Context: an optimization exercise on an open-source flow, tuned for small area and a short achievable clock period. The choices shown serve that exercise and are no tape-out recipe. At most, simulation tests tie the RTL to the original design; equivalence was not proved. Not every run is shown, and edits may drop behaviour that the tests do not exercise. The RTL of runs 3 to 16 was laid out without a check of its function.

--- flow/design.v: outline only ---
// module multiplier: 2554 lines
// module FA: 4 lines
// module FAX: 6 lines
// module XOR2: 3 lines
// module MAJ: 3 lines
// module BENC: 5 lines
// module PPSEL: 3 lines
// module HA: 4 lines
// module CPA: 1638 lines
// module INV: 3 lines
// module NAND2: 3 lines
// module NOR2: 3 lines
// module XNOR2: 3 lines
// module AOI21: 3 lines
// module OAI21: 3 lines
module multiplier (
    input clk,
    input rst,
    input start,
    input [31:0] A,
    input [31:0] B,
    input [7:0] Physical_address_in,
    input [31:0] PC_in,
    output [63:0] Product,
    output reg done,
    output reg [7:0] Physical_address_out,
    output reg [31:0] PC_out
);
  // ...
==> flow/run.sh <==
#!/bin/bash
# synth_recipe.tcl (not shown) runs the flow's synth.tcl, then flattens the netlist and writes it again
# the make line also repeats each setting of config.mk as NAME=value (left out here)
make -C /OpenROAD-flow-scripts/flow DESIGN_CONFIG=/design/flow/config.mk WORK_HOME=/design/flow/orfs CLKGATE_MAP_FILE= SYNTH_SCRIPT=/design/flow/synth_recipe.tcl finish
==> flow/config.mk <==
export PLATFORM = sky130hd
export DESIGN_NAME = multiplier
export DESIGN_NICKNAME = multiplier
export VERILOG_FILES = /design/flow/design.v
export SDC_FILE = /design/flow/constraint.sdc
export NUM_CORES = 8
export LEC_CHECK = 0
export CAP_MARGIN = 20
export CORE_MARGIN = 2
export CORE_UTILIZATION = 40
export SETUP_SLACK_MARGIN = 1
export SLEW_MARGIN = 20
export SYNTH_HIERARCHICAL = 1
export SYNTH_MINIMUM_KEEP_SIZE = 0
==> flow/constraint.sdc <==
create_clock -name core_clock -period 5.0 [get_ports {clk}]
set_input_delay 1.0000 -clock core_clock [delete_from_list [all_inputs] [get_ports {clk}]]
set_output_delay 1.0000 -clock core_clock [all_outputs]
set_load 0.01 [all_outputs]
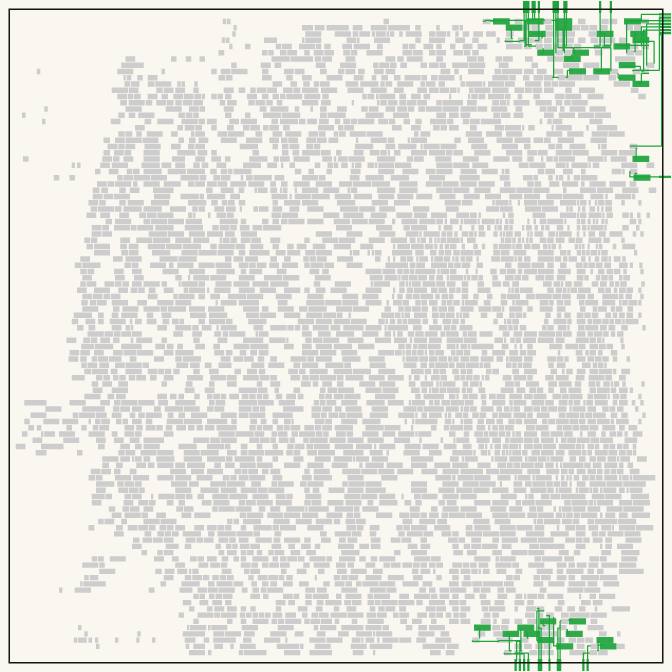
Run 1: I/O nets highlighted
green -> PC_in  # bits 32, direction input, end cells 32, buffers 32, wire 915 um
Port Buffers: 211
number of top-level pins: 212

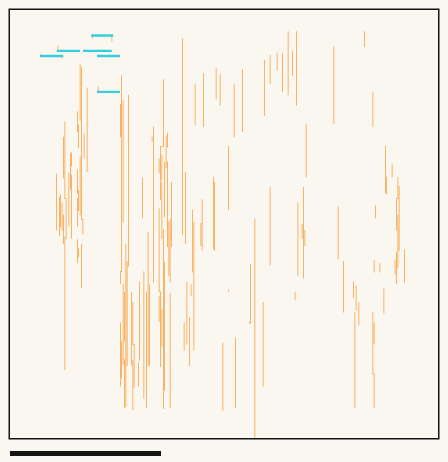
Run 1: wiring by layer
Bar = 100 um. Two of the layers only.
orange -> metal 4  # wire length 5,120 um
cyan -> metal 5  # wire length 85.6 um
via count: 26,202
Total Wirelength: 122.6 mm
total track usage: 0.2866
routed len/inst: 27.25 um

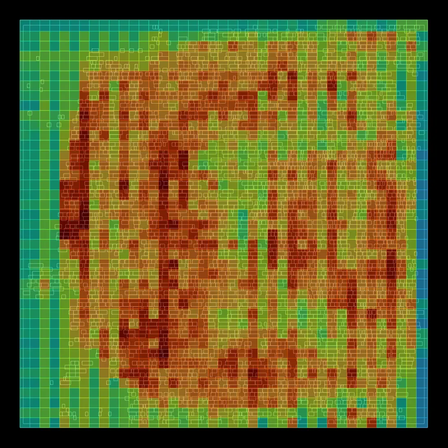
Run 1: routing congestion
met3 Use GR: 0.04574
global routing's busiest layer: met2
met1 Use GR: 0.3950
post-route core utilization: 0.5610

==> out/metrics.yaml, run 1 <==
outcome:
  status: "no timing/DRC/antenna violations"
placed_design:
  place_area_um2: 37070
  placed_cells: 4222
  hpwl_mm: 89.99
floorplanning:
  start_util: 0.4043
  die_h_um: 283.8
  die_w_um: 283.8
  fp-row-count: 102
clocking:
  cts_buffer_depth: 3
  clk_pin_slew_ns: 0.06
  tritoncts: "yes"
cells_and_area:
  mostFrequentLayoutCells: "524 x xnor2_1, 496 x a22oi_2, 363 x fa_1"
  nFillCells: 6486
  finalNetCount: 4073
  final_common_cell: "xnor2_1"
  drive_gt1_frac: 0.5428
sta:
  drv_slew: 0
  finalWorstSetupSlack_ns: 0.7053
  fmax_mhz: 232.8
  finalCritPeriodShare: 0.8589
  fin_hold_ws_ns: 0.8956
  worst_pin_slew_ns: 0.7509
  hold_viol_final: 0
  finalSetupTns_ns: 0
route:
  ant_nets: 0
  drcViolationCount: 0
  drtIter0Drc: 2249
  drt_pass1_iterations: 5
  vias_per_cell: 5.824
global_routing:
  globalRoute.totalOverflow: 0
  grt_pass1_wl_mm: 176.8
  grt_max_degree: 41
synth:
  ys_seq_elements: 229
  netlist_area_um2: 31320
  syn_avg_cell_area_um2: 11.24
  ys_seq_area_frac: 0.1464
setup_path:
  path_class: "flop to output pin"
  cp_cell_sequence: "fa_1 > xor2_1 > buf_4 > clkinvlp_4 > nor2_4 > nand2_2 > nor2_4 > a21oi_2 > buf_4 > o21ai_2 > a21oi_4 > xnor2_2 > buf_2"
  path_max_fanout: 3
  critPathCaptureType: "output pin"
  cp_slowest_stage_delay_ns: 0.57
min_path:
  hold_class: "input pin to flop"
  holdPathStages: 1
flow_run:
  max-cap-violations: 0
Testbench counts for the RTL of run 1, summed over its fixed seeds: latency 24,000, ops 24,000.
[run 1: final cells by class]
| cell class | count | area, um2 | area share |
|---|---|---|---|
| diodes | 1 | 2.502 | 0.00005758 |
| clock buffers | 30 | 664.4 | 0.01529 |
| clock inverters | 14 | 161.4 | 0.003714 |
| inverters | 94 | 385.4 | 0.008867 |
| multi-input cells | 2458 | 30420 | 0.7000 |
| flip-flops and latches | 229 | 4601 | 0.1059 |
| well taps | 1040 | 1301 | 0.02994 |
| repair buffers | 633 | 5922 | 0.1363 |
[run 1: Yosys cell counts]
cell type / count / share of area
buf_4: 17 / 0.0041
a21oi_2: 147 / 0.041
and2_2: 2 / 0.00048
xnor2_1: 570 / 0.16
xor2_1: 101 / 0.028
fa_1: 480 / 0.31
buf_2: 3 / 0.00048
nand2_2: 2 / 0.00040
nand2_1: 215 / 0.026
nor2_1: 147 / 0.018
o22ai_1: 16 / 0.0032
o21ai_1: 168 / 0.027
dfxtp_1: 229 / 0.15
nand2b_1: 16 / 0.0032
ha_1: 46 / 0.018
a22oi_2: 496 / 0.20
and2_1: 30 / 0.0060
nor2b_1: 1 / 0.00020
conb_1: 2 / 0.00024
inv_1: 94 / 0.011
buf_8: 2 / 0.00096
buf_6: 2 / 0.00072
[run 1: critical path, delay by kind of cell (launching register included)]
family,cells,cell delay [ns]
compound gates,3,0.33
flops,1,0.32
simple gates,3,0.53
fa+ha+maj,1,0.57
xor+xnor,2,0.37
buf+inv,4,0.62
[run 1: cells by family after synthesis]
group	share of synthesized area
other	0.0002398
adders and majority gates	0.3252
AOI/OAI and AO/OA	0.2693
and+or+nand+nor	0.05366
buffers and inverters	0.01750
xor gates and xnor gates	0.1877
DFF	0.1464
[run 1: routing by layer]
metal  track usage  vias up  wire [um]
met5             0        -         85
met4       0.07804       12       5122
met3       0.04574      295       9222
met2        0.4668     1245      56880
met1        0.3950    13707      51300
li1              -    10943          -
[run 1: what timing repair did]
action | in CTS | in global routing
cloned | 0 | 11
buffers inserted | 88 | 133
pin swaps | 180 | 175
gates resized for setup | 751 | 346
setup endpoints to repair | 130 | 137
==> inputs of run 2 (changes only) <==
--- a/flow/config.mk
+++ b/flow/config.mk
@@ -8,7 +8,7 @@
 export CAP_MARGIN = 20
 export CORE_MARGIN = 2
 export CORE_UTILIZATION = 40
-export SETUP_SLACK_MARGIN = 1
+export SETUP_SLACK_MARGIN = 0
 export SLEW_MARGIN = 20
 export SYNTH_HIERARCHICAL = 1
 export SYNTH_MINIMUM_KEEP_SIZE = 0
==> run 2 against run 1 <==
  * First-iteration DRC count shrank 12%
  * Maximum frequency fell by 13%
  * Area after synthesis unchanged
  * Setup slack lost 0.63 ns
  * Synthesized cell count is the same
  * Critical path depth fell by 2
  * Sequential cell count unchanged
  * Critical path type unchanged
  * Highest routed layer unchanged
==> out/metrics.yaml, run 2 <==
outcome:
  status: "no timing/DRC/antenna violations"
floorplanning:
  start_util: 0.4043  # unchanged
  fp-row-count: 102  # unchanged
  die_h_um: 283.8  # unchanged
  die_w_um: 283.8  # unchanged
cells_and_area:
  mostFrequentLayoutCells: "566 x xnor2_1, 496 x a22oi_2, 480 x fa_1"
  final_common_cell: "xnor2_1"
  finalNetCount: 3837  # -5.8%
setup_path:
  path_max_fanout: 3  # unchanged
  critPathCaptureType: "output pin"
  path_class: "flop to output pin"
  cp_num_cells: 11  # -2
min_path:
  holdPathStages: 1  # unchanged
  hold_class: "input pin to flop"
synth:
  synth-simple-area-share: 0.05366  # unchanged
  netlist_area_um2: 31320  # unchanged
  yosys.area.top_type: "fa_1"
  synth.most_common_cell: "xnor2_1"
  async_reset_ff_frac: 0  # unchanged
  synthFlopType: "dfxtp_1"
  synthAdderAreaFrac: 0.3252  # unchanged
  synthTopCellsByCount: "570 x xnor2_1, 496 x a22oi_2, 480 x fa_1, 229 x dfxtp_1, 215 x nand2_1"
  yosys.area_share.xor_xnor: 0.1877  # unchanged
  synth-edff-count: 0  # unchanged
  ys_seq_area_frac: 0.1464  # unchanged
  ys_top_cells_by_area: "fa_1 31%, a22oi_2 20%, xnor2_1 16%, dfxtp_1 15%, a21oi_2 4.1%"
  syn_avg_cell_area_um2: 11.24  # unchanged
  synth.area.mux_share: 0  # unchanged
  ys_seq_elements: 229  # unchanged
  synth-compound-area-share: 0.2693  # unchanged
  synth_top_family_by_area: "adder cells"
sta:
  finalCritPeriodShare: 0.9840  # +0.1251
  hold_viol_final: 0  # unchanged
  worst_pin_slew_ns: 0.7901  # +0.03915 ns
  fmax_mhz: 203.3  # -13%
  drv_slew: 0  # unchanged
  finalWorstSetupSlack_ns: 0.07997  # -0.6253 ns
route:
  drt_pass1_iterations: 5  # unchanged
  drcViolationCount: 0  # unchanged
clocking:
  tritoncts: "yes"
  clk_pin_slew_ns: 0.07  # about the same
placed_design:
  hpwl_mm: 91.03  # +1.2%
  port_buffers: 211  # unchanged
global_routing:
  grt_pass1_wl_mm: 172.2  # -2.6%
  grt_max_degree: 39  # -4.9%
  globalRoute.totalOverflow: 0  # unchanged
flow_run:
  max-cap-violations: 0  # unchanged
-- run 2: cell counts after synthesis --
No cell type changed its count.
-- run 2: layout make-up --
class | count | area (um2) | share of cell area
clock inverters | 14 | 112.6 | 0.002970
multi-input cells | 2458 | 27150 | 0.7161
diodes | 7 | 17.52 | 0.0004620
well taps | 1040 | 1301 | 0.03432
repair buffers | 395 | 3654 | 0.09636
inverters | 94 | 352.8 | 0.009306
clock buffers | 34 | 742.0 | 0.01957
flip-flops and latches | 229 | 4584 | 0.1209
-- run 2: what timing repair did --
item                                    CTS  global route
pin swaps                                 1             1
endpoints found under the setup margin   20            43
cloned                                    0             0
gates resized for setup                  19            62
setup buffers                             0             0
-- run 2: metrics by stage --
step | cells | utilization | TNS, ns
finish | 4271 | 0.4894 | 0
global route | 4266 | 0.4893 | -0.4868
CTS | 4264 | 0.4857 | 0
global placement | 4216 | 0.4733 | 0
detailed placement | 4216 | 0.4733 | -0.01527
floorplan | 2805 | - | 0
-- run 2: metal layers --
metal  track usage  part of all wire
met2        0.4483              0.46
met3       0.04799             0.071
met1        0.3829              0.43
met4       0.08492             0.032
met5             0           0.00030
-- run 2: kinds of logic (layout without fill, tap and decap cells) --
family | count (synthesis) | count (layout)
compound gates | 827 | 827
xor+xnor | 671 | 671
fa+ha+maj | 526 | 526
simple gates | 413 | 413
flops | 229 | 229
buf+inv | 118 | 537
other cells | 2 | 28
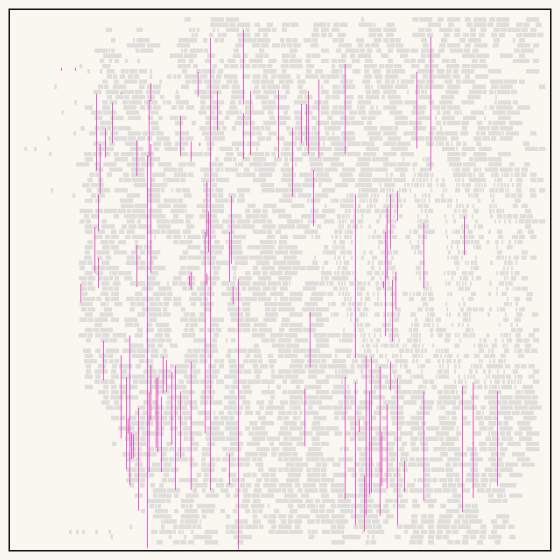
Run 2: signal wires on met4
longest straight run = 237 um
share of all routed wire = 3.2%
wire length on this layer = 3,670 um
nets with wire on the layer = 81
main direction = vertical
via count: 24,749
Total Wirelength: 113.0 mm

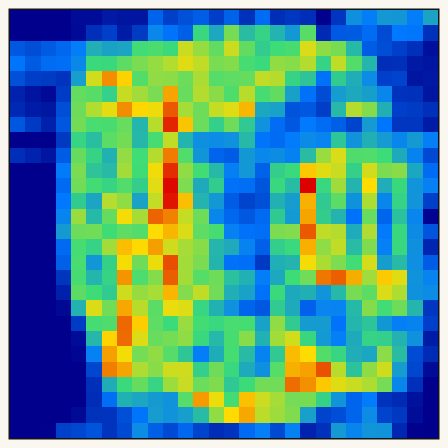
Run 2: routed metal per tile
28 x 28 tiles, from dark blue (low) to red (high), scaled to the fullest tile. Values are wire area over tile area, all layers added.
emptiest ninth of the die = lower left
tiles over half the peak = 36%
mean over tiles = 0.23
fullest tile = 0.60
nearly empty tiles = 11%
total track usage: 0.2787
routed len/inst: 26.46 um

--- run 3: outline of the changes from run 2 ---
flow/design.v: 4238 -> 2308 lines; modules unchanged: 0
  multiplier: edited, 2554 -> 2308 lines
  removed: FA, FAX, XOR2, MAJ, BENC, PPSEL, HA, CPA, INV, NAND2, NOR2, XNOR2, AOI21, OAI21
--- a/flow/config.mk
+++ b/flow/config.mk
@@ -9,6 +9,3 @@
 export CORE_MARGIN = 2
 export CORE_UTILIZATION = 40
-export SETUP_SLACK_MARGIN = 0
 export SLEW_MARGIN = 20
-export SYNTH_HIERARCHICAL = 1
-export SYNTH_MINIMUM_KEEP_SIZE = 0
==> run 3 against run 2 <==
  * The layout now fails its checks (setup timing)
  * Area after synthesis rose by 4.6%
  * Utilization rose by 1.6 points
  * First-iteration DRC count rose by 45%
  * Routed wire length rose by 5.4%
  * Final area rose by 7.7%
  * Global-route usage rose by 0.067 points
  * Sequential share of layout area rose by 4.9 points
  * Maximum frequency fell by 22%
  * Critical endpoint is now Product[56]
==> out/metrics.yaml, run 3 <==
outcome:
  status: "finished with violations"
  so.violations: "setup timing"
setup_path:
  arrival_ns: 5.31
  cp_cell_sequence: "inv_2 > fa_1 > inv_1 > fa_1 > inv_1 > fa_1 > inv_2 > ha_4 > ha_4 > nand2_2 > o211ai_1 > a41o_1 > nand3_4 > nor4_4 > a21oi_4 > o31a_1 > buf_12 > o21a_1 > o311a_1 > buf_2"
  cp_num_cells: 20  # +9
  cp_slowest_stage_delay_ns: 0.53
  critPathCaptureType: "output pin"
  path_class: "flop to output pin"
  path_max_fanout: 4  # +1
synth:
  ys_top_cells_by_area: "fa_1 28%, dfxtp_1 21%, xnor2_1 14%, a22oi_1 11%, ha_1 5.8%"
  netlist_area_um2: 32770  # +4.6%
  ys_seq_elements: 346  # +51%
  synth-edff-count: 0  # unchanged
  syn_avg_cell_area_um2: 9.808  # -13%
  async_reset_ff_frac: 0  # unchanged
  ys_seq_area_frac: 0.2114  # +0.06499
  yosys.area.top_type: "fa_1"
  synthFlopType: "dfxtp_1"
  synthTopCellsByCount: "514 x xnor2_1, 487 x inv_1, 466 x a22oi_1, 464 x fa_1, 346 x dfxtp_1"
sta:
  finalWorstSetupSlack_ns: -1.311  # -1.391 ns
  hold_viol_final: 0  # unchanged
  finalSetupTns_ns: -37.60  # -37.60 ns
  drv_slew: 0  # unchanged
  setup_viol: 43
  finalCritPeriodShare: 1.262  # +0.2782
  worst_pin_slew_ns: 1.129  # +0.3388 ns
floorplanning:
  die_h_um: 290.2  # +2.3%
  start_util: 0.4055  # +0.001264
  die_w_um: 290.2  # +2.3%
  fp-row-count: 104  # +2.0%
cells_and_area:
  area_growth_pct: 24.60
  drive_gt1_frac: 0.2256
  mostFrequentLayoutCells: "503 x xnor2_1, 465 x a22oi_1, 451 x inv_1"
  finalNetCount: 4362  # +14%
  final_common_cell: "xnor2_1"
placed_design:
  port_buffers: 211  # unchanged
  hpwl_mm: 83.38  # -8.4%
global_routing:
  grt_util_met2: 0.4362  # -0.01219
  grt_use_met1: 0.3514  # -0.03152
  grt_max_degree: 47  # +21%
  globalRoute.totalOverflow: 0  # unchanged
  grt_pass1_wl_mm: 176.8  # +2.7%
  grt.busiest_layer: "met2"
route:
  drt_pass1_iterations: 6  # +1
  wl_per_cell_um: 25.16  # -4.9%
  drcViolationCount: 0  # unchanged
flow_run:
  max-cap-violations: 0  # unchanged
clocking:
  tritoncts: "yes"
  clk_pin_slew_ns: 0.07  # about the same
min_path:
  holdPathStages: 1  # unchanged
  hold_class: "input pin to flop"
run 3: cell count changes after synthesis, moves of 41 or more:
cell / before / now
a22oi_2: 496 / 0
a22oi_1: 0 / 466
inv_1: 94 / 487
clkbuf_1: 0 / 259
o21ai_1: 168 / 1
a21oi_2: 147 / 1
nor2_1: 147 / 29
dfxtp_1: 229 / 346
nand2_1: 215 / 104
ha_1: 46 / 151
a21oi_1: 0 / 96
xnor2_1: 570 / 514
xor2_1: 101 / 59
o21ai_0: 0 / 41
run 3: through the flow:
stage / worst slack, ns / utilization / instances / cell area, um2
finish: -1.311 / 0.5053 / 4731 / 40830
global placement: -1.506 / 0.4681 / 4614 / 37830
global route: -1.496 / 0.5052 / 4730 / 40830
CTS: -1.477 / 0.5003 / 4715 / 40430
detailed placement: -1.504 / 0.4681 / 4614 / 37830
floorplan: -0.2886 / - / 3341 / 33230
run 3: logic make-up after synthesis:
kind of cell               count (synthesis)  share of synthesized area
buffers and inverters                    816                    0.09427
AOI/OAI and AO/OA                        739                     0.1601
adders and majority gates                615                     0.3411
xor gates and xnor gates                 573                     0.1532
DFF                                      346                     0.2114
and+or+nand+nor                          236                    0.03448
muxes                                     16                   0.005498
run 3: timing repair:
action	in CTS	in global routing
setup buffers	36	24
pin swaps	128	107
resized for setup	442	89
endpoints found under the setup margin	49	48
hold buffers	0	0
run 3: per-layer routing:
layer  vias to the layer above  part of all wire
met3                       401              0.11
met1                     13294              0.38
li1                      11440                 -
met4                        10             0.057
met5                         -           0.00057
met2                      1655              0.45
run 3: layout make-up:
| class | count | area (um2) |
|---|---|---|
| Tap cell | 1060 | 1326 |
| Timing Repair Buffer | 576 | 4911 |
| Sequential cell | 346 | 6954 |
| Fill cell | 7309 | 39980 |
| Antenna cell | 1 | 2.502 |
| Multi-Input combinational cell | 2179 | 24410 |
| Inverter | 497 | 1871 |
| Clock inverter | 19 | 193.9 |
| Clock buffer | 53 | 1162 |
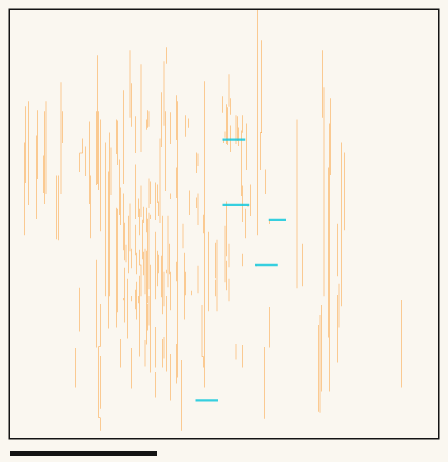
Run 3: wiring by layer
Bar = 100 um. Two of the layers only.
total track usage: 0.2794
via count: 26,800

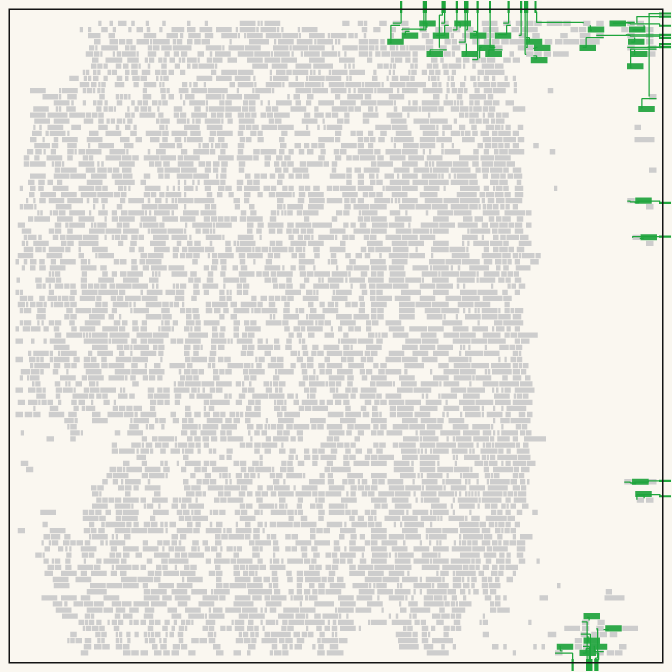
Run 3: I/O nets highlighted
green -> PC_in  # bits 32, direction input, end cells 32, buffers 32, wire 692 um

==> run 4: too many edits to list; what changed since run 3 <==
flow/design.v: 2308 -> 2148 lines; modules unchanged: 0
  multiplier: edited, 2308 -> 2148 lines
==> run 4 against run 3 <==
  * Still fails the layout checks on setup timing
  * Sequential cell count decreased by 80
  * Maximum frequency increased by 6.3%
  * Die area decreased by 4.8%
  * Largest cell class unchanged
==> out/metrics.yaml, run 4 <==
cells_and_area:
  nFillCells: 7095  # -2.9%
  mostFrequentLayoutCells: "501 x xnor2_1, 496 x inv_1, 466 x a22oi_1"
  finalNetCount: 4299  # -1.4%
  final_common_cell: "xnor2_1"
  area_growth_pct: 23.86
  register_area_um2: 5336  # -23%
  drive_gt1_frac: 0.1903  # -0.03534
  instances_no_fill: 4640  # -1.9%
  multi_input_area_um2: 23920  # -2.0%
sta:
  finalWorstSetupSlack_ns: -0.9393  # +0.3717 ns
  worst_pin_slew_ns: 0.8096  # -0.3192 ns
  finalCritPeriodShare: 1.188  # -0.07434
  setup_viol: 33  # -23%
  finalSetupTns_ns: -19.56  # +18.04 ns
  drv_slew: 0  # unchanged
floorplanning:
  die_w_um: 283.2  # -2.4%
  die_h_um: 283.2  # -2.4%
setup_path:
  arrival_ns: 4.94  # -0.37 ns
  path_max_fanout: 4  # unchanged
  path_class: "flop to output pin"
clocking:
  tritoncts: "yes"
  cts_hold_buf: 0  # unchanged
  clk_pin_slew_ns: 0.06  # about the same
outcome:
  so.violations: "setup timing"
  status: "finished with violations"
synth:
  synthFlopType: "dfxtp_1"
  ys_seq_elements: 266  # -23%
  yosys.area.top_type: "fa_1"
  netlist_area_um2: 31190  # -4.8%
  synthTopCellsByCount: "514 x xnor2_1, 509 x inv_1, 466 x a22oi_1, 465 x fa_1, 266 x dfxtp_1"
placed_design:
  placed_cells: 4552  # -1.3%
  place_area_um2: 36240  # -4.2%
route:
  drt_pass1_iterations: 7  # +1
  drcViolationCount: 0  # unchanged
global_routing:
  grt_max_degree: 68  # +45%
min_path:
  holdPathStages: 1  # unchanged
run 4: kinds of logic after synthesis:
family | after synthesis | synth area share
flip-flops | 266 | 0.1707
AND/OR/NAND/NOR | 245 | 0.03727
AO/OA/AOI/OAI | 733 | 0.1675
buffers and inverters | 820 | 0.09909
adder cells (fa/ha/maj) | 614 | 0.3582
XOR/XNOR | 576 | 0.1617
multiplexers | 15 | 0.005416
run 4: area by class of cell:
cell class	instances	area share
Clock buffer	36	0.02053
Sequential cell	266	0.1381
Clock inverter	18	0.007028
Timing Repair Buffer	581	0.1313
Inverter	516	0.05014
Multi-Input combinational cell	2183	0.6191
Tap cell	1040	0.03368
run 4: through the flow:
step                setup slack [ns]    util
finish                       -0.9393  0.4995
global route                  -1.108  0.4995
CTS                          -0.8979  0.4930
detailed placement           -0.8982  0.4686
global placement             -0.8766  0.4686
floorplan                   -0.06507       -
run 4: timing repair:
item | CTS | global route
setup buffers | 31 | 13
resized for setup | 316 | 91
pin swaps | 86 | 64
setup endpoints to repair | 44 | 44
run 4: routing by layer:
| metal | share of wire | GRT usage | up-vias |
|---|---|---|---|
| li1 | - | - | 11186 |
| met1 | 0.42 | 0.3917 | 12796 |
| met2 | 0.42 | 0.3951 | 1498 |
| met3 | 0.12 | 0.06973 | 197 |
| met4 | 0.033 | 0.08095 | 6 |
| met5 | 0.00038 | 0 | - |
run 4: critical path, cell delays in order, from the launching register on:
cell,delay (ns)
dfxtp_2,0.32
fa_1,0.54
inv_2,0.04
fa_1,0.37
inv_2,0.07
fa_1,0.37
inv_1,0.08
fa_1,0.42
inv_2,0.08
ha_4,0.21
buf_4,0.15
buf_6,0.13
nand3_2,0.06
o211ai_1,0.15
buf_4,0.18
a21o_4,0.20
a21oi_4,0.19
o41ai_2,0.10
buf_4,0.15
or2_1,0.23
xor2_1,0.14
buf_2,0.14
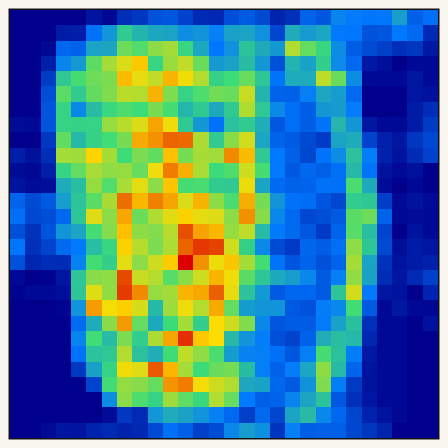
Run 4: routed metal per tile
28 x 28 tiles, from dark blue (low) to red (high), scaled to the fullest tile. Values are wire area over tile area, all layers added.
tiles over half the peak = 29%
fullest tile = 0.72
mean over tiles = 0.24
nearly empty tiles = 16%
routed len/inst: 23.86 um
via count: 25,683
Total Wirelength: 110.7 mm
total track usage: 0.2705

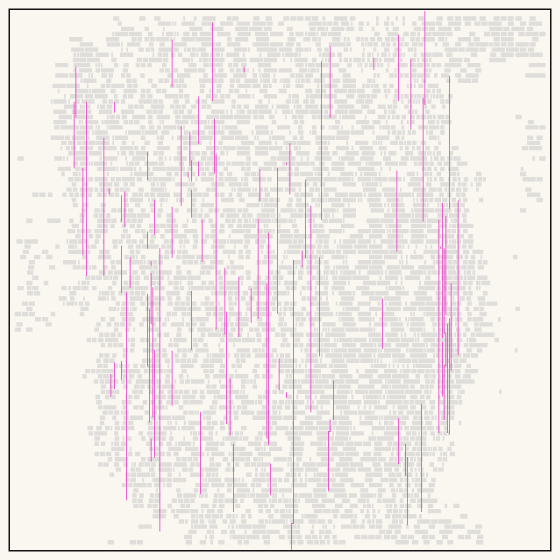
Run 4: signal wires on met4
share of all routed wire = 3.3%
nets with wire on the layer = 67
main direction = vertical
longest straight run = 148 um

==> run 5: too many edits to list; what changed since run 4 <==
flow/design.v: 2148 -> 2156 lines; modules unchanged: 0
  multiplier: edited, 2148 -> 2148 lines
  FA: new, 4 lines
  HA: new, 4 lines
==> module HA as of run 5 <==
module HA (input a, input b, output s, output co);
  assign s = a ^ b;
  assign co = a & b;
endmodule
==> module FA as of run 5 <==
module FA (input a, input b, input c, output s, output co);
  assign s = a ^ b ^ c;
  assign co = (a & b) | (a & c) | (b & c);
endmodule
--- a/flow/config.mk
+++ b/flow/config.mk
@@ -10,2 +10,4 @@
 export CORE_UTILIZATION = 40
 export SLEW_MARGIN = 20
+export SYNTH_HIERARCHICAL = 1
+export SYNTH_MINIMUM_KEEP_SIZE = 0
==> run 5 against run 4 <==
  * The layout still fails its checks (setup timing)
  * Worst hold slack improved by 0.0087 ns
  * Via count decreased by 3.9%
  * Sequential share of layout area increased by 0.73 points
  * Synthesized cell count decreased by 12%
  * Clock-buffer cell count decreased by 4
  * Cell count decreased by 12%
  * Critical endpoint is now Product[60]
  * Non-clock buffer count decreased by 80
  * Highest routed layer unchanged
  * Maximum frequency increased by 0.99%
  * Die area decreased by 4.4%
  * Setup slack improved by 0.058 ns
  * First-iteration DRC count decreased by 1.0%
==> out/metrics.yaml, run 5 <==
route:
  wl_met3_mm: 12.96  # -0.74%
  wl_met1_mm: 44.17  # -6.0%
  met2_length_mm: 49.79  # +5.9%
  drt_pass1_iterations: 8  # +1
  highest_layer: "met5"
  drcViolationCount: 0  # unchanged
sta:
  hold_viol_final: 0
  finalCritPeriodShare: 1.176  # -0.01166
  finalWorstSetupSlack_ns: -0.8810  # +0.05828 ns
  setup_viol: 32  # -3.0%
  drv_slew: 0  # unchanged
  worst_pin_slew_ns: 0.8909  # +0.08130 ns
placed_design:
  place_area_um2: 34190  # -5.7%
  post-place-ws_ns: -0.8653  # +0.03289 ns
synth:
  synthFlopType: "dfxtp_1"
  synth_top_family_by_area: "adder cells"
  async_reset_ff_frac: 0
  netlist_area_um2: 29810  # -4.4%
  synth.area.mux_share: 0.006423  # +0.001007
  synthAdderAreaFrac: 0.3802  # +0.02201
  ys_seq_elements: 266  # unchanged
  yosys.area.top_type: "fa_1"
  synth-compound-area-share: 0.1785  # +0.01097
  yosys.area_share.xor_xnor: 0.1581  # -0.003657
floorplanning:
  die_w_um: 277.0  # -2.2%
  die_h_um: 277.0  # -2.2%
cells_and_area:
  mostFrequentLayoutCells: "506 x xnor2_1, 465 x a22oi_1, 463 x fa_1"
  drive_gt1_frac: 0.1934  # +0.003126
  finalNetCount: 3823  # -11%
  area_growth_pct: 23.07
  multi_input_area_um2: 24350  # +1.8%
  register_area_um2: 5336  # unchanged
  final_common_cell: "xnor2_1"
min_path:
  holdPathStages: 1  # unchanged
clocking:
  cts_hold_buf: 0  # unchanged
  tritoncts: "yes"
setup_path:
  path_max_fanout: 4  # unchanged
  path_class: "flop to output pin"
outcome:
  so.violations: "setup timing"
  status: "finished with violations"
run 5: cell count changes after synthesis, sizes merged, moves of 15 or more:
cell / before / now
inv: 516 / 44
nand2: 108 / 147
xor2: 62 / 24
nand3: 14 / 46
o21ai: 44 / 69
clkbuf: 263 / 285
a21o: 23 / 42
and2: 18 / 37
fa: 465 / 483
a21oi: 107 / 91
ha: 149 / 133
a31o: 15 / 0
run 5: metal layers:
metal  global-route usage  vias up
li1                     -    10300
met1               0.3710    12368
met2               0.4429     1670
met3              0.08361      329
met4               0.1150        6
met5             0.006254        -
run 5: timing repair:
item | in CTS | in global routing
setup buffers | 19 | 21
gates resized for setup | 313 | 114
pin swaps | 71 | 91
cloned | 0 | 0
endpoints found under the setup margin | 42 | 42
run 5: cells by family (layout without fill, tap and decap cells):
kind of cell,count (synthesis),after routing
other,1,18
AOI/OAI and AO/OA,747,747
xor gates and xnor gates,538,538
muxes,17,17
and+or+nand+nor,322,322
adders and majority gates,616,616
buffers and inverters,369,601
DFF,266,266
run 5: worst max-delay path, cell delays in order (launching register included):
cell,delay (ns)
dfxtp_2,0.32
fa_1,0.56
fa_2,0.45
fa_2,0.35
fa_2,0.47
ha_4,0.32
nand2_4,0.07
or3_4,0.39
or4_4,0.44
a21oi_4,0.19
o31ai_4,0.14
o31ai_4,0.26
xor2_1,0.16
buf_2,0.15
run 5: layout make-up:
type / instances / area share
Antenna cell: 2 / 0.0001364
Clock buffer: 32 / 0.02125
Clock inverter: 24 / 0.008562
Inverter: 44 / 0.004502
Multi-Input combinational cell: 2256 / 0.6639
Sequential cell: 266 / 0.1455
Tap cell: 969 / 0.03305
Timing Repair Buffer: 501 / 0.1231
run 5: metrics by stage:
stage | setup TNS (ns) | cells
floorplan | 0 | 2891
global placement | -18.68 | 4009
detailed placement | -18.84 | 4009
CTS | -20.87 | 4081
global route | -23.70 | 4094
finish | -18.35 | 4094
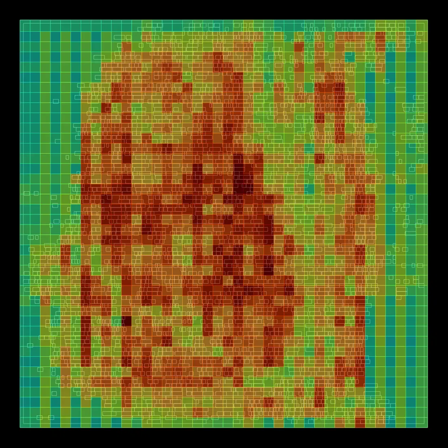
Run 5: routing congestion
met3 Use GR: 0.08361
routed len/inst: 27.27 um
total track usage: 0.2846
met1 Use GR: 0.3710
post-route core utilization: 0.4952

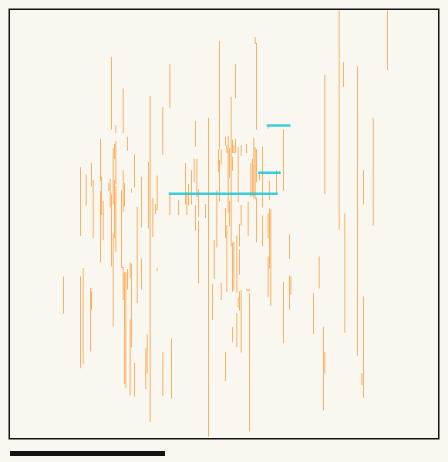
Run 5: wiring by layer
Bar = 100 um. Two of the layers only.
Total Wirelength: 111.6 mm
via count: 24,673

--- run 6: outline of the changes from run 5 ---
flow/design.v: 2156 -> 2050 lines; modules unchanged: 2
  multiplier: edited, 2148 -> 2042 lines
==> run 6 against run 5 <==
  * The layout still fails its checks (setup timing)
  * Critical path depth rose by 6
  * Cell count fell by 3.2%
  * Sequential cell count fell by 53
  * Non-clock buffer count rose by 7
  * Clock-buffer cell count rose by 3
  * Routed wire length fell by 5.6%
  * Highest routed layer unchanged
==> out/metrics.yaml, run 6 <==
route:
  drt_pass1_iterations: 8  # unchanged
  drcViolationCount: 0  # unchanged
global_routing:
  globalRoute.totalOverflow: 0
  antenna_found_initial: 8
  grt_pass1_vias: 25919
sta:
  hold_viol_final: 0  # unchanged
  worst_pin_slew_ns: 0.8503  # -0.04059 ns
  finalWorstSetupSlack_ns: -0.4699  # +0.4112 ns
  finalCritPeriodShare: 1.094  # -0.08223
  setup_viol: 26  # -19%
  drv_slew: 0  # unchanged
setup_path:
  crit_slowest_cell: "fa_1"
  crit_family: "adder cells"
  cp_num_cells: 19  # +6
  path_max_fanout: 3  # -1
  cp_cell_sequence: "fa_1 > ha_2 > ha_4 > ha_4 > ha_4 > buf_4 > a21oi_1 > o211ai_1 > a21oi_1 > buf_4 > o22ai_1 > a31oi_1 > buf_4 > o31ai_4 > o21a_1 > buf_6 > a31oi_4 > xnor2_1 > buf_2"
  path_buf_inv: 5  # +4
  cp_slowest_stage_delay_ns: 0.47  # -0.09 ns
  path_class: "flop to output pin"
cells_and_area:
  area_growth_pct: 23.60
  mostFrequentLayoutCells: "508 x xnor2_1, 475 x fa_1, 466 x a22oi_1"
  drive_gt1_frac: 0.1795  # -0.01387
  final_common_cell: "xnor2_1"
  finalNetCount: 3722  # -2.6%
floorplanning:
  die_w_um: 270.7  # -2.3%
  die_h_um: 270.7  # -2.3%
outcome:
  so.violations: "setup timing"
  status: "finished with violations"
min_path:
  hold_class: "input pin to flop"
  holdPathStages: 1  # unchanged
synth:
  synthFlopType: "dfxtp_1"
  async_reset_ff_frac: 0  # unchanged
  yosys.area.top_type: "fa_1"
  ys_seq_elements: 213  # -20%
  netlist_area_um2: 28450  # -4.6%
placed_design:
  place_area_um2: 33060  # -3.3%
clocking:
  tritoncts: "yes"
  cts_inserted_buffers: 26
## run 6: changes by cell type in the layout (fill, tap and decap cells not counted), moves of 9 or more
cell     previous run  this run
fa_1              463       475
dfxtp_1           257       207
buf_4             227       215
ha_4               32        20
buf_12             28        50
fa_2               20        11
a21o_1             42        21
xor2_1             20        30
nand2_1           132       118
## run 6: logic make-up (layout without fill, tap and decap cells)
| kind of cell | after synthesis | in the layout | share of synthesized area |
|---|---|---|---|
| AOI/OAI and AO/OA | 721 | 721 | 0.1786 |
| xor gates and xnor gates | 544 | 544 | 0.1675 |
| adders and majority gates | 613 | 613 | 0.3978 |
| DFF | 213 | 213 | 0.1499 |
| muxes | 15 | 15 | 0.005937 |
| and+or+nand+nor | 300 | 300 | 0.05154 |
| buffers and inverters | 365 | 597 | 0.04860 |
| other | 1 | 22 | 0.0001318 |
## run 6: per-layer routing
layer  part of all wire  vias up  global-route usage
met5            0.00021        -                   0
met4              0.042        4              0.1198
met3               0.11      309             0.06310
met2               0.47     1520              0.4636
met1               0.38    12224              0.3601
li1                   -     9959                   -
## run 6: through the flow
stage / setup TNS, ns / std cells / setup slack [ns] / utilization
after floorplan: 0 / 2787 / 0.04740 / -
after global placement: -8.307 / 3878 / -0.7582 / 0.4705
after detailed placement: -8.628 / 3878 / -0.7734 / 0.4705
after CTS: -6.990 / 3946 / -0.5171 / 0.4955
after global routing: -10.32 / 3963 / -0.6144 / 0.5003
final: -6.276 / 3965 / -0.4699 / 0.5004
## run 6: layout make-up
cell class | instances | area (um2) | area share
Antenna cell | 6 | 15.01 | 0.0004270
Timing Repair Buffer | 508 | 4863 | 0.1383
Sequential cell | 213 | 4272 | 0.1215
Clock inverter | 10 | 192.7 | 0.005480
Tap cell | 940 | 1176 | 0.03345
Inverter | 44 | 165.2 | 0.004697
Clock buffer | 35 | 724.4 | 0.02060
Multi-Input combinational cell | 2209 | 23760 | 0.6756
## run 6: repair_timing
item / CTS / global route
gates cloned: 0 / 0
setup buffers: 26 / 15
pin swaps: 64 / 38
hold buffers: 0 / 0
gates resized for setup: 281 / 60
setup endpoints to repair: 36 / 37
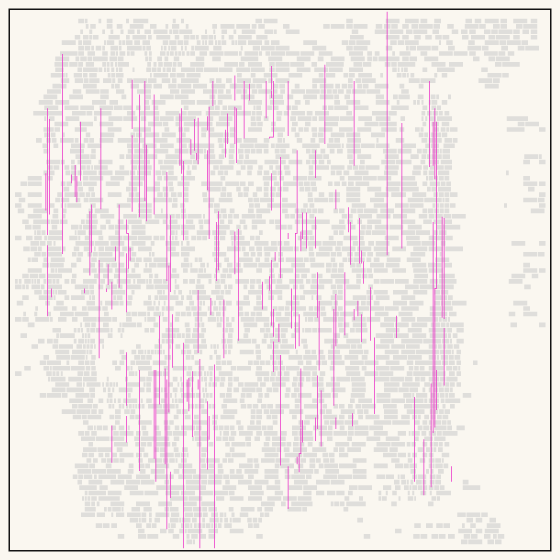
Run 6: signal wires on met4
nets with wire on the layer = 113
wire length on this layer = 4,400 um
main direction = vertical
longest straight run = 122 um
share of all routed wire = 4.2%
Total Wirelength: 105.3 mm
via count: 24,016

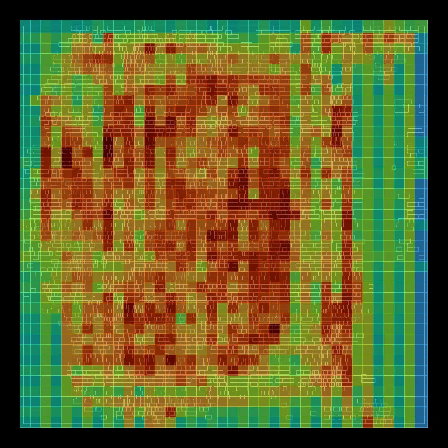
Run 6: routing congestion
post-route core utilization: 0.5004
met3 Use GR: 0.06310
met2 usage: 0.4636
total track usage: 0.2830
routed len/inst: 26.56 um

==> run 7: too many edits to list; what changed since run 6 <==
flow/design.v: 2050 -> 3988 lines; modules unchanged: 2
  multiplier: edited, 2042 -> 2432 lines
  FAX: new, 6 lines
  MAJ: new, 3 lines
  BENC: new, 5 lines
  PPSEL: new, 3 lines
  INV: new, 3 lines
  NAND2: new, 3 lines
  NOR2: new, 3 lines
  XOR2: new, 3 lines
  XNOR2: new, 3 lines
  AOI21: new, 3 lines
  OAI21: new, 3 lines
  CPA: new, 1510 lines
==> module NAND2 as of run 7 <==
module NAND2 (input a, input b, output y);
  assign y = ~(a & b);
endmodule
==> module BENC as of run 7 <==
module BENC (input x2, input x1, input x0, output one, output two, output neg);
  assign one = x1 ^ x0;
  assign two = ~one & (x2 ^ x1);
  assign neg = x2;
endmodule
==> module PPSEL as of run 7 <==
module PPSEL (input one, input two, input neg, input a, input am, output pp);
  assign pp = ((one & a) | (two & am)) ^ neg;
endmodule
==> module MAJ as of run 7 <==
module MAJ (input a, input b, input c, output y);
  assign y = (a & b) | (a & c) | (b & c);
endmodule
==> module XNOR2 as of run 7 <==
module XNOR2 (input a, input b, output y);
  assign y = ~(a ^ b);
endmodule
==> module AOI21 as of run 7 <==
module AOI21 (input a, input b, input c, output y);
  assign y = ~((a & b) | c);
endmodule
==> module OAI21 as of run 7 <==
module OAI21 (input a, input b, input c, output y);
  assign y = ~((a | b) & c);
endmodule
==> module XOR2 as of run 7 <==
module XOR2 (input a, input b, output y);
  assign y = a ^ b;
endmodule
==> module NOR2 as of run 7 <==
module NOR2 (input a, input b, output y);
  assign y = ~(a | b);
endmodule
==> module FAX as of run 7 <==
module FAX (input a, input b, input c, output s, output co);
  wire t;
  XOR2 u_x1 (.a(a), .b(b), .y(t));
  XOR2 u_x2 (.a(t), .b(c), .y(s));
  MAJ u_m (.a(a), .b(b), .c(c), .y(co));
endmodule
==> module INV as of run 7 <==
module INV (input a, output y);
  assign y = ~a;
endmodule
--- a/flow/config.mk
+++ b/flow/config.mk
@@ -9,4 +9,5 @@
 export CORE_MARGIN = 2
 export CORE_UTILIZATION = 40
+export SETUP_SLACK_MARGIN = 0.5
 export SLEW_MARGIN = 20
 export SYNTH_HIERARCHICAL = 1
==> run 7 against run 6 <==
  * Now clean on timing, DRC and antenna
  * Die area up 10%
  * Global-route usage down 1.4 points
  * Sequential cell count down 45
  * Final area up 14%
  * Setup slack better by 1.0 ns
  * Sequential share of layout area down 3.8 points
  * Cell count up 17%
==> out/metrics.yaml, run 7 <==
outcome:
  status: "no timing/DRC/antenna violations"
cells_and_area:
  final_common_cell: "xnor2_1"
  drive_gt1_frac: 0.3934  # +0.2138
  area_growth_pct: 28.17
  n_antenna_cell: 0  # -6
  finalNetCount: 4039  # +8.5%
  instances_no_fill: 4627  # +17%
synth:
  synthFlopType: "dfxtp_1"
  ys_seq_elements: 168  # -21%
  async_reset_ff_frac: 0  # unchanged
global_routing:
  grt_pass1_vias: 26059  # +0.54%
  antenna_found_initial: 1  # -7
  globalRoute.totalOverflow: 0  # unchanged
clocking:
  tritoncts: "yes"
  cts_inserted_buffers: 17  # -35%
floorplanning:
  die_w_um: 283.9  # +4.9%
sta:
  hold_viol_final: 0  # unchanged
  drv_slew: 0  # unchanged
  finalWorstSetupSlack_ns: 0.5311  # +1.001 ns
  setup_viol: 0  # -100%
route:
  vias_per_cell: 5.663
  drt_pass1_iterations: 7  # -1
min_path:
  hold_class: "input pin to flop"
  holdPathStages: 1  # unchanged
setup_path:
  path_max_fanout: 11  # +8
run 7: per-layer routing:
layer / share of wire / track usage / vias up
li1: - / - / 11700
met1: 0.45 / 0.3821 / 13391
met2: 0.45 / 0.4299 / 967
met3: 0.062 / 0.03473 / 144
met4: 0.032 / 0.06786 / 0
met5: 0 / 0 / -
run 7: layout make-up:
cell class	instances	area (um2)
clock buffer	18	439.2
clock inverter	14	158.9
fill	7111	37310
inverter	32	120.1
multi-input combinational	2797	29050
sequential	168	3363
tap	1040	1301
timing repair buffer	558	5718
run 7: cell families after synthesis:
group,Yosys count,synth area share
XOR/XNOR,1007,0.2815
AO/OA/AOI/OAI,827,0.2692
adder cells (fa/ha/maj),526,0.2781
AND/OR/NAND/NOR,413,0.05364
flip-flops,168,0.1074
buffers and inverters,55,0.009826
other,2,0.0002397
run 7: repair_timing:
action,in CTS,in global routing
pin swaps,4,97
resized for setup,8,107
setup endpoints to repair,9,54
gates cloned,1,13
setup buffers,5,87
run 7: critical path: stages:
cell             delay (ns)
clkdlybuf4s50_1        0.46
buf_4                  0.18
xor2_4                 0.18
buf_4                  0.19
clkbuf_16              0.19
a22oi_2                0.20
xnor2_1                0.13
fa_2                   0.43
fa_1                   0.40
fa_1                   0.47
fa_1                   0.55
fa_1                   0.42
run 7: through the flow:
step / TNS, ns / hold WS [ns] / cell area (um2)
floorplan: 0 / 1.028 / 32080
global placement: -0.1512 / 1.449 / 37650
detailed placement: -0.1741 / 1.452 / 37650
CTS: 0 / 0.9344 / 38390
global route: 0 / 0.9367 / 40150
finish: 0 / 0.9574 / 40150
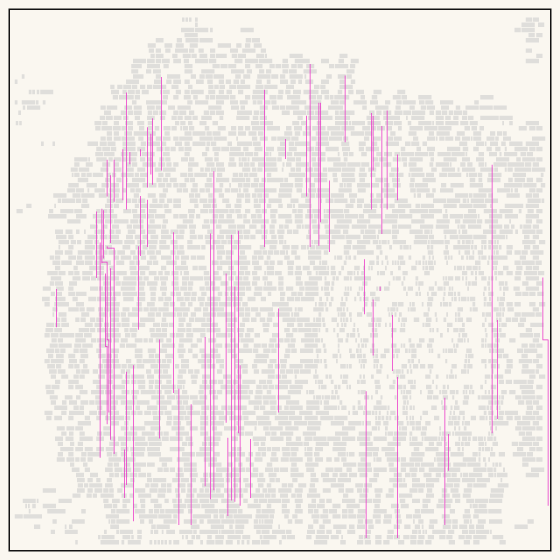
Run 7: signal wires on met4
longest straight run = 167 um
main direction = vertical
wire length on this layer = 3,750 um
share of all routed wire = 3.2%
Total Wirelength: 115.8 mm
via count: 26,202

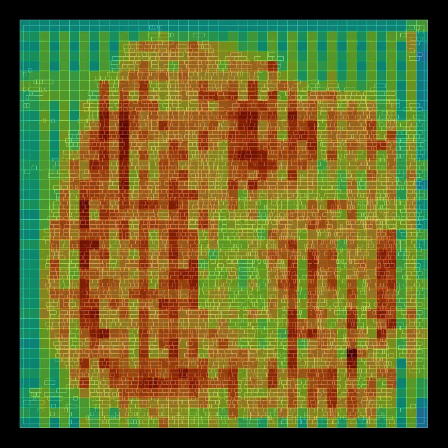
Run 7: routing congestion
routed len/inst: 25.03 um
met3 Use GR: 0.03473
post-route core utilization: 0.5183
total track usage: 0.2689
met2 usage: 0.4299

--- run 8: outline of the changes from run 7 ---
flow/design.v: 3988 -> 3988 lines; modules unchanged: 14
  multiplier: edited, 2432 -> 2432 lines
==> run 8 against run 7 <==
  * Die area rose by 8.6%
  * Cell count up 13%
  * Maximum frequency is 1.3% higher
  * Non-clock buffer count fell by 121
  * Utilization fell by 2.6 points
  * Critical path type unchanged
  * Critical path depth increased by 3
  * Setup slack improved by 0.056 ns
  * Worst hold slack better by 0.027 ns
  * Largest cell class unchanged
  * Synthesized cell count rose by 21%
==> out/metrics.yaml, run 8 <==
outcome:
  status: "no timing/DRC/antenna violations"
placed_design:
  place_area_um2: 39710  # +5.5%
sta:
  hold_viol_final: 0  # unchanged
  setup_viol: 0  # unchanged
cells_and_area:
  instances_no_fill: 5236  # +13%
  fin_area_um2: 41350  # +3.0%
  drive_gt1_frac: 0.3788  # -0.01458
  register_area_um2: 3363  # unchanged
  multi_input_area_um2: 31700  # +9.1%
  area_growth_pct: 21.44
  final_common_cell: "xor2_1"
  nFillCells: 8016  # +13%
setup_path:
  cpMostUsedCell: "xor2_1"
  crit_family: "XOR/XNOR gates"
  cp_num_cells: 15  # +3
  crit_slowest_cell: "clkdlybuf4s50_1"
  cp_cell_sequence: "clkdlybuf4s50_1 > nand2b_1 > o22ai_4 > buf_12 > a22oi_2 > xnor2_2 > xor2_1 > xor2_2 > maj3_2 > maj3_2 > xor2_1 > xor2_2 > maj3_2 > xor2_1 > xor2_1"
  cp_slowest_stage_delay_ns: 0.51  # -0.04 ns
global_routing:
  grt_pass1_vias: 28425  # +9.1%
  grt_usage: 0.2624  # -0.006415
clocking:
  cts_inserted_buffers: 17  # unchanged
  tritoncts: "yes"
min_path:
  holdPathStages: 1  # unchanged
route:
  drt_pass1_iterations: 5  # -2
floorplanning:
  die_w_um: 295.8  # +4.2%
==> run 8: layout make-up <==
cell class | count | share of cell area
antenna | 2 | 0.0001210
clock buffer | 18 | 0.01038
clock inverter | 14 | 0.003389
inverter | 32 | 0.002905
multi-input combinational | 3431 | 0.7666
sequential | 168 | 0.08134
tap | 1134 | 0.03431
timing repair buffer | 437 | 0.1010
==> run 8: metrics by stage <==
stage	utilization	hold WS [ns]
finish	0.4925	0.9842
floorplan	-	1.028
global placement	0.4730	1.449
detailed placement	0.4730	1.452
CTS	0.4802	0.9534
global route	0.4925	0.9637
==> run 8: timing repair <==
action	CTS	global route
hold buffers	0	0
cloned	0	5
pin swaps	1	20
setup endpoints to repair	5	50
buffers inserted	1	20
gates resized for setup	4	97
==> run 8: per-layer routing <==
metal  up-vias  track usage  wire (um)  part of all wire
li1      13727            -          -                 -
met1     14180       0.3661      54390              0.46
met2      1070       0.4138      51560              0.44
met3       209      0.04077       8318             0.070
met4         6      0.07825       3854             0.033
met5         -            0         38           0.00032
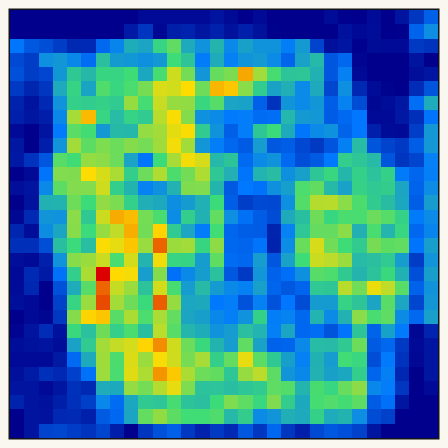
Run 8: routed metal per tile
30 x 30 tiles, from dark blue (low) to red (high), scaled to the fullest tile. Values are wire area over tile area, all layers added.
routed len/inst: 22.57 um
via count: 29,192
Total Wirelength: 118.2 mm

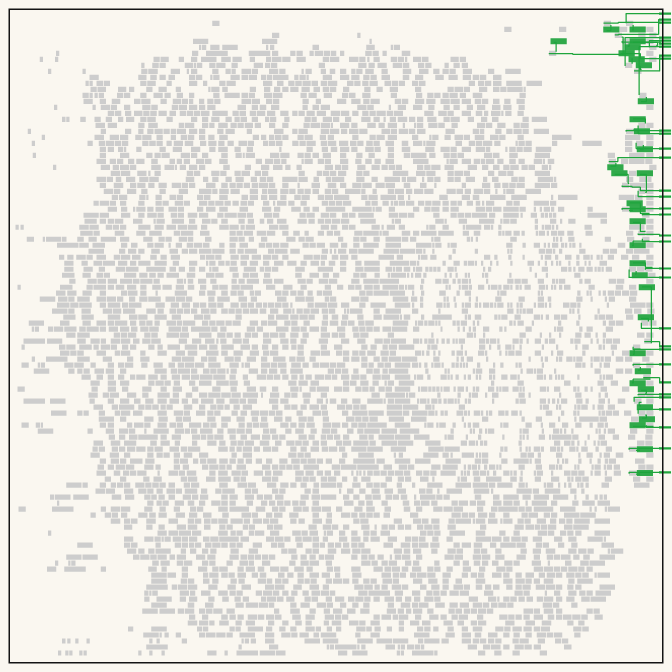
Run 8: I/O nets highlighted

==> inputs of run 9 (changes only) <==
--- a/flow/config.mk
+++ b/flow/config.mk
@@ -8,7 +8,7 @@
 export CAP_MARGIN = 20
 export CORE_MARGIN = 2
 export CORE_UTILIZATION = 40
-export SETUP_SLACK_MARGIN = 0.5
+export SETUP_SLACK_MARGIN = 1.0
 export SLEW_MARGIN = 20
 export SYNTH_HIERARCHICAL = 1
 export SYNTH_MINIMUM_KEEP_SIZE = 0
==> run 9 against run 8 <==
  * Still clean
  * Cell count up 2.4%
  * Clock-buffer cell count down 1
  * Sequential cell count unchanged
  * Utilization up 3.7 points
  * Non-clock buffer count up 130
  * Worst hold slack worse by 0.037 ns
  * Maximum frequency up 10%
==> out/metrics.yaml, run 9 <==
route:
  routed_wl_mm: 126.3  # +6.9%
  vias_per_cell: 5.622
  met2_length_mm: 56.53  # +9.6%
  drcViolationCount: 0
  wl_met3_mm: 8.939  # +7.5%
  drt_pass1_iterations: 5  # unchanged
  vias: 30156  # +3.3%
  highest_layer: "met4"
  wl_met1_mm: 55.97  # +2.9%
global_routing:
  grt_pass1_vias: 29345  # +3.2%
  globalRoute.totalOverflow: 0
  antenna_found_initial: 0
flow_run:
  max-cap-violations: 0
clocking:
  h-tree-depth: 4
  cts_hold_buf: 0  # unchanged
  cts.sinks: 168
  tritoncts: "yes"
  cts_inserted_buffers: 17  # unchanged
  root_buffer: "clkbuf_16"
min_path:
  holdPathStages: 1  # unchanged
floorplanning:
  die_h_um: 295.8
  core_um2: 83950
  io_pins: 212
  dieArea_um2: 87470
  die_w_um: 295.8  # unchanged
  start_util: 0.4056
cells_and_area:
  drive_gt1_frac: 0.4631  # +0.08434
  multi_input_area_um2: 33440  # +5.5%
  register_area_um2: 3392  # +0.86%
  mostFrequentLayoutCells: "963 x xor2_1, 496 x a22oi_2, 479 x maj3_2"
  area_growth_pct: 30.66
  nFillCells: 7719  # -3.7%
  final_common_cell: "xor2_1"
  n_antenna_cell: 0  # -2
placed_design:
  hpwl_mm: 95.05
  post-place-ws_ns: 0.03846
  port_buffers: 211
setup_path:
  required_ns: 4.00
  arrival_ns: 3.01
  path_max_fanout: 3
  critPathCaptureType: "output pin"
sta:
  drv_slew: 0
  hold_viol_final: 0  # unchanged
  slew_headroom: 0.4586
  setup_viol: 0  # unchanged
  finalSetupTns_ns: 0
  finalCritPeriodShare: 0.8018
  fmax_mhz: 249.4
outcome:
  status: "no timing/DRC/antenna violations"
synth:
  synth_cells: 3621
  netlist_area_um2: 34050
  syn_avg_cell_area_um2: 9.403
  synth.yosys.warnings: 7
run 9: changes by cell type in the layout (fill, tap and decap cells not counted), sizes merged, moves of 2 or more:
cell	delta
clkdlybuf4s50	-27
dlygate4sd2	+8
buf	+128
dlymetal6s2s	+6
clkbuf	+12
clkinvlp	-3
bufbuf	+2
diode	-2
clkinv	+2
run 9: what timing repair did:
item | CTS | global route
setup buffers | 29 | 101
gates cloned | 4 | 4
endpoints found under the setup margin | 125 | 112
pin swaps | 30 | 119
resized for setup | 219 | 298
run 9: stage by stage:
step,cell area [um2],instances,hold slack [ns]
3_3_place_gp,40230,5194,1.448
4_1_cts,42310,5259,0.9188
3_5_place_dp,40230,5194,1.452
2_1_floorplan,35060,3654,1.028
5_1_grt,44490,5364,0.9239
6_report,44490,5364,0.9467
run 9: metal layers:
metal  up-vias  global-route usage
met5         -                   0
met4         0              0.1019
met3       259             0.04639
met2      1143              0.4490
met1     14755              0.3722
li1      13999                   -
run 9: cell type report:
cell class	instances	share of cell area
Multi-Input combinational cell	3431	0.7517
Inverter	32	0.002700
Tap cell	1134	0.03190
Sequential cell	168	0.07625
Clock inverter	15	0.004106
Clock buffer	17	0.009563
Timing Repair Buffer	567	0.1238
run 9: worst max-delay path: stages, from the launching register on:
cell	delay (ns)
dfxtp_1	0.35
xnor2_2	0.18
buf_4	0.16
nor2_2	0.20
nand2_2	0.15
o21ai_2	0.25
a21oi_4	0.07
o21ai_2	0.24
a21oi_2	0.09
xor2_1	0.24
clkdlybuf4s50_1	0.58
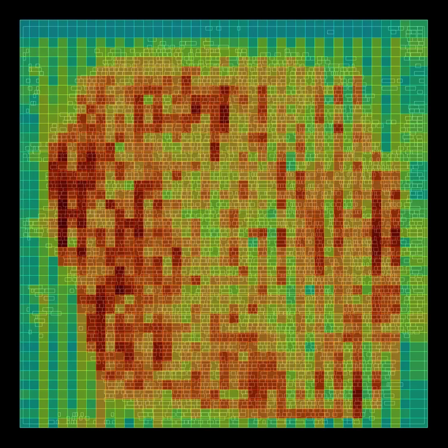
Run 9: routing congestion
met3 Use GR: 0.04639
total track usage: 0.2786
met2 usage: 0.4490
post-route core utilization: 0.5299
routed len/inst: 23.54 um

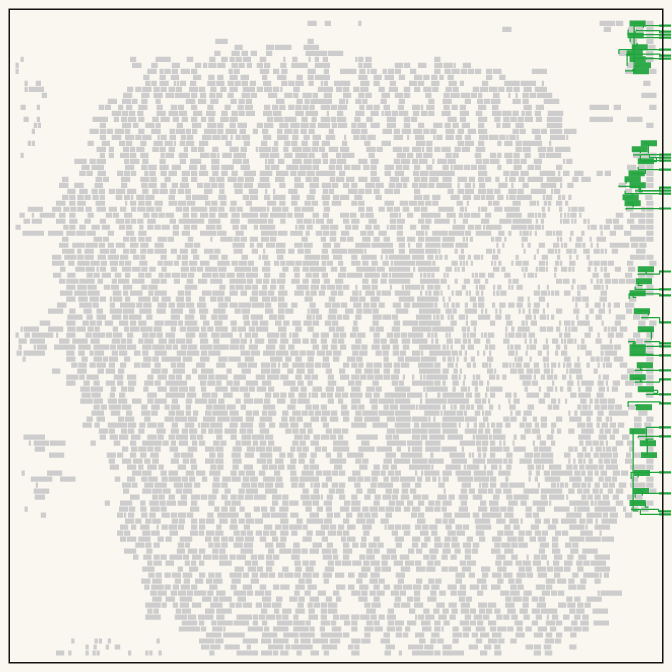
Run 9: I/O nets highlighted

==> inputs of run 10 (changes only) <==
--- a/flow/config.mk
+++ b/flow/config.mk
@@ -8,7 +8,7 @@
 export CAP_MARGIN = 20
 export CORE_MARGIN = 2
 export CORE_UTILIZATION = 40
-export SETUP_SLACK_MARGIN = 1.0
+export SETUP_SLACK_MARGIN = 1.5
 export SLEW_MARGIN = 20
 export SYNTH_HIERARCHICAL = 1
 export SYNTH_MINIMUM_KEEP_SIZE = 0
==> run 10 against run 9 <==
  * Still clean on timing, DRC and antenna
  * Routed wire length increased by 8.3%
  * Critical endpoint is now r37_0
  * Synthesized cell count unchanged
  * Utilization increased by 6.8 points
  * Worst hold slack got worse by 0.20 ns
  * Cell count increased by 5.4%
  * Global-route usage increased by 2.0 points
==> out/metrics.yaml, run 10 <==
cells_and_area:
  drive_gt1_frac: 0.5830  # +0.1199
  post-route-util: 0.5984  # +0.06848
  multi_input_area_um2: 35930  # +7.4%
  final_common_cell: "xor2_1"
sta:
  finalCritPeriodShare: 0.8065  # +0.004663
  drv_slew: 0  # unchanged
  slew_headroom: 0.4619  # +0.003310
  fmax_mhz: 248.0  # -0.58%
  finalSetupTns_ns: 0  # unchanged
  setup_viol: 0  # unchanged
synth:
  netlist_area_um2: 34050  # unchanged
  synth.yosys.warnings: 7  # unchanged
floorplanning:
  core_um2: 83950  # unchanged
  die_w_um: 295.8  # unchanged
  dieArea_um2: 87470  # unchanged
clocking:
  tritoncts: "yes"
  cts_hold_buf: 0  # unchanged
  root_buffer: "clkbuf_16"
outcome:
  status: "no timing/DRC/antenna violations"
global_routing:
  grt_pass1_vias: 31274  # +6.6%
placed_design:
  port_buffers: 211  # unchanged
  post-place-ws_ns: -0.02274  # -0.06120 ns
setup_path:
  cp_num_cells: 17  # +7
  crit_family: "XOR/XNOR gates"
  path_max_fanout: 6  # +3
  cp_slowest_stage_delay_ns: 0.34  # -0.24 ns
  critPathCaptureType: "flop"
route:
  vias_per_cell: 5.669  # +0.83%
run 10: per-layer routing:
layer,part of all wire,up-vias,GRT usage
li1,-,14450,-
met1,0.42,15806,0.3954
met2,0.45,1415,0.4789
met3,0.082,375,0.05306
met4,0.046,0,0.1174
met5,0,-,0
run 10: timing repair:
action	in CTS	in global routing
setup buffers	298	112
pin swaps	475	423
endpoints found under the hold margin	0	0
gates resized for setup	881	436
endpoints found under the setup margin	166	151
gates cloned	19	1
run 10: final cells by class:
class	count	area share
tap	1134	0.02824
timing repair buffer	855	0.1726
clock buffer	18	0.008742
clock inverter	14	0.003686
sequential	168	0.06889
multi-input combinational	3431	0.7152
antenna	1	0.00004981
inverter	32	0.002541
run 10: stage by stage:
stage	std cells
after floorplan	3654
after global placement	5190
after detailed placement	5190
after CTS	5539
after global routing	5652
final	5653
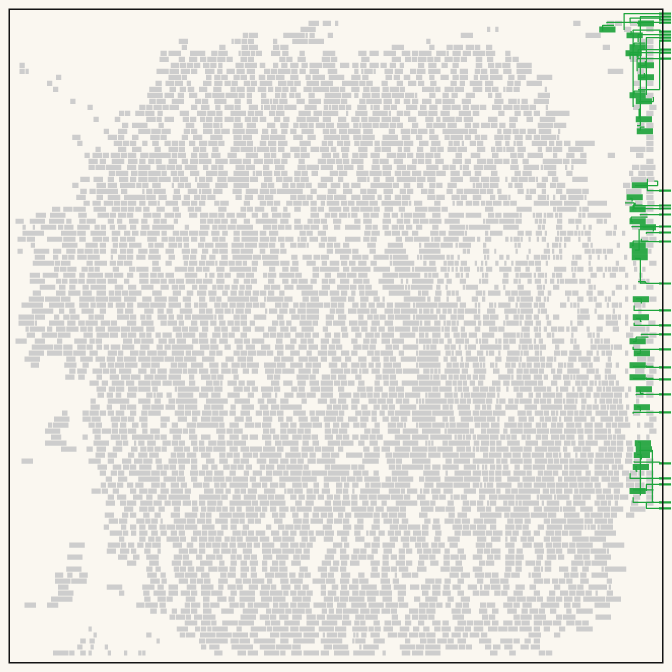
Run 10: I/O nets highlighted
green -> PC_in  # bits 32, direction input, end cells 32, buffers 32, wire 796 um

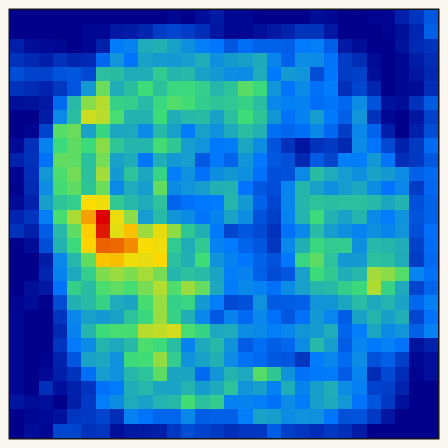
Run 10: routed metal per tile
30 x 30 tiles, from dark blue (low) to red (high), scaled to the fullest tile. Values are wire area over tile area, all layers added.
tiles over half the peak = 9.8%
emptiest ninth of the die = upper right
nearly empty tiles = 11%
fullest tile = 0.96
via count: 32,046
routed len/inst: 24.20 um

==> inputs of run 11 (changes only) <==
==> flow/flow/run.sh (new file) <==
#!/bin/bash
# Layout flow: the standard ORFS flow (standard.sh) with extra ORFS
# settings read from flow/knobs.txt (one VAR=value per line).
set -euo pipefail
knobs=()
while IFS= read -r line; do
  [[ -z "$line" || "$line" == \#* ]] && continue
  knobs+=("$line")
done < flow/knobs.txt
bash standard.sh "${knobs[@]}" finish > standard.log 2>&1
==> flow/flow/knobs.txt (new file) <==
RECOVER_POWER=100
BUFFER_PORTS_ARGS=-buffer_cell sky130_fd_sc_hd__buf_2
==> flow/standard.sh (new file) <==
#!/bin/bash
# synth_recipe.tcl (not shown) runs the flow's synth.tcl, then flattens the netlist and writes it again
# the make line also repeats each setting of config.mk as NAME=value (left out here)
make -C /OpenROAD-flow-scripts/flow DESIGN_CONFIG=/design/flow/config.mk WORK_HOME=/design/flow/orfs CLKGATE_MAP_FILE= SYNTH_SCRIPT=/design/flow/synth_recipe.tcl "${@:-finish}"
--- a/flow/config.mk
+++ b/flow/config.mk
@@ -8,7 +8,7 @@
 export CAP_MARGIN = 20
 export CORE_MARGIN = 2
 export CORE_UTILIZATION = 40
-export SETUP_SLACK_MARGIN = 1.5
+export SETUP_SLACK_MARGIN = 1.0
 export SLEW_MARGIN = 20
 export SYNTH_HIERARCHICAL = 1
 export SYNTH_MINIMUM_KEEP_SIZE = 0
removed: flow/run.sh
==> run 11 against run 10 <==
  * Still clean
  * Critical path depth did not move
  * Utilization fell by 9.3 points
  * Non-clock buffer count fell by 331
  * Maximum frequency fell by 9.8%
  * Setup slack got worse by 0.44 ns
  * Routed wire length fell by 7.2%
  * Highest routed layer is now met5
==> out/metrics.yaml, run 11 <==
placed_design:
  placed_cells: 5117  # -1.4%
  port_buffers: 211  # unchanged
route:
  vias_per_cell: 5.705  # +0.64%
floorplanning:
  core_um2: 83950  # unchanged
  die_w_um: 295.8  # unchanged
  dieArea_um2: 87470  # unchanged
synth:
  netlist_area_um2: 34050  # unchanged
  synth.yosys.warnings: 7  # unchanged
clocking:
  root_buffer: "clkbuf_16"
  cts_hold_buf: 0  # unchanged
  tritoncts: "yes"
global_routing:
  grt_pass1_vias: 28469  # -9.0%
setup_path:
  path_max_fanout: 7  # +1
  cp_slowest_stage_delay_ns: 0.53  # +0.19 ns
  critPathCaptureType: "flop"
cells_and_area:
  instances_no_fill: 5322  # -5.9%
  multi_input_area_um2: 32370  # -9.9%
  final_common_cell: "xor2_1"
sta:
  finalSetupTns_ns: 0  # unchanged
  finalCritPeriodShare: 0.8946  # +0.08811
  fmax_mhz: 223.6  # -9.8%
  drv_slew: 0  # unchanged
  setup_viol: 0  # unchanged
  slew_headroom: 0.2945  # -0.1675
outcome:
  status: "no timing/DRC/antenna violations"
run 11: critical path, delay by kind of cell:
kind                       cells  cell delay (ns)
adders and majority gates      1             0.33
buffers and inverters          4             0.67
xor gates and xnor gates       9             2.04
and+or+nand+nor                2             0.21
AOI/OAI and AO/OA              1             0.53
run 11: per-layer routing:
layer | routed length, um | up-vias | global-route usage
met3 | 9614 | 227 | 0.03522
met2 | 55830 | 1260 | 0.4195
li1 | - | 13831 | -
met1 | 56880 | 15035 | 0.3798
met4 | 4507 | 10 | 0.07268
met5 | 60 | - | 0
run 11: final cells by class:
type / instances / area share
multi-input combinational: 3431 / 0.7625
timing repair buffer: 524 / 0.1087
sequential: 168 / 0.07921
tap: 1134 / 0.03342
clock buffer: 18 / 0.01011
clock inverter: 14 / 0.003094
inverter: 32 / 0.002829
antenna: 1 / 0.00005894
run 11: timing repair:
| action | CTS | global route |
|---|---|---|
| buffers inserted | 17 | 132 |
| cloned | 8 | 15 |
| resized for setup | 44 | 211 |
| hold endpoints to repair | 0 | 0 |
| setup endpoints to repair | 47 | 57 |
| pin swaps | 8 | 154 |
run 11: stage by stage:
step | area [um2] | utilization | setup slack [ns]
after floorplan | 35060 | - | 0.6561
after global placement | 38790 | 0.4621 | 0.3038
after detailed placement | 38790 | 0.4621 | 0.2689
after CTS | 40040 | 0.4770 | 0.9449
after global routing | 42450 | 0.5057 | 0.4306
final | 42460 | 0.5057 | 0.5270
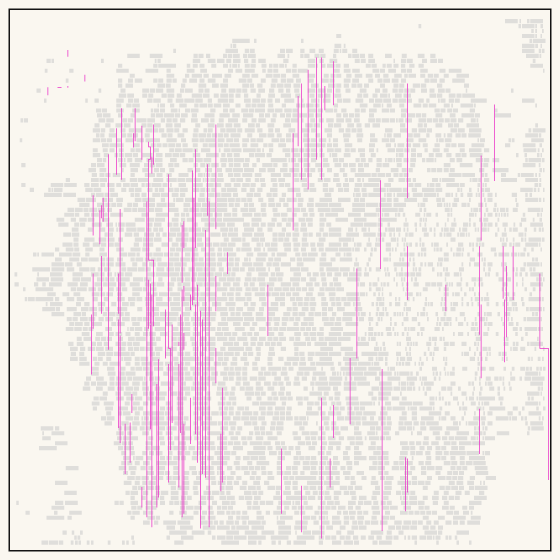
Run 11: signal wires on met4
Total Wirelength: 126.9 mm
via count: 30,363

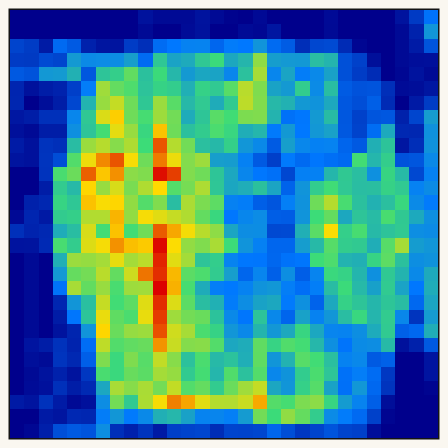
Run 11: routed metal per tile
30 x 30 tiles, from dark blue (low) to red (high), scaled to the fullest tile. Values are wire area over tile area, all layers added.
emptiest ninth of the die = upper right
fullest tile = 0.71
nearly empty tiles = 12%
mean over tiles = 0.24
tiles over half the peak = 26%
total track usage: 0.2669
routed len/inst: 23.84 um

==> run 12: too many edits to list; what changed since run 11 <==
flow/design.v: 3988 -> 5044 lines; modules unchanged: 12
  multiplier: edited, 2432 -> 3488 lines
  BENC: edited, 5 -> 5 lines
  PPSEL: edited, 3 -> 3 lines
==> module BENC as of run 12 <==
module BENC (input x2, input x1, input x0, output one, output two, output sgn);
  assign one = x1 ^ x0;
  assign two = ~one & (x2 ^ x1);
  assign sgn = x2 & ~(x1 & x0);
endmodule
==> module PPSEL as of run 12 <==
module PPSEL (input one, input two, input x, input xm, output pp);
  assign pp = (one & x) | (two & xm);
endmodule
==> flow/run.sh (new file) <==
#!/bin/bash
# synth_recipe.tcl (not shown) runs the flow's synth.tcl, then flattens the netlist and writes it again
# the make line also repeats each setting of config.mk as NAME=value (left out here)
make -C /OpenROAD-flow-scripts/flow DESIGN_CONFIG=/design/flow/config.mk WORK_HOME=/design/flow/orfs CLKGATE_MAP_FILE= SYNTH_SCRIPT=/design/flow/synth_recipe.tcl finish
removed: flow/flow/run.sh
removed: flow/flow/knobs.txt
removed: flow/standard.sh
==> run 12 against run 11 <==
  * Utilization rose by 2.9 points
  * Global-route usage increased by 0.75 points
  * Worst hold slack better by 0.29 ns
  * Critical path depth fell by 8
  * Final area is 0.22% lower
  * Cell count down 0.68%
  * Die area down 5.5%
  * Highest routed layer unchanged
  * Clock-buffer cell count down 1
  * Synthesized cell count down 0.99%
  * Setup slack gained 0.49 ns
==> out/metrics.yaml, run 12 <==
outcome:
  status: "no timing/DRC/antenna violations"
setup_path:
  cpMostUsedCell: "a21oi_2"
  cp_cell_sequence: "xnor2_2 > nor2_1 > nand2_1 > o21ai_2 > a21oi_2 > o21ai_4 > a21oi_2 > xor2_1 > clkdlybuf4s50_1"
  critPathCaptureType: "output pin"
  cp-start-kind: "flop"
  path_max_fanout: 4  # -3
  cp_slowest_stage_delay_ns: 0.58  # +0.05 ns
sta:
  fmax_mhz: 251.3  # +12%
  slew_headroom: 0.3859  # +0.09139
  period_minus_slack_ns: 3.979
  setup_viol: 0  # unchanged
  rsz0062_at_grt: "true"
  worst_pin_slew_ns: 0.9193
  hold_viol_final: 0
  drv_slew: 0  # unchanged
  finalSetupTns_ns: 0  # unchanged
  finalCritPeriodShare: 0.7957  # -0.09885
global_routing:
  antenna_found_initial: 2
  grt_pass1_vias: 28524  # +0.19%
  grt_max_degree: 68
clocking:
  cts.sinks: 168
  root_buffer: "clkbuf_16"
  tritoncts: "yes"
  cts_inserted_buffers: 17
  cts_hold_buf: 0  # unchanged
placed_design:
  port_buffers: 211  # unchanged
  gp_congestion: 0.9549
route:
  vias: 30096  # -0.88%
  routed_wl_mm: 123.3  # -2.8%
  vias_per_cell: 5.694  # -0.20%
  drcViolationCount: 0
  drtIter0Drc: 2362
cells_and_area:
  n_antenna_cell: 0  # -1
  drive_gt1_frac: 0.3314
  final_common_cell: "xor2_1"
floorplanning:
  io_pins: 212
  fp-row-count: 103
  dieArea_um2: 82700  # -5.5%
  die_w_um: 287.6  # -2.8%
  core_um2: 79260  # -5.6%
synth:
  synth.yosys.warnings: 7  # unchanged
  syn_avg_cell_area_um2: 8.972
  netlist_area_um2: 32170  # -5.5%
min_path:
  hold_class: "input pin to flop"
[run 12: worst max-delay path: cells and delay by family, from the launching register on]
kind / cells / cell delay [ns]
simple gates: 2 / 0.36
compound gates: 4 / 0.67
xor+xnor: 2 / 0.54
buf+inv: 1 / 0.58
flops: 1 / 0.36
[run 12: area by class of cell]
type	count	area [um2]	area share
clock buffer	17	425.4	0.01004
multi-input combinational	3419	31160	0.7357
sequential	168	3378	0.07974
clock inverter	15	178.9	0.004224
tap	1050	1314	0.03101
inverter	32	120.1	0.002835
timing repair buffer	585	5782	0.1365
[run 12: per-stage QoR]
stage / cell area [um2] / worst slack, ns / cells / hold WS, ns
after CTS: 39800 / 0.9469 / 5150 / 0.9442
after global placement: 37470 / 0.1243 / 5042 / 1.426
after detailed placement: 37470 / 0.05194 / 5042 / 1.425
after floorplan: 32590 / 0.9230 / 3616 / 1.028
after global routing: 42360 / 0.8644 / 5286 / 0.9329
final: 42360 / 1.021 / 5286 / 0.9396
[run 12: timing repair]
item / in CTS / in global routing
endpoints found under the setup margin: 120 / 105
setup buffers: 70 / 123
gates resized for setup: 192 / 271
pin swaps: 58 / 191
gates cloned: 6 / 13
[run 12: per-layer routing]
metal / GRT usage / up-vias / share of wire
met5: 0 / - / 0.000089
met1: 0.3693 / 14693 / 0.44
met3: 0.04382 / 209 / 0.075
li1: - / 13999 / -
met4: 0.08763 / 2 / 0.038
met2: 0.4456 / 1193 / 0.45
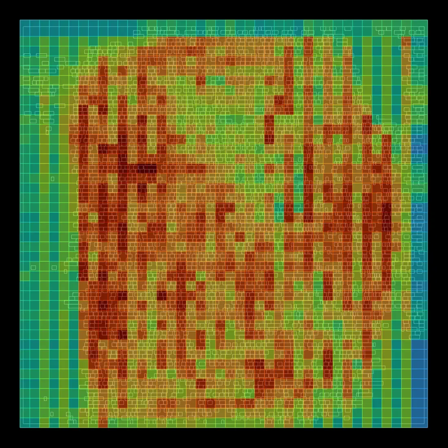
Run 12: routing congestion
total track usage: 0.2744
routed len/inst: 23.33 um
post-route core utilization: 0.5345

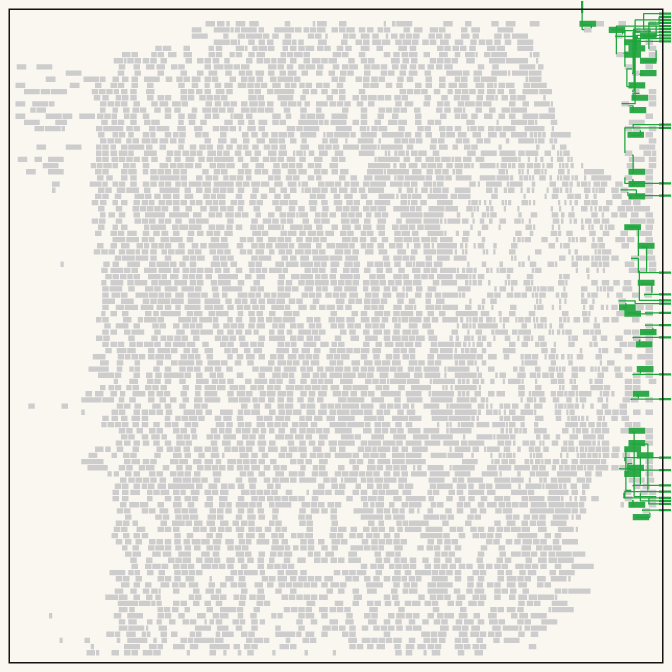
Run 12: I/O nets highlighted
green -> PC_in  # bits 32, direction input, end cells 32, buffers 32, wire 876 um

==> inputs of run 13 (changes only) <==
--- a/flow/config.mk
+++ b/flow/config.mk
@@ -8,7 +8,7 @@
 export CAP_MARGIN = 20
 export CORE_MARGIN = 2
 export CORE_UTILIZATION = 40
-export SETUP_SLACK_MARGIN = 1.0
+export SETUP_SLACK_MARGIN = 0.5
 export SLEW_MARGIN = 20
 export SYNTH_HIERARCHICAL = 1
 export SYNTH_MINIMUM_KEEP_SIZE = 0
==> run 13 against run 12 <==
  * Critical path depth unchanged
  * Utilization decreased by 5.1 points
  * Via count is 4.1% lower
  * Area after synthesis stayed put
  * Sequential share of layout area up 0.80 points
  * Final area is 9.5% lower
  * Sequential cell count did not move
  * Die area is the same
  * Routed wire length down 6.7%
  * Maximum frequency decreased by 10%
  * Clock-buffer cell count unchanged
  * Critical endpoint is now Product[57]
  * Largest cell class unchanged
==> out/metrics.yaml, run 13 <==
floorplanning:
  dieArea_um2: 82700  # unchanged
  fp-row-count: 103  # unchanged
  io_pins: 212  # unchanged
sta:
  finalSetupTns_ns: 0  # unchanged
  finalCritPeriodShare: 0.8842  # +0.08846
  rsz0062_at_grt: "false"
  slew_headroom: 0.3971  # +0.01123
  hold_viol_final: 0  # unchanged
  drv_slew: 0  # unchanged
route:
  drcViolationCount: 0  # unchanged
  vias_per_cell: 5.636  # -1.0%
  wl_per_cell_um: 22.48  # -3.6%
  drtIter0Drc: 2360  # -0.085%
global_routing:
  grt_util_met2: 0.4379  # -0.007752
  grt.busiest_layer: "met2"
  grt_use_met1: 0.3666  # -0.002685
  antenna_found_initial: 2  # unchanged
  grt_max_degree: 37  # -46%
setup_path:
  critPathCaptureType: "output pin"
  path_max_fanout: 4  # unchanged
synth:
  syn_avg_cell_area_um2: 8.972  # unchanged
  netlist_area_um2: 32170  # unchanged
cells_and_area:
  final_common_cell: "xor2_1"
  drive_gt1_frac: 0.2354  # -0.09606
clocking:
  cts.sinks: 168  # unchanged
min_path:
  hold_class: "input pin to flop"
outcome:
  status: "no timing/DRC/antenna violations"
placed_design:
  post-place-ws_ns: 0.1352  # +0.08329 ns
-- run 13: worst max-delay path, cell delays in order, from the launching register on --
cell and delay, ns:
dfxtp_1 0.38, xnor2_1 0.55, nor2_1 0.20, a21oi_2 0.21, o21ai_1 0.14, a21oi_2 0.17, o21ai_1 0.19, a21oi_2 0.23
xor2_1 0.27, clkdlybuf4s50_1 0.59
-- run 13: layout make-up --
| class | count | area, um2 |
|---|---|---|
| clock buffers | 17 | 425.4 |
| clock inverters | 15 | 137.6 |
| fillers | 7809 | 40940 |
| inverters | 32 | 120.1 |
| multi-input cells | 3413 | 29060 |
| flip-flops and latches | 168 | 3363 |
| well taps | 1050 | 1314 |
| repair buffers | 425 | 3902 |
-- run 13: routing by layer --
metal / vias up / wire length (um) / part of all wire
met1: 13945 / 52910 / 0.46
met4: 0 / 3703 / 0.032
met3: 156 / 7855 / 0.068
li1: 13753 / - / -
met2: 1000 / 50640 / 0.44
met5: - / 0 / 0
-- run 13: through the flow --
step                utilization  instances  hold WS (ns)  instance area, um2
floorplan                     -       3616         1.028               32400
global placement         0.4736       5082         1.449               37540
detailed placement       0.4736       5082         1.452               37540
CTS                      0.4809       5114        0.9464               38120
global route             0.4835       5120        0.9529               38320
finish                   0.4835       5120        0.9804               38320
-- run 13: timing repair --
action,in CTS,in global routing
endpoints found under the setup margin,2,27
hold buffers,0,0
pin swaps,0,7
resized for setup,2,24
buffers inserted,0,6
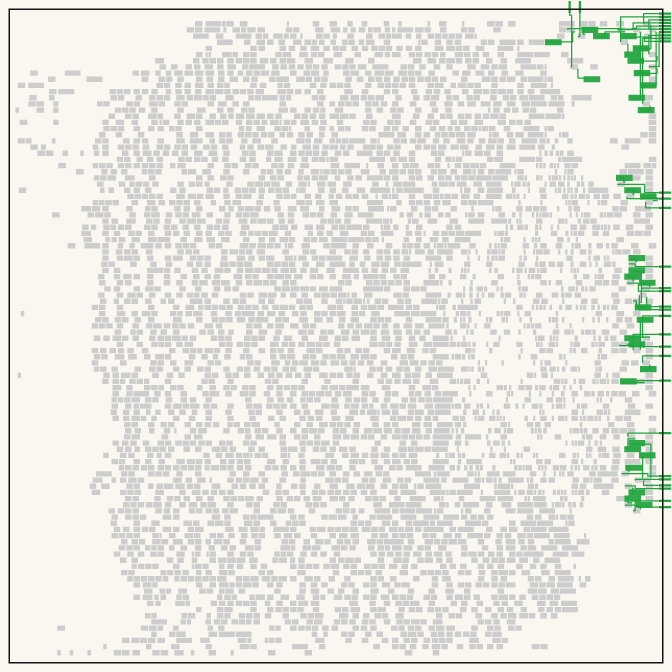
Run 13: I/O nets highlighted

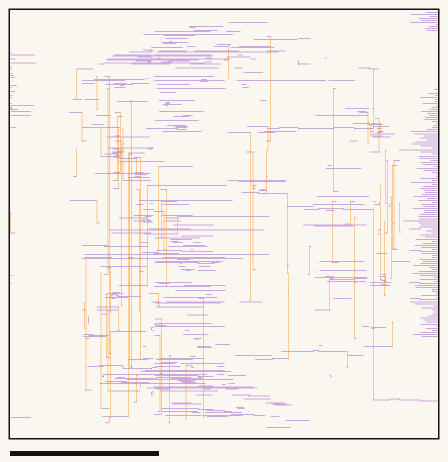
Run 13: wiring by layer
Bar = 100 um. Two of the layers only.
purple -> metal 3  # wire length 7,860 um
orange -> metal 4  # wire length 3,700 um
via count: 28,854
Total Wirelength: 115.1 mm
total track usage: 0.2698

==> inputs of run 14 (changes only) <==
==> flow/flow/run.sh (new file) <==
#!/bin/bash
# Layout flow: the standard ORFS flow (standard.sh) with extra ORFS
# settings read from flow/knobs.txt (one VAR=value per line).
set -euo pipefail
knobs=()
while IFS= read -r line; do
  [[ -z "$line" || "$line" == \#* ]] && continue
  knobs+=("$line")
done < flow/knobs.txt
bash standard.sh "${knobs[@]}" finish > standard.log 2>&1
==> flow/flow/knobs.txt (new file) <==
BUFFER_PORTS_ARGS=-buffer_cell sky130_fd_sc_hd__buf_4
==> flow/standard.sh (new file) <==
#!/bin/bash
# synth_recipe.tcl (not shown) runs the flow's synth.tcl, then flattens the netlist and writes it again
# the make line also repeats each setting of config.mk as NAME=value (left out here)
make -C /OpenROAD-flow-scripts/flow DESIGN_CONFIG=/design/flow/config.mk WORK_HOME=/design/flow/orfs CLKGATE_MAP_FILE= SYNTH_SCRIPT=/design/flow/synth_recipe.tcl "${@:-finish}"
removed: flow/run.sh
==> run 14 against run 13 <==
  * Sequential cell count is the same
  * Routed wire length is 2.0% lower
  * Sequential share of layout area grew 0.44 points
  * Maximum frequency increased by 1.7%
  * Worst hold slack worse by 0.35 ns
  * Via count down 2.2%
  * Non-clock buffer count decreased by 138
  * Highest routed layer is now met5
  * Critical path depth rose by 4
==> out/metrics.yaml, run 14 <==
synth:
  netlist_area_um2: 32170  # unchanged
  synth_cells: 3585
  syn_avg_cell_area_um2: 8.972  # unchanged
clocking:
  postCtsSetupRepairBufs: 0  # unchanged
  cts.sinks: 168  # unchanged
  h-tree-depth: 4
  root_buffer: "clkbuf_16"
  cts_inserted_buffers: 17
sta:
  finalWorstSetupSlack_ns: 0.6515
  finalSetupTns_ns: 0  # unchanged
  drv_slew: 0  # unchanged
  rsz0062_at_grt: "false"
  slew_headroom: 0.4092  # +0.01210
  hold_viol_final: 0  # unchanged
  finalCritPeriodShare: 0.8697  # -0.01450
  fmax_mhz: 230.0
route:
  drt_pass1_iterations: 6
  drcViolationCount: 0  # unchanged
  drtIter0Drc: 2320  # -1.7%
  vias_per_cell: 5.663  # +0.49%
setup_path:
  crit_slowest_cell: "nor2b_1"
  cp_cell_sequence: "buf_4 > buf_4 > nor2b_1 > inv_1 > maj3_2 > xor2_1 > xor2_1 > xor2_1 > xor2_1 > maj3_2 > xor2_1 > xor2_1 > maj3_2"
  cp_num_cells: 13  # +4
  cpMostUsedCell: "xor2_1"
  cp-start-kind: "input pin"
  critPathCaptureType: "flop"
  path_buf_inv: 3  # +2
  path_max_fanout: 35  # +31
  crit_family: "XOR/XNOR gates"
  cp_slowest_stage_delay_ns: 0.55  # -0.04 ns
cells_and_area:
  post-route-util: 0.4604  # -0.02302
  drive_gt1_frac: 0.2528  # +0.01742
  final_common_cell: "xor2_1"
  finalNetCount: 4088
  fin_area_um2: 36490  # -4.8%
  instances_no_fill: 4983  # -2.7%
floorplanning:
  die_w_um: 287.6
  fp-row-count: 103  # unchanged
  io_pins: 212  # unchanged
  dieArea_um2: 82700  # unchanged
  start_util: 0.4058
  core_um2: 79260
placed_design:
  place_area_um2: 35860  # -4.5%
  placed_cells: 4950  # -2.6%
  post-place-ws_ns: 0.1345  # -0.0006960 ns
outcome:
  status: "no timing/DRC/antenna violations"
min_path:
  hold_class: "input pin to flop"
global_routing:
  grt_max_degree: 37  # unchanged
  antenna_found_initial: 6  # +4
-- run 14: cell type report --
cell class              instances  area [um2]
clock buffers                  17       425.4
flip-flops and latches        168        3363
repair buffers                287        2167
clock inverters                15       200.2
multi-input cells            3413       28900
diodes                          1       2.502
fillers                      7912       42760
inverters                      32       120.1
well taps                    1050        1314
-- run 14: per-layer routing --
metal	vias up	global-route usage	wire [um]
met5	-	0	27
met4	4	0.08906	3500
met3	149	0.04136	7789
met2	928	0.4153	48430
met1	13642	0.3681	53080
li1	13496	-	-
-- run 14: stage by stage --
step	hold slack [ns]
6_report	0.6312
5_1_grt	0.6069
4_1_cts	0.6016
3_5_place_dp	1.105
3_3_place_gp	1.104
2_1_floorplan	1.028
-- run 14: timing repair --
action | 4_1_cts | 5_1_grt
setup endpoints to repair | 0 | 2
gates resized for setup | 0 | 1
endpoints found under the hold margin | 0 | 0
hold buffers | 0 | 0
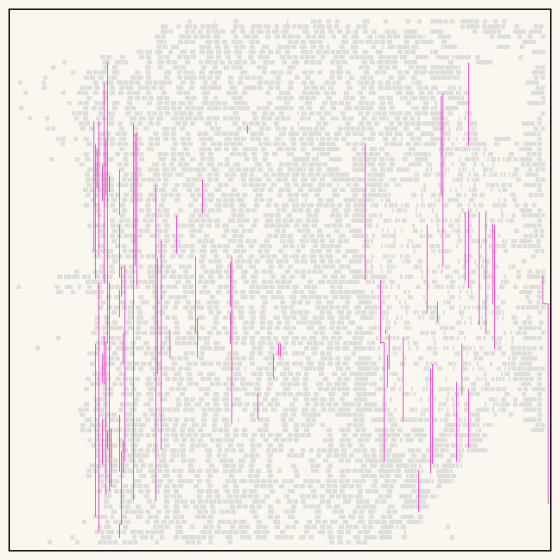
Run 14: signal wires on met4
main direction = vertical
nets with wire on the layer = 55
longest straight run = 200 um
share of all routed wire = 3.1%
via count: 28,219
Total Wirelength: 112.8 mm

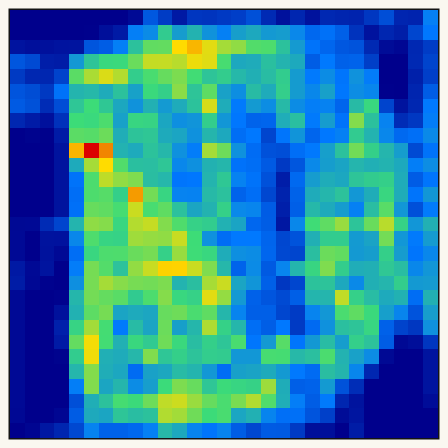
Run 14: routed metal per tile
29 x 29 tiles, from dark blue (low) to red (high), scaled to the fullest tile. Values are wire area over tile area, all layers added.
routed len/inst: 22.64 um
total track usage: 0.2652

==> inputs of run 15 (changes only) <==
--- a/flow/config.mk
+++ b/flow/config.mk
@@ -8,7 +8,7 @@
 export CAP_MARGIN = 20
 export CORE_MARGIN = 2
 export CORE_UTILIZATION = 40
-export SETUP_SLACK_MARGIN = 0.5
+export SETUP_SLACK_MARGIN = 1.0
 export SLEW_MARGIN = 20
 export SYNTH_HIERARCHICAL = 1
 export SYNTH_MINIMUM_KEEP_SIZE = 0
==> run 15 against run 14 <==
  * Still clean
  * Routed wire length rose by 2.1%
  * Cell count up 1.1%
  * Sequential share of layout area shrank 0.36 points
  * Critical path depth is the same
  * Die area unchanged
  * Synthesized cell count unchanged
==> out/metrics.yaml, run 15 <==
outcome:
  status: "no timing/DRC/antenna violations"
cells_and_area:
  finalNetCount: 4142  # +1.3%
  instances_no_fill: 5037  # +1.1%
  final_common_cell: "xor2_1"
  drive_gt1_frac: 0.2895  # +0.03672
placed_design:
  placed_cells: 4948  # -0.040%
  post-place-ws_ns: 0.3811  # +0.2465 ns
sta:
  fmax_mhz: 248.7  # +8.1%
  finalCritPeriodShare: 0.8043  # -0.06542
  hold_viol_final: 0  # unchanged
  rsz0062_at_grt: "true"
  drv_slew: 0  # unchanged
  finalSetupTns_ns: 0  # unchanged
  fin_hold_ws_ns: 0.6323  # +0.001137 ns
  finalWorstSetupSlack_ns: 0.9786  # +0.3271 ns
  slew_headroom: 0.4434  # +0.03421
floorplanning:
  core_um2: 79260  # unchanged
  start_util: 0.4058  # unchanged
  dieArea_um2: 82700  # unchanged
  die_w_um: 287.6  # unchanged
  io_pins: 212  # unchanged
  fp-row-count: 103  # unchanged
setup_path:
  required_ns: 5.30
  cp-start-kind: "input pin"
  critPathCaptureType: "flop"
clocking:
  cts_hold_buf: 0  # unchanged
  cts_inserted_buffers: 17  # unchanged
  h-tree-depth: 4  # unchanged
  root_buffer: "clkbuf_16"
  cts.sinks: 168  # unchanged
synth:
  netlist_area_um2: 32170  # unchanged
  synth_cells: 3585  # unchanged
global_routing:
  grt_max_degree: 36  # -2.7%
route:
  met2_length_mm: 50.26  # +3.8%
  highest_layer: "met4"
  drt_pass1_iterations: 5  # -1
  wl_met3_mm: 8.729  # +12%
  vias_per_cell: 5.697  # +0.60%
  drcViolationCount: 0  # unchanged
  wl_met1_mm: 51.90  # -2.2%
min_path:
  hold_class: "input pin to flop"
-- run 15: worst max-delay path, stage by stage --
cell	delay, ns
buf_4	0.15
ha_4	0.33
nor2_4	0.26
buf_4	0.19
a22o_1	0.17
xor2_1	0.19
xor2_1	0.39
xor2_1	0.21
xor2_1	0.12
maj3_2	0.35
maj3_2	0.36
xor2_1	0.19
xor2_1	0.42
-- run 15: cell type report --
class	count	area (um2)
Multi-Input combinational cell	3421	29860
Sequential cell	168	3363
Timing Repair Buffer	333	2730
Fill cell	7705	41260
Antenna cell	1	2.502
Inverter	32	120.1
Clock buffer	18	429.2
Tap cell	1050	1314
Clock inverter	14	173.9
-- run 15: timing repair --
item / in CTS / in global routing
gates resized for setup: 23 / 112
endpoints found under the setup margin: 37 / 61
setup buffers: 8 / 40
pin swaps: 8 / 39
gates cloned: 4 / 4
-- run 15: per-layer routing --
| metal | up-vias | global-route usage |
|---|---|---|
| met1 | 13851 | 0.3604 |
| met5 | - | 0 |
| met3 | 197 | 0.04739 |
| met2 | 1083 | 0.4284 |
| met4 | 0 | 0.08932 |
| li1 | 13565 | - |
-- run 15: stage by stage --
step	utilization	instance area, um2
after global routing	0.4794	37990
after global placement	0.4546	36030
after CTS	0.4655	36900
final	0.4794	38000
after detailed placement	0.4546	36030
after floorplan	-	32590
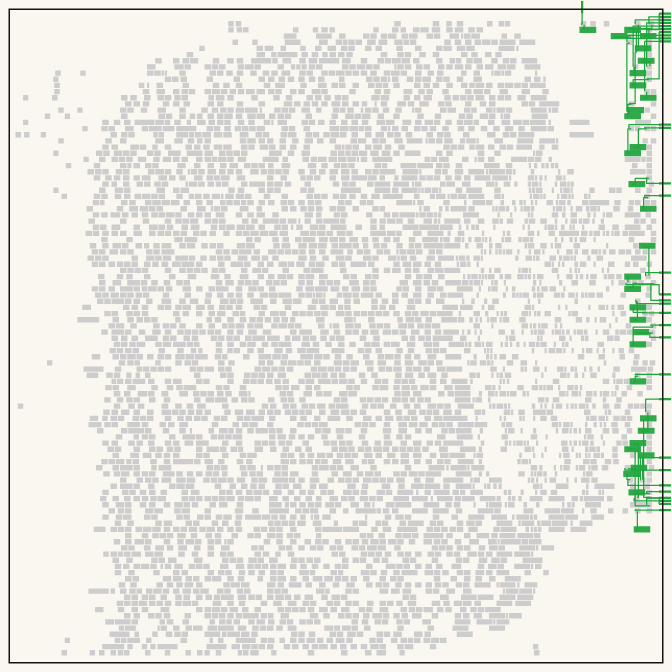
Run 15: I/O nets highlighted
green -> PC_in  # bits 32, direction input, end cells 32, buffers 32, wire 839 um

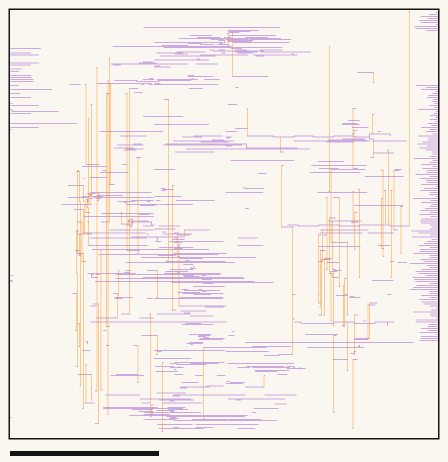
Run 15: wiring by layer
Bar = 100 um. Two of the layers only.
via count: 28,696
Total Wirelength: 115.2 mm
total track usage: 0.2675
routed len/inst: 22.87 um

==> inputs of run 16 (changes only) <==
--- a/flow/config.mk
+++ b/flow/config.mk
@@ -8,7 +8,7 @@
 export CAP_MARGIN = 20
 export CORE_MARGIN = 2
 export CORE_UTILIZATION = 40
-export SETUP_SLACK_MARGIN = 1.0
+export SETUP_SLACK_MARGIN = 1.4
 export SLEW_MARGIN = 20
 export SYNTH_HIERARCHICAL = 1
 export SYNTH_MINIMUM_KEEP_SIZE = 0
==> run 16 against run 15 <==
  * Synthesized cell count is the same
  * Area after synthesis did not move
  * Cell count rose by 4.4%
  * First-iteration DRC count grew 23%
==> out/metrics.yaml, run 16 <==
route:
  drcViolationCount: 0  # unchanged
  drt_pass1_iterations: 6  # +1
  wl_per_cell_um: 23.56  # +3.0%
placed_design:
  post-place-ws_ns: 0.1614  # -0.2197 ns
  place_area_um2: 36030  # unchanged
clocking:
  h-tree-depth: 4  # unchanged
  cts.sinks: 168  # unchanged
  cts_inserted_buffers: 17  # unchanged
cells_and_area:
  final_common_cell: "xor2_1"
  n_antenna_cell: 0  # -1
  finalNetCount: 4364  # +5.4%
setup_path:
  cp_slowest_stage_delay_ns: 0.35  # -0.07 ns
  cp_cell_sequence: "buf_12 > ha_4 > nor2_4 > a22o_1 > xor2_1 > xor2_1 > xor2_1 > xor2_2 > maj3_2 > maj3_2 > maj3_2 > xor2_1 > xor2_1"
  cp_num_cells: 13  # unchanged
  crit_family: "adder cells"
  critPathCaptureType: "flop"
  required_ns: 5.33  # +0.03 ns
  cp-start-kind: "input pin"
  crit_slowest_cell: "maj3_2"
sta:
  fin_hold_ws_ns: 0.6395  # +0.007164 ns
  slew_headroom: 0.5339  # +0.09049
floorplanning:
  core_um2: 79260  # unchanged
  die_w_um: 287.6  # unchanged
  fp-row-count: 103  # unchanged
outcome:
  status: "no timing/DRC/antenna violations"
min_path:
  hold_class: "input pin to flop"
synth:
  netlist_area_um2: 32170  # unchanged
  synth_cells: 3585  # unchanged
## run 16: timing repair
item                                   CTS  global route
cloned                                  13             9
pin swaps                              183           433
hold buffers                             0             0
endpoints found under the hold margin    0             0
buffers inserted                       132           132
gates resized for setup                292           521
setup endpoints to repair              119           116
## run 16: metal layers
metal / vias to the layer above / track usage / share of wire
met4: 2 / 0.08854 / 0.041
met5: - / 0 / 0.00010
met1: 14898 / 0.3876 / 0.44
li1: 13856 / - / -
met2: 1263 / 0.4445 / 0.44
met3: 244 / 0.03914 / 0.080
## run 16: area by class of cell
class,instances,area (um2)
timing repair buffer,553,5265
sequential,168,3396
fill,6981,35170
inverter,32,120.1
tap,1050,1314
clock buffer,18,439.2
clock inverter,14,156.4
multi-input combinational,3423,33400
## run 16: through the flow
stage,utilization,cells
2_1_floorplan,-,3616
3_3_place_gp,0.4546,4940
3_5_place_dp,0.4546,4940
4_1_cts,0.5015,5117
5_1_grt,0.5563,5258
6_report,0.5563,5258
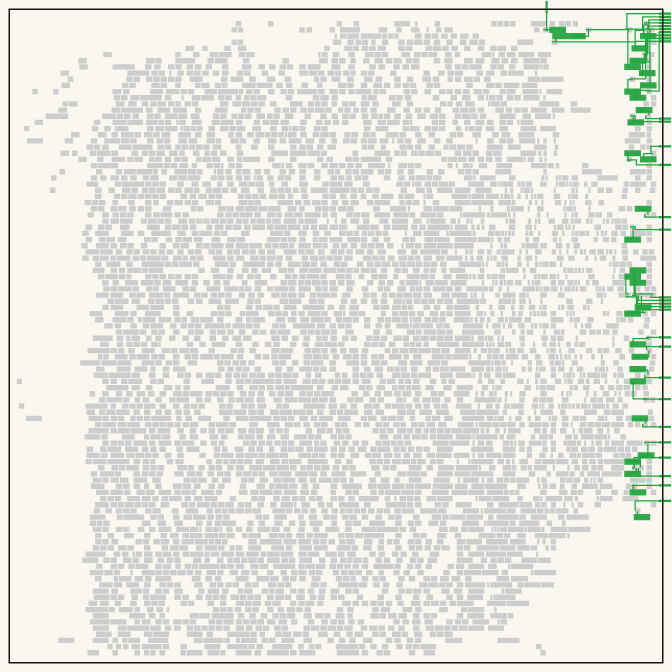
Run 16: I/O nets highlighted
green -> PC_in  # bits 32, direction input, end cells 32, buffers 32, wire 761 um

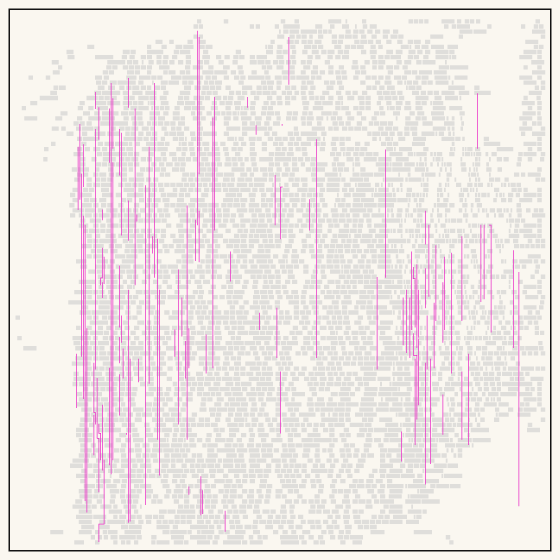
Run 16: signal wires on met4
share of all routed wire = 4.1%
longest straight run = 208 um
main direction = vertical
Total Wirelength: 123.9 mm
via count: 30,263

--- run 17: outline of the changes from run 16 ---
flow/design.v: 5044 -> 5066 lines; modules unchanged: 13
  multiplier: edited, 3488 -> 3490 lines
  HAN: new, 4 lines
  OR2: new, 3 lines
  FA1: new, 4 lines
  BENC: edited, 5 -> 5 lines
  BTWO: new, 3 lines
  BSGN: new, 3 lines
  PPSELN: new, 3 lines
==> module BTWO as of run 17 <==
module BTWO (input x2, input x1, input x0, output y);
  assign y = x2 ? (~x1 & ~x0) : (x1 & x0);
endmodule
==> module BENC as of run 17 <==
module BENC (input x2, input x1, input x0, output one, output two, output sgn);
  XOR2 u_one (.a(x1), .b(x0), .y(one));
  BTWO u_two (.x2(x2), .x1(x1), .x0(x0), .y(two));
  BSGN u_sgn (.x2(x2), .x1(x1), .x0(x0), .y(sgn));
endmodule
==> module FA1 as of run 17 <==
module FA1 (input a, input b, output s, output co);
  XNOR2 u_s (.a(a), .b(b), .y(s));
  OR2 u_c (.a(a), .b(b), .y(co));
endmodule
==> module OR2 as of run 17 <==
module OR2 (input a, input b, output y);
  assign y = a | b;
endmodule
==> module PPSELN as of run 17 <==
module PPSELN (input one, input two, input x, input xm, output pp);
  assign pp = ~((one & x) | (two & xm));
endmodule
==> module HAN as of run 17 <==
module HAN (input a, input b, output s, output co);
  XNOR2 u_s (.a(a), .b(b), .y(s));
  OR2 u_c (.a(a), .b(b), .y(co));
endmodule
==> module BSGN as of run 17 <==
module BSGN (input x2, input x1, input x0, output y);
  assign y = x2 & ~(x1 & x0);
endmodule
==> flow/flow/run.sh (replaced) <==
#!/bin/bash
# Layout flow: the standard ORFS flow (standard.sh) with extra ORFS
# settings read from flow/knobs.txt (one VAR=value per line; @FLOW@ stands
# for this flow folder). Its output goes to standard.log.
set -euo pipefail
flowdir="$(pwd)/flow"
knobs=()
while IFS= read -r line; do
  [[ -z "$line" || "$line" == \#* ]] && continue
  knobs+=("${line//@FLOW@/$flowdir}")
done < flow/knobs.txt
bash standard.sh "${knobs[@]}" finish > standard.log 2>&1
==> flow/flow/downsize.tcl (new file) <==
# Start the layout from the smallest drive strength of every logic cell that
# synthesis sized up; the flow's timing repair then sizes up what needs it.
set n 0
foreach inst [[ord::get_db_block] getInsts] {
  set m [[$inst getMaster] getName]
  if {![regexp {^(sky130_fd_sc_hd__[a-z0-9]+)_([0-9]+)$} $m -> base size]} { continue }
  if {$size <= 1} { continue }
  if {[string match "*df*" $base] || [string match "*conb*" $base] || [string match "*clk*" $base]} { continue }
  set small [get_lib_cells -quiet ${base}_1]
  if {$small == ""} { continue }
  replace_cell [$inst getName] $small
  incr n
}
puts "downsize: $n cells set to drive strength 1"
==> flow/flow/knobs.txt (replaced) <==
BUFFER_PORTS_ARGS=-buffer_cell sky130_fd_sc_hd__buf_4
PRE_FLOORPLAN_TCL=@FLOW@/downsize.tcl
--- a/flow/config.mk
+++ b/flow/config.mk
@@ -9,5 +9,5 @@
 export CORE_MARGIN = 2
 export CORE_UTILIZATION = 40
-export SETUP_SLACK_MARGIN = 1.4
+export SETUP_SLACK_MARGIN = 1.2
 export SLEW_MARGIN = 20
 export SYNTH_HIERARCHICAL = 1
==> run 17 against run 16 <==
  * Still clean on timing, DRC and antenna
  * Worst hold slack worse by 0.015 ns
  * Global-route usage up 1.5 points
  * Final area down 8.3%
  * Clock-buffer cell count unchanged
  * Critical path type unchanged
==> out/metrics.yaml, run 17 <==
outcome:
  status: "no timing/DRC/antenna violations"
cells_and_area:
  n_antenna_cell: 0  # unchanged
  finalNetCount: 4225  # -3.2%
  drive_gt1_frac: 0.2449
  final_common_cell: "xor2_1"
  nFillCells: 7038  # +0.82%
  post-route-util: 0.5314  # -0.02492
clocking:
  cts.sinks: 168  # unchanged
  cts_inserted_buffers: 17  # unchanged
  tritoncts: "yes"
  root_buffer: "clkbuf_16"
  h-tree-depth: 4  # unchanged
placed_design:
  post-place-ws_ns: 0.3304  # +0.1690 ns
global_routing:
  grt_max_degree: 43
floorplanning:
  die_w_um: 281.5  # -2.1%
  fp-row-count: 101  # -1.9%
route:
  wl_met3_mm: 10.46  # +5.3%
  vias_per_cell: 5.846
  drcViolationCount: 0  # unchanged
  met2_length_mm: 54.64  # +0.54%
  highest_layer: "met5"
  wl_met1_mm: 52.21  # -4.2%
sta:
  period_minus_slack_ns: 3.934
  slew_headroom: 0.4012  # -0.1327
synth:
  synth_cells: 3586  # +0.028%
  netlist_area_um2: 30800  # -4.3%
min_path:
  hold_class: "input pin to flop"
setup_path:
  required_ns: 5.34  # about the same
  cp-start-kind: "input pin"
Testbench counts for the RTL of run 17, summed over its fixed seeds: latency 24,000, ops 24,000.
==> run 17: timing repair <==
item                                    in CTS  in global routing
setup buffers                               63                 78
cloned                                      20                  6
hold buffers                                 0                  0
gates resized for setup                    192                295
endpoints found under the setup margin     117                 94
pin swaps                                   59                222
==> run 17: layer usage <==
layer	global-route usage	vias to the layer above
met5	0	-
met4	0.1237	2
met3	0.05411	282
met2	0.4732	1431
met1	0.3858	14525
li1	-	13672
==> run 17: cell type report <==
cell class,instances,area (um2),area share
inverters,32,120.1,0.002971
clock inverters,14,183.9,0.004550
repair buffers,454,4544,0.1124
flip-flops and latches,168,3374,0.08347
clock buffers,18,429.2,0.01062
multi-input cells,3401,30490,0.7541
well taps,1030,1289,0.03188
==> run 17: through the flow <==
stage,hold slack (ns),instance area (um2),cells
3_5_place_dp,1.106,35160,4918
4_1_cts,0.5939,37970,5033
5_1_grt,0.6006,40430,5117
6_report,0.6244,40430,5117
2_1_floorplan,1.028,31560,3591
3_3_place_gp,1.105,35160,4918
==> run 17: critical path, cell delays in order <==
cell	delay (ns)
buf_16	0.12
buf_16	0.15
buf_6	0.12
xor2_4	0.31
a22o_1	0.27
xor2_1	0.25
xor2_2	0.25
xor2_1	0.28
xor2_2	0.24
buf_4	0.16
xnor2_2	0.06
maj3_2	0.35
maj3_2	0.36
xor2_2	0.16
xor2_1	0.17
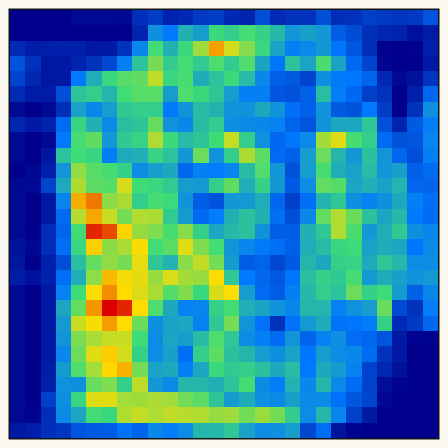
Run 17: routed metal per tile
28 x 28 tiles, from dark blue (low) to red (high), scaled to the fullest tile. Values are wire area over tile area, all layers added.
fullest tile = 0.80
nearly empty tiles = 11%
tiles over half the peak = 21%
routed len/inst: 23.99 um
Total Wirelength: 122.8 mm

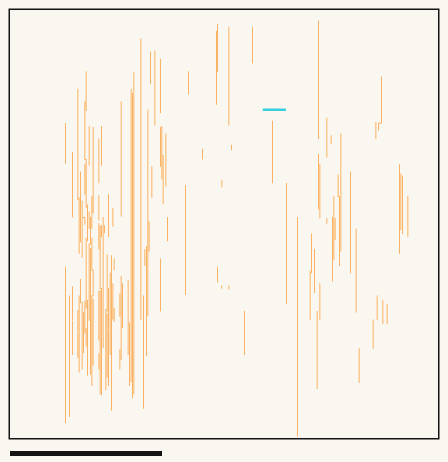
Run 17: wiring by layer
Bar = 100 um. Two of the layers only.
cyan -> metal 5  # wire length 13.8 um
orange -> metal 4  # wire length 5,440 um
total track usage: 0.2945
via count: 29,912

==> inputs of run 18 (changes only) <==
--- a/flow/config.mk
+++ b/flow/config.mk
@@ -8,7 +8,7 @@
 export CAP_MARGIN = 20
 export CORE_MARGIN = 2
 export CORE_UTILIZATION = 40
-export SETUP_SLACK_MARGIN = 1.2
+export SETUP_SLACK_MARGIN = 1.0
 export SLEW_MARGIN = 20
 export SYNTH_HIERARCHICAL = 1
 export SYNTH_MINIMUM_KEEP_SIZE = 0
==> run 18 against run 17 <==
  * Still clean
  * Critical path depth fell by 3
  * Cell count fell by 1.8%
  * Sequential cell count did not move
  * Setup slack got worse by 0.044 ns
  * Sequential share of layout area rose by 0.64 points
  * Maximum frequency fell by 1.1%
  * Routed wire length fell by 5.2%
  * Global-route usage fell by 1.3 points
  * Critical endpoint is now r24_1
  * Highest routed layer unchanged
==> out/metrics.yaml, run 18 <==
setup_path:
  cp-start-kind: "input pin"
  path_max_fanout: 11
  cp_slowest_stage_delay_ns: 0.42  # +0.06 ns
  cpMostUsedCell: "maj3_1"
  crit_slowest_cell: "maj3_1"
  cp_cell_sequence: "buf_4 > nand2b_4 > buf_12 > o22ai_4 > buf_4 > a22o_1 > maj3_1 > maj3_1 > maj3_1 > maj3_1 > xor2_1 > xor2_2"
clocking:
  tritoncts: "yes"
  cts_inserted_buffers: 17  # unchanged
  h-tree-depth: 4  # unchanged
  cts_hold_buf: 0  # unchanged
  cts.sinks: 168  # unchanged
synth:
  synth_cells: 3586  # unchanged
placed_design:
  placed_cells: 4913  # -0.10%
  place_area_um2: 34980  # -0.51%
cells_and_area:
  n_antenna_cell: 0  # unchanged
  final_common_cell: "xor2_1"
  finalNetCount: 4131  # -2.2%
  instances_no_fill: 5023  # -1.8%
  drive_gt1_frac: 0.1558  # -0.08915
  fin_area_um2: 37440  # -7.4%
floorplanning:
  die_w_um: 281.5  # unchanged
global_routing:
  grt_max_degree: 43  # unchanged
sta:
  period_minus_slack_ns: 3.978  # +0.04422 ns
  slew_headroom: 0.4232  # +0.02198
outcome:
  status: "no timing/DRC/antenna violations"
min_path:
  hold_class: "input pin to flop"
route:
  drcViolationCount: 0  # unchanged
run 18: area by class of cell:
type	instances	area, um2
Fill cell	7413	38630
Sequential cell	168	3363
Multi-Input combinational cell	3400	28920
Clock buffer	17	425.4
Inverter	32	120.1
Tap cell	1030	1289
Timing Repair Buffer	361	3128
Clock inverter	15	200.2
run 18: per-layer routing:
metal | global-route usage | vias up | share of wire
met2 | 0.4478 | 1118 | 0.44
met3 | 0.04284 | 207 | 0.076
li1 | - | 13549 | -
met5 | 0 | - | 0.00023
met1 | 0.3871 | 13870 | 0.45
met4 | 0.09070 | 4 | 0.035
run 18: repair_timing:
action,CTS,global route
endpoints found under the setup margin,61,85
gates resized for setup,52,121
pin swaps,14,47
gates cloned,8,6
setup buffers,17,47
run 18: metrics by stage:
stage	hold slack, ns	util	setup slack (ns)
6_report	0.6339	0.4922	1.022
5_1_grt	0.6064	0.4922	0.9614
4_1_cts	0.6091	0.4762	0.9630
3_5_place_dp	1.106	0.4598	0.3027
3_3_place_gp	1.104	0.4598	0.3559
2_1_floorplan	1.028	-	0.9974
run 18: worst max-delay path, delay by kind of cell:
kind | cells | cell delay, ns
XOR/XNOR | 2 | 0.56
AND/OR/NAND/NOR | 1 | 0.19
adder cells (fa/ha/maj) | 4 | 1.66
AO/OA/AOI/OAI | 2 | 0.37
buffers and inverters | 3 | 0.54
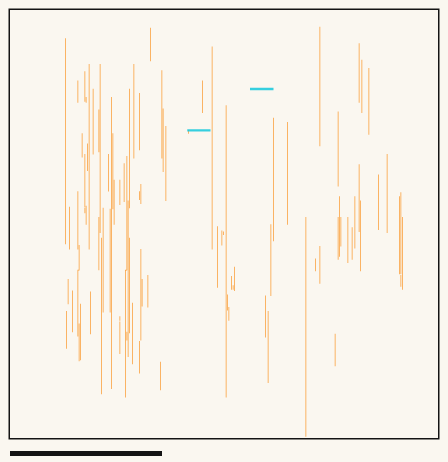
Run 18: wiring by layer
Bar = 100 um. Two of the layers only.
orange -> metal 4  # wire length 4,020 um
cyan -> metal 5  # wire length 27.6 um
Total Wirelength: 116.4 mm
via count: 28,748
total track usage: 0.2813
routed len/inst: 23.16 um

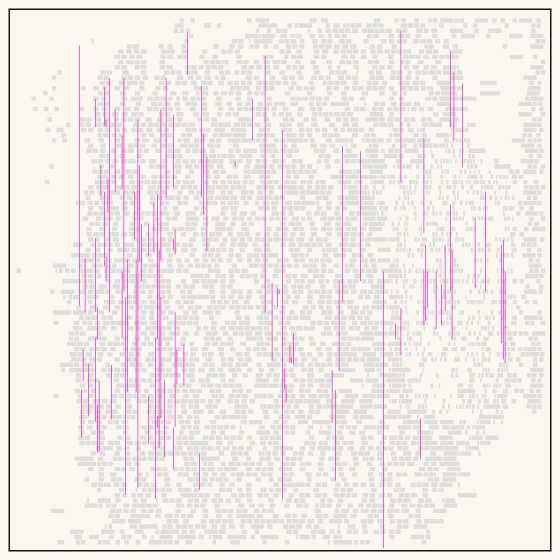
Run 18: signal wires on met4


==> notes/layouts.md <==
Pictures saved along the way, in no particular order.

Routed metal per tile.
(a)
28 x 28 tiles, from dark blue (low) to red (high), scaled to the fullest tile. Values are wire area over tile area, all layers added.
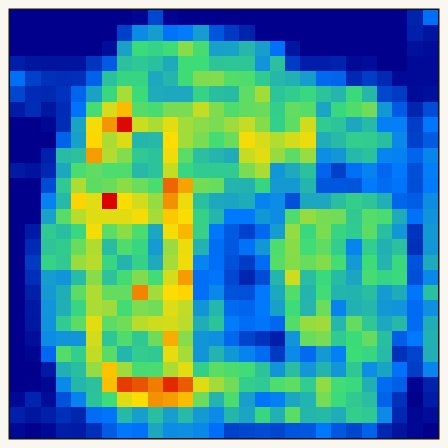
(b)
30 x 30 tiles, from dark blue (low) to red (high), scaled to the fullest tile. Values are wire area over tile area, all layers added.
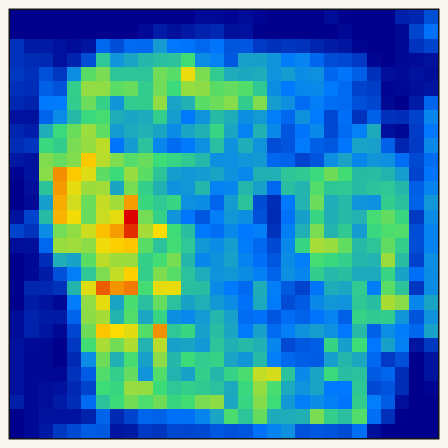
(c)
28 x 28 tiles, from dark blue (low) to red (high), scaled to the fullest tile. Values are wire area over tile area, all layers added.
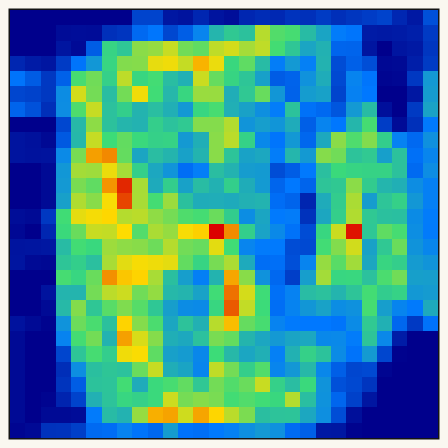
(d)
27 x 27 tiles, from dark blue (low) to red (high), scaled to the fullest tile. Values are wire area over tile area, all layers added.
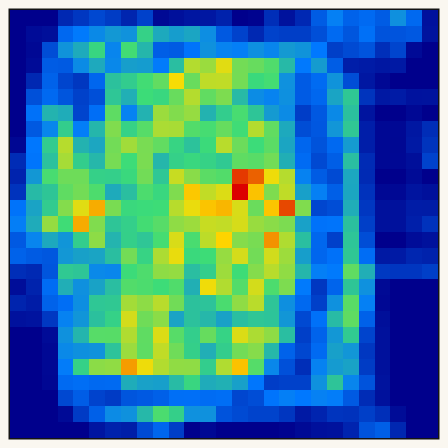
(e)
29 x 29 tiles, from dark blue (low) to red (high), scaled to the fullest tile. Values are wire area over tile area, all layers added.
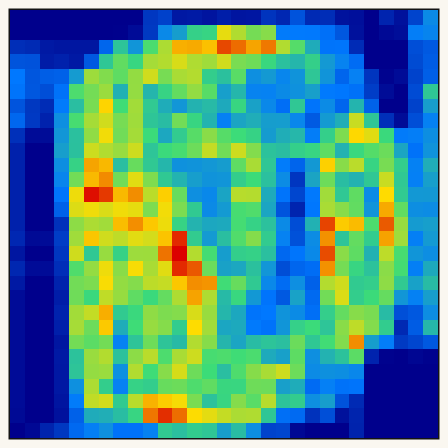
(f)
28 x 28 tiles, from dark blue (low) to red (high), scaled to the fullest tile. Values are wire area over tile area, all layers added.
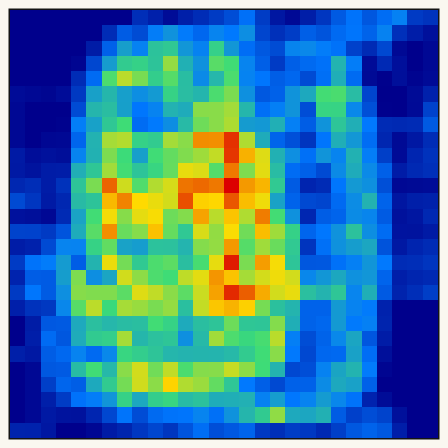
run 15: (e)
run 5: (f)
run 7: (a)
run 18: (c)
run 6: (d)
run 9: (b)


==> layout pictures side by side <==
Wiring by layer.
Bar = 100 um. Two of the layers only.
shot_01.png
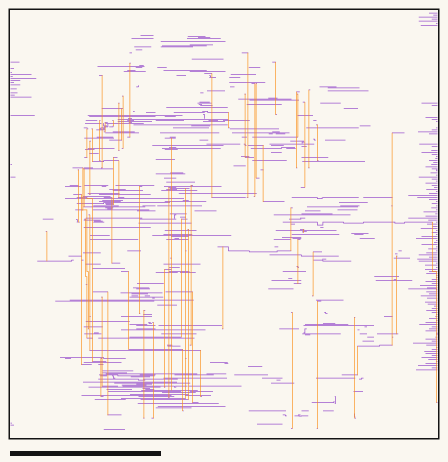
shot_02.png
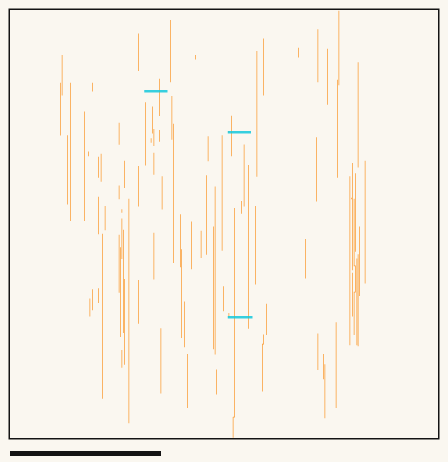
shot_03.png
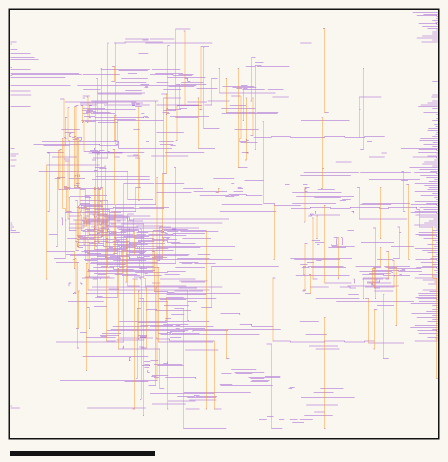
shot_03.png is run 10.
shot_02.png is run 4.
shot_01.png is run 7.

Key to shot_01.png:
purple -> metal 3  # wire length 7,210 um
orange -> metal 4  # wire length 3,750 um

==> static timing again, ports no longer ideal <==
No port has a modelled driver above. Below, the same layouts with a new extraction and two added sets of constraints.
Step 1 sets driving cells, clkbuf_16 on the clock port and buf_2 on the other inputs (assumed; they add their load-dependent delay and slew).
Step 2 times the ports against the registers' clock, not the clock port: input delays grow and output delays shrink by t, the midpoint of the rising clock arrivals with the driver on.
Three values: no drivers, after step 1, after step 2; two values: the first two.
run	shift t [ns]	setup WS [ns]	slew at the worst register clock pin (ns)	worst slew at a driven data input, ns	pins driven straight from the clock port
run 1	0.597	0.705 / 0.646 / 0.330	0.07 / 0.07	0.27	1
run 2	0.607	0.080 / 0.013 / -0.060	0.07 / 0.07	0.23	1
run 3	0.651	-1.311 / -1.376 / -0.725	0.07 / 0.07	0.13	1
run 4	0.659	-0.939 / -1.002 / -0.342	0.09 / 0.09	0.09	1
run 5	0.667	-0.881 / -0.944 / -0.277	0.07 / 0.07	0.19	1
run 6	0.631	-0.470 / -0.522 / 0.049	0.07 / 0.07	0.16	1
run 7	0.530	0.531 / 0.507 / 0.038	0.09 / 0.09	0.07	1
run 8	0.506	0.588 / 0.529 / 0.120	0.08 / 0.08	0.11	1
run 9	0.548	0.991 / 0.928 / 0.468	0.08 / 0.08	0.11	1
run 10	0.516	0.968 / 0.966 / 0.450	0.08 / 0.08	0.08	1
run 11	0.503	0.527 / 0.510 / 0.047	0.08 / 0.08	0.11	1
run 12	0.499	1.021 / 0.967 / 0.545	0.08 / 0.08	0.09	1
run 13	0.516	0.579 / 0.518 / 0.142	0.08 / 0.08	0.08	1
run 14	0.512	0.652 / 0.670 / 0.158	0.08 / 0.08	0.11	1
run 15	0.518	0.979 / 1.010 / 0.492	0.08 / 0.08	0.09	1
run 16	0.507	1.064 / 1.073 / 0.566	0.07 / 0.07	0.10	1
run 17	0.508	1.066 / 0.974 / 0.466	0.08 / 0.08	0.25	1
run 18	0.506	1.022 / 1.038 / 0.532	0.08 / 0.08	0.07	1
With both steps, setup timing fails in run 2, where it was met with ideal ports. The setup slack of run 17, which loses most, moves by -0.092 ns with the drivers and by -0.600 ns with both steps.
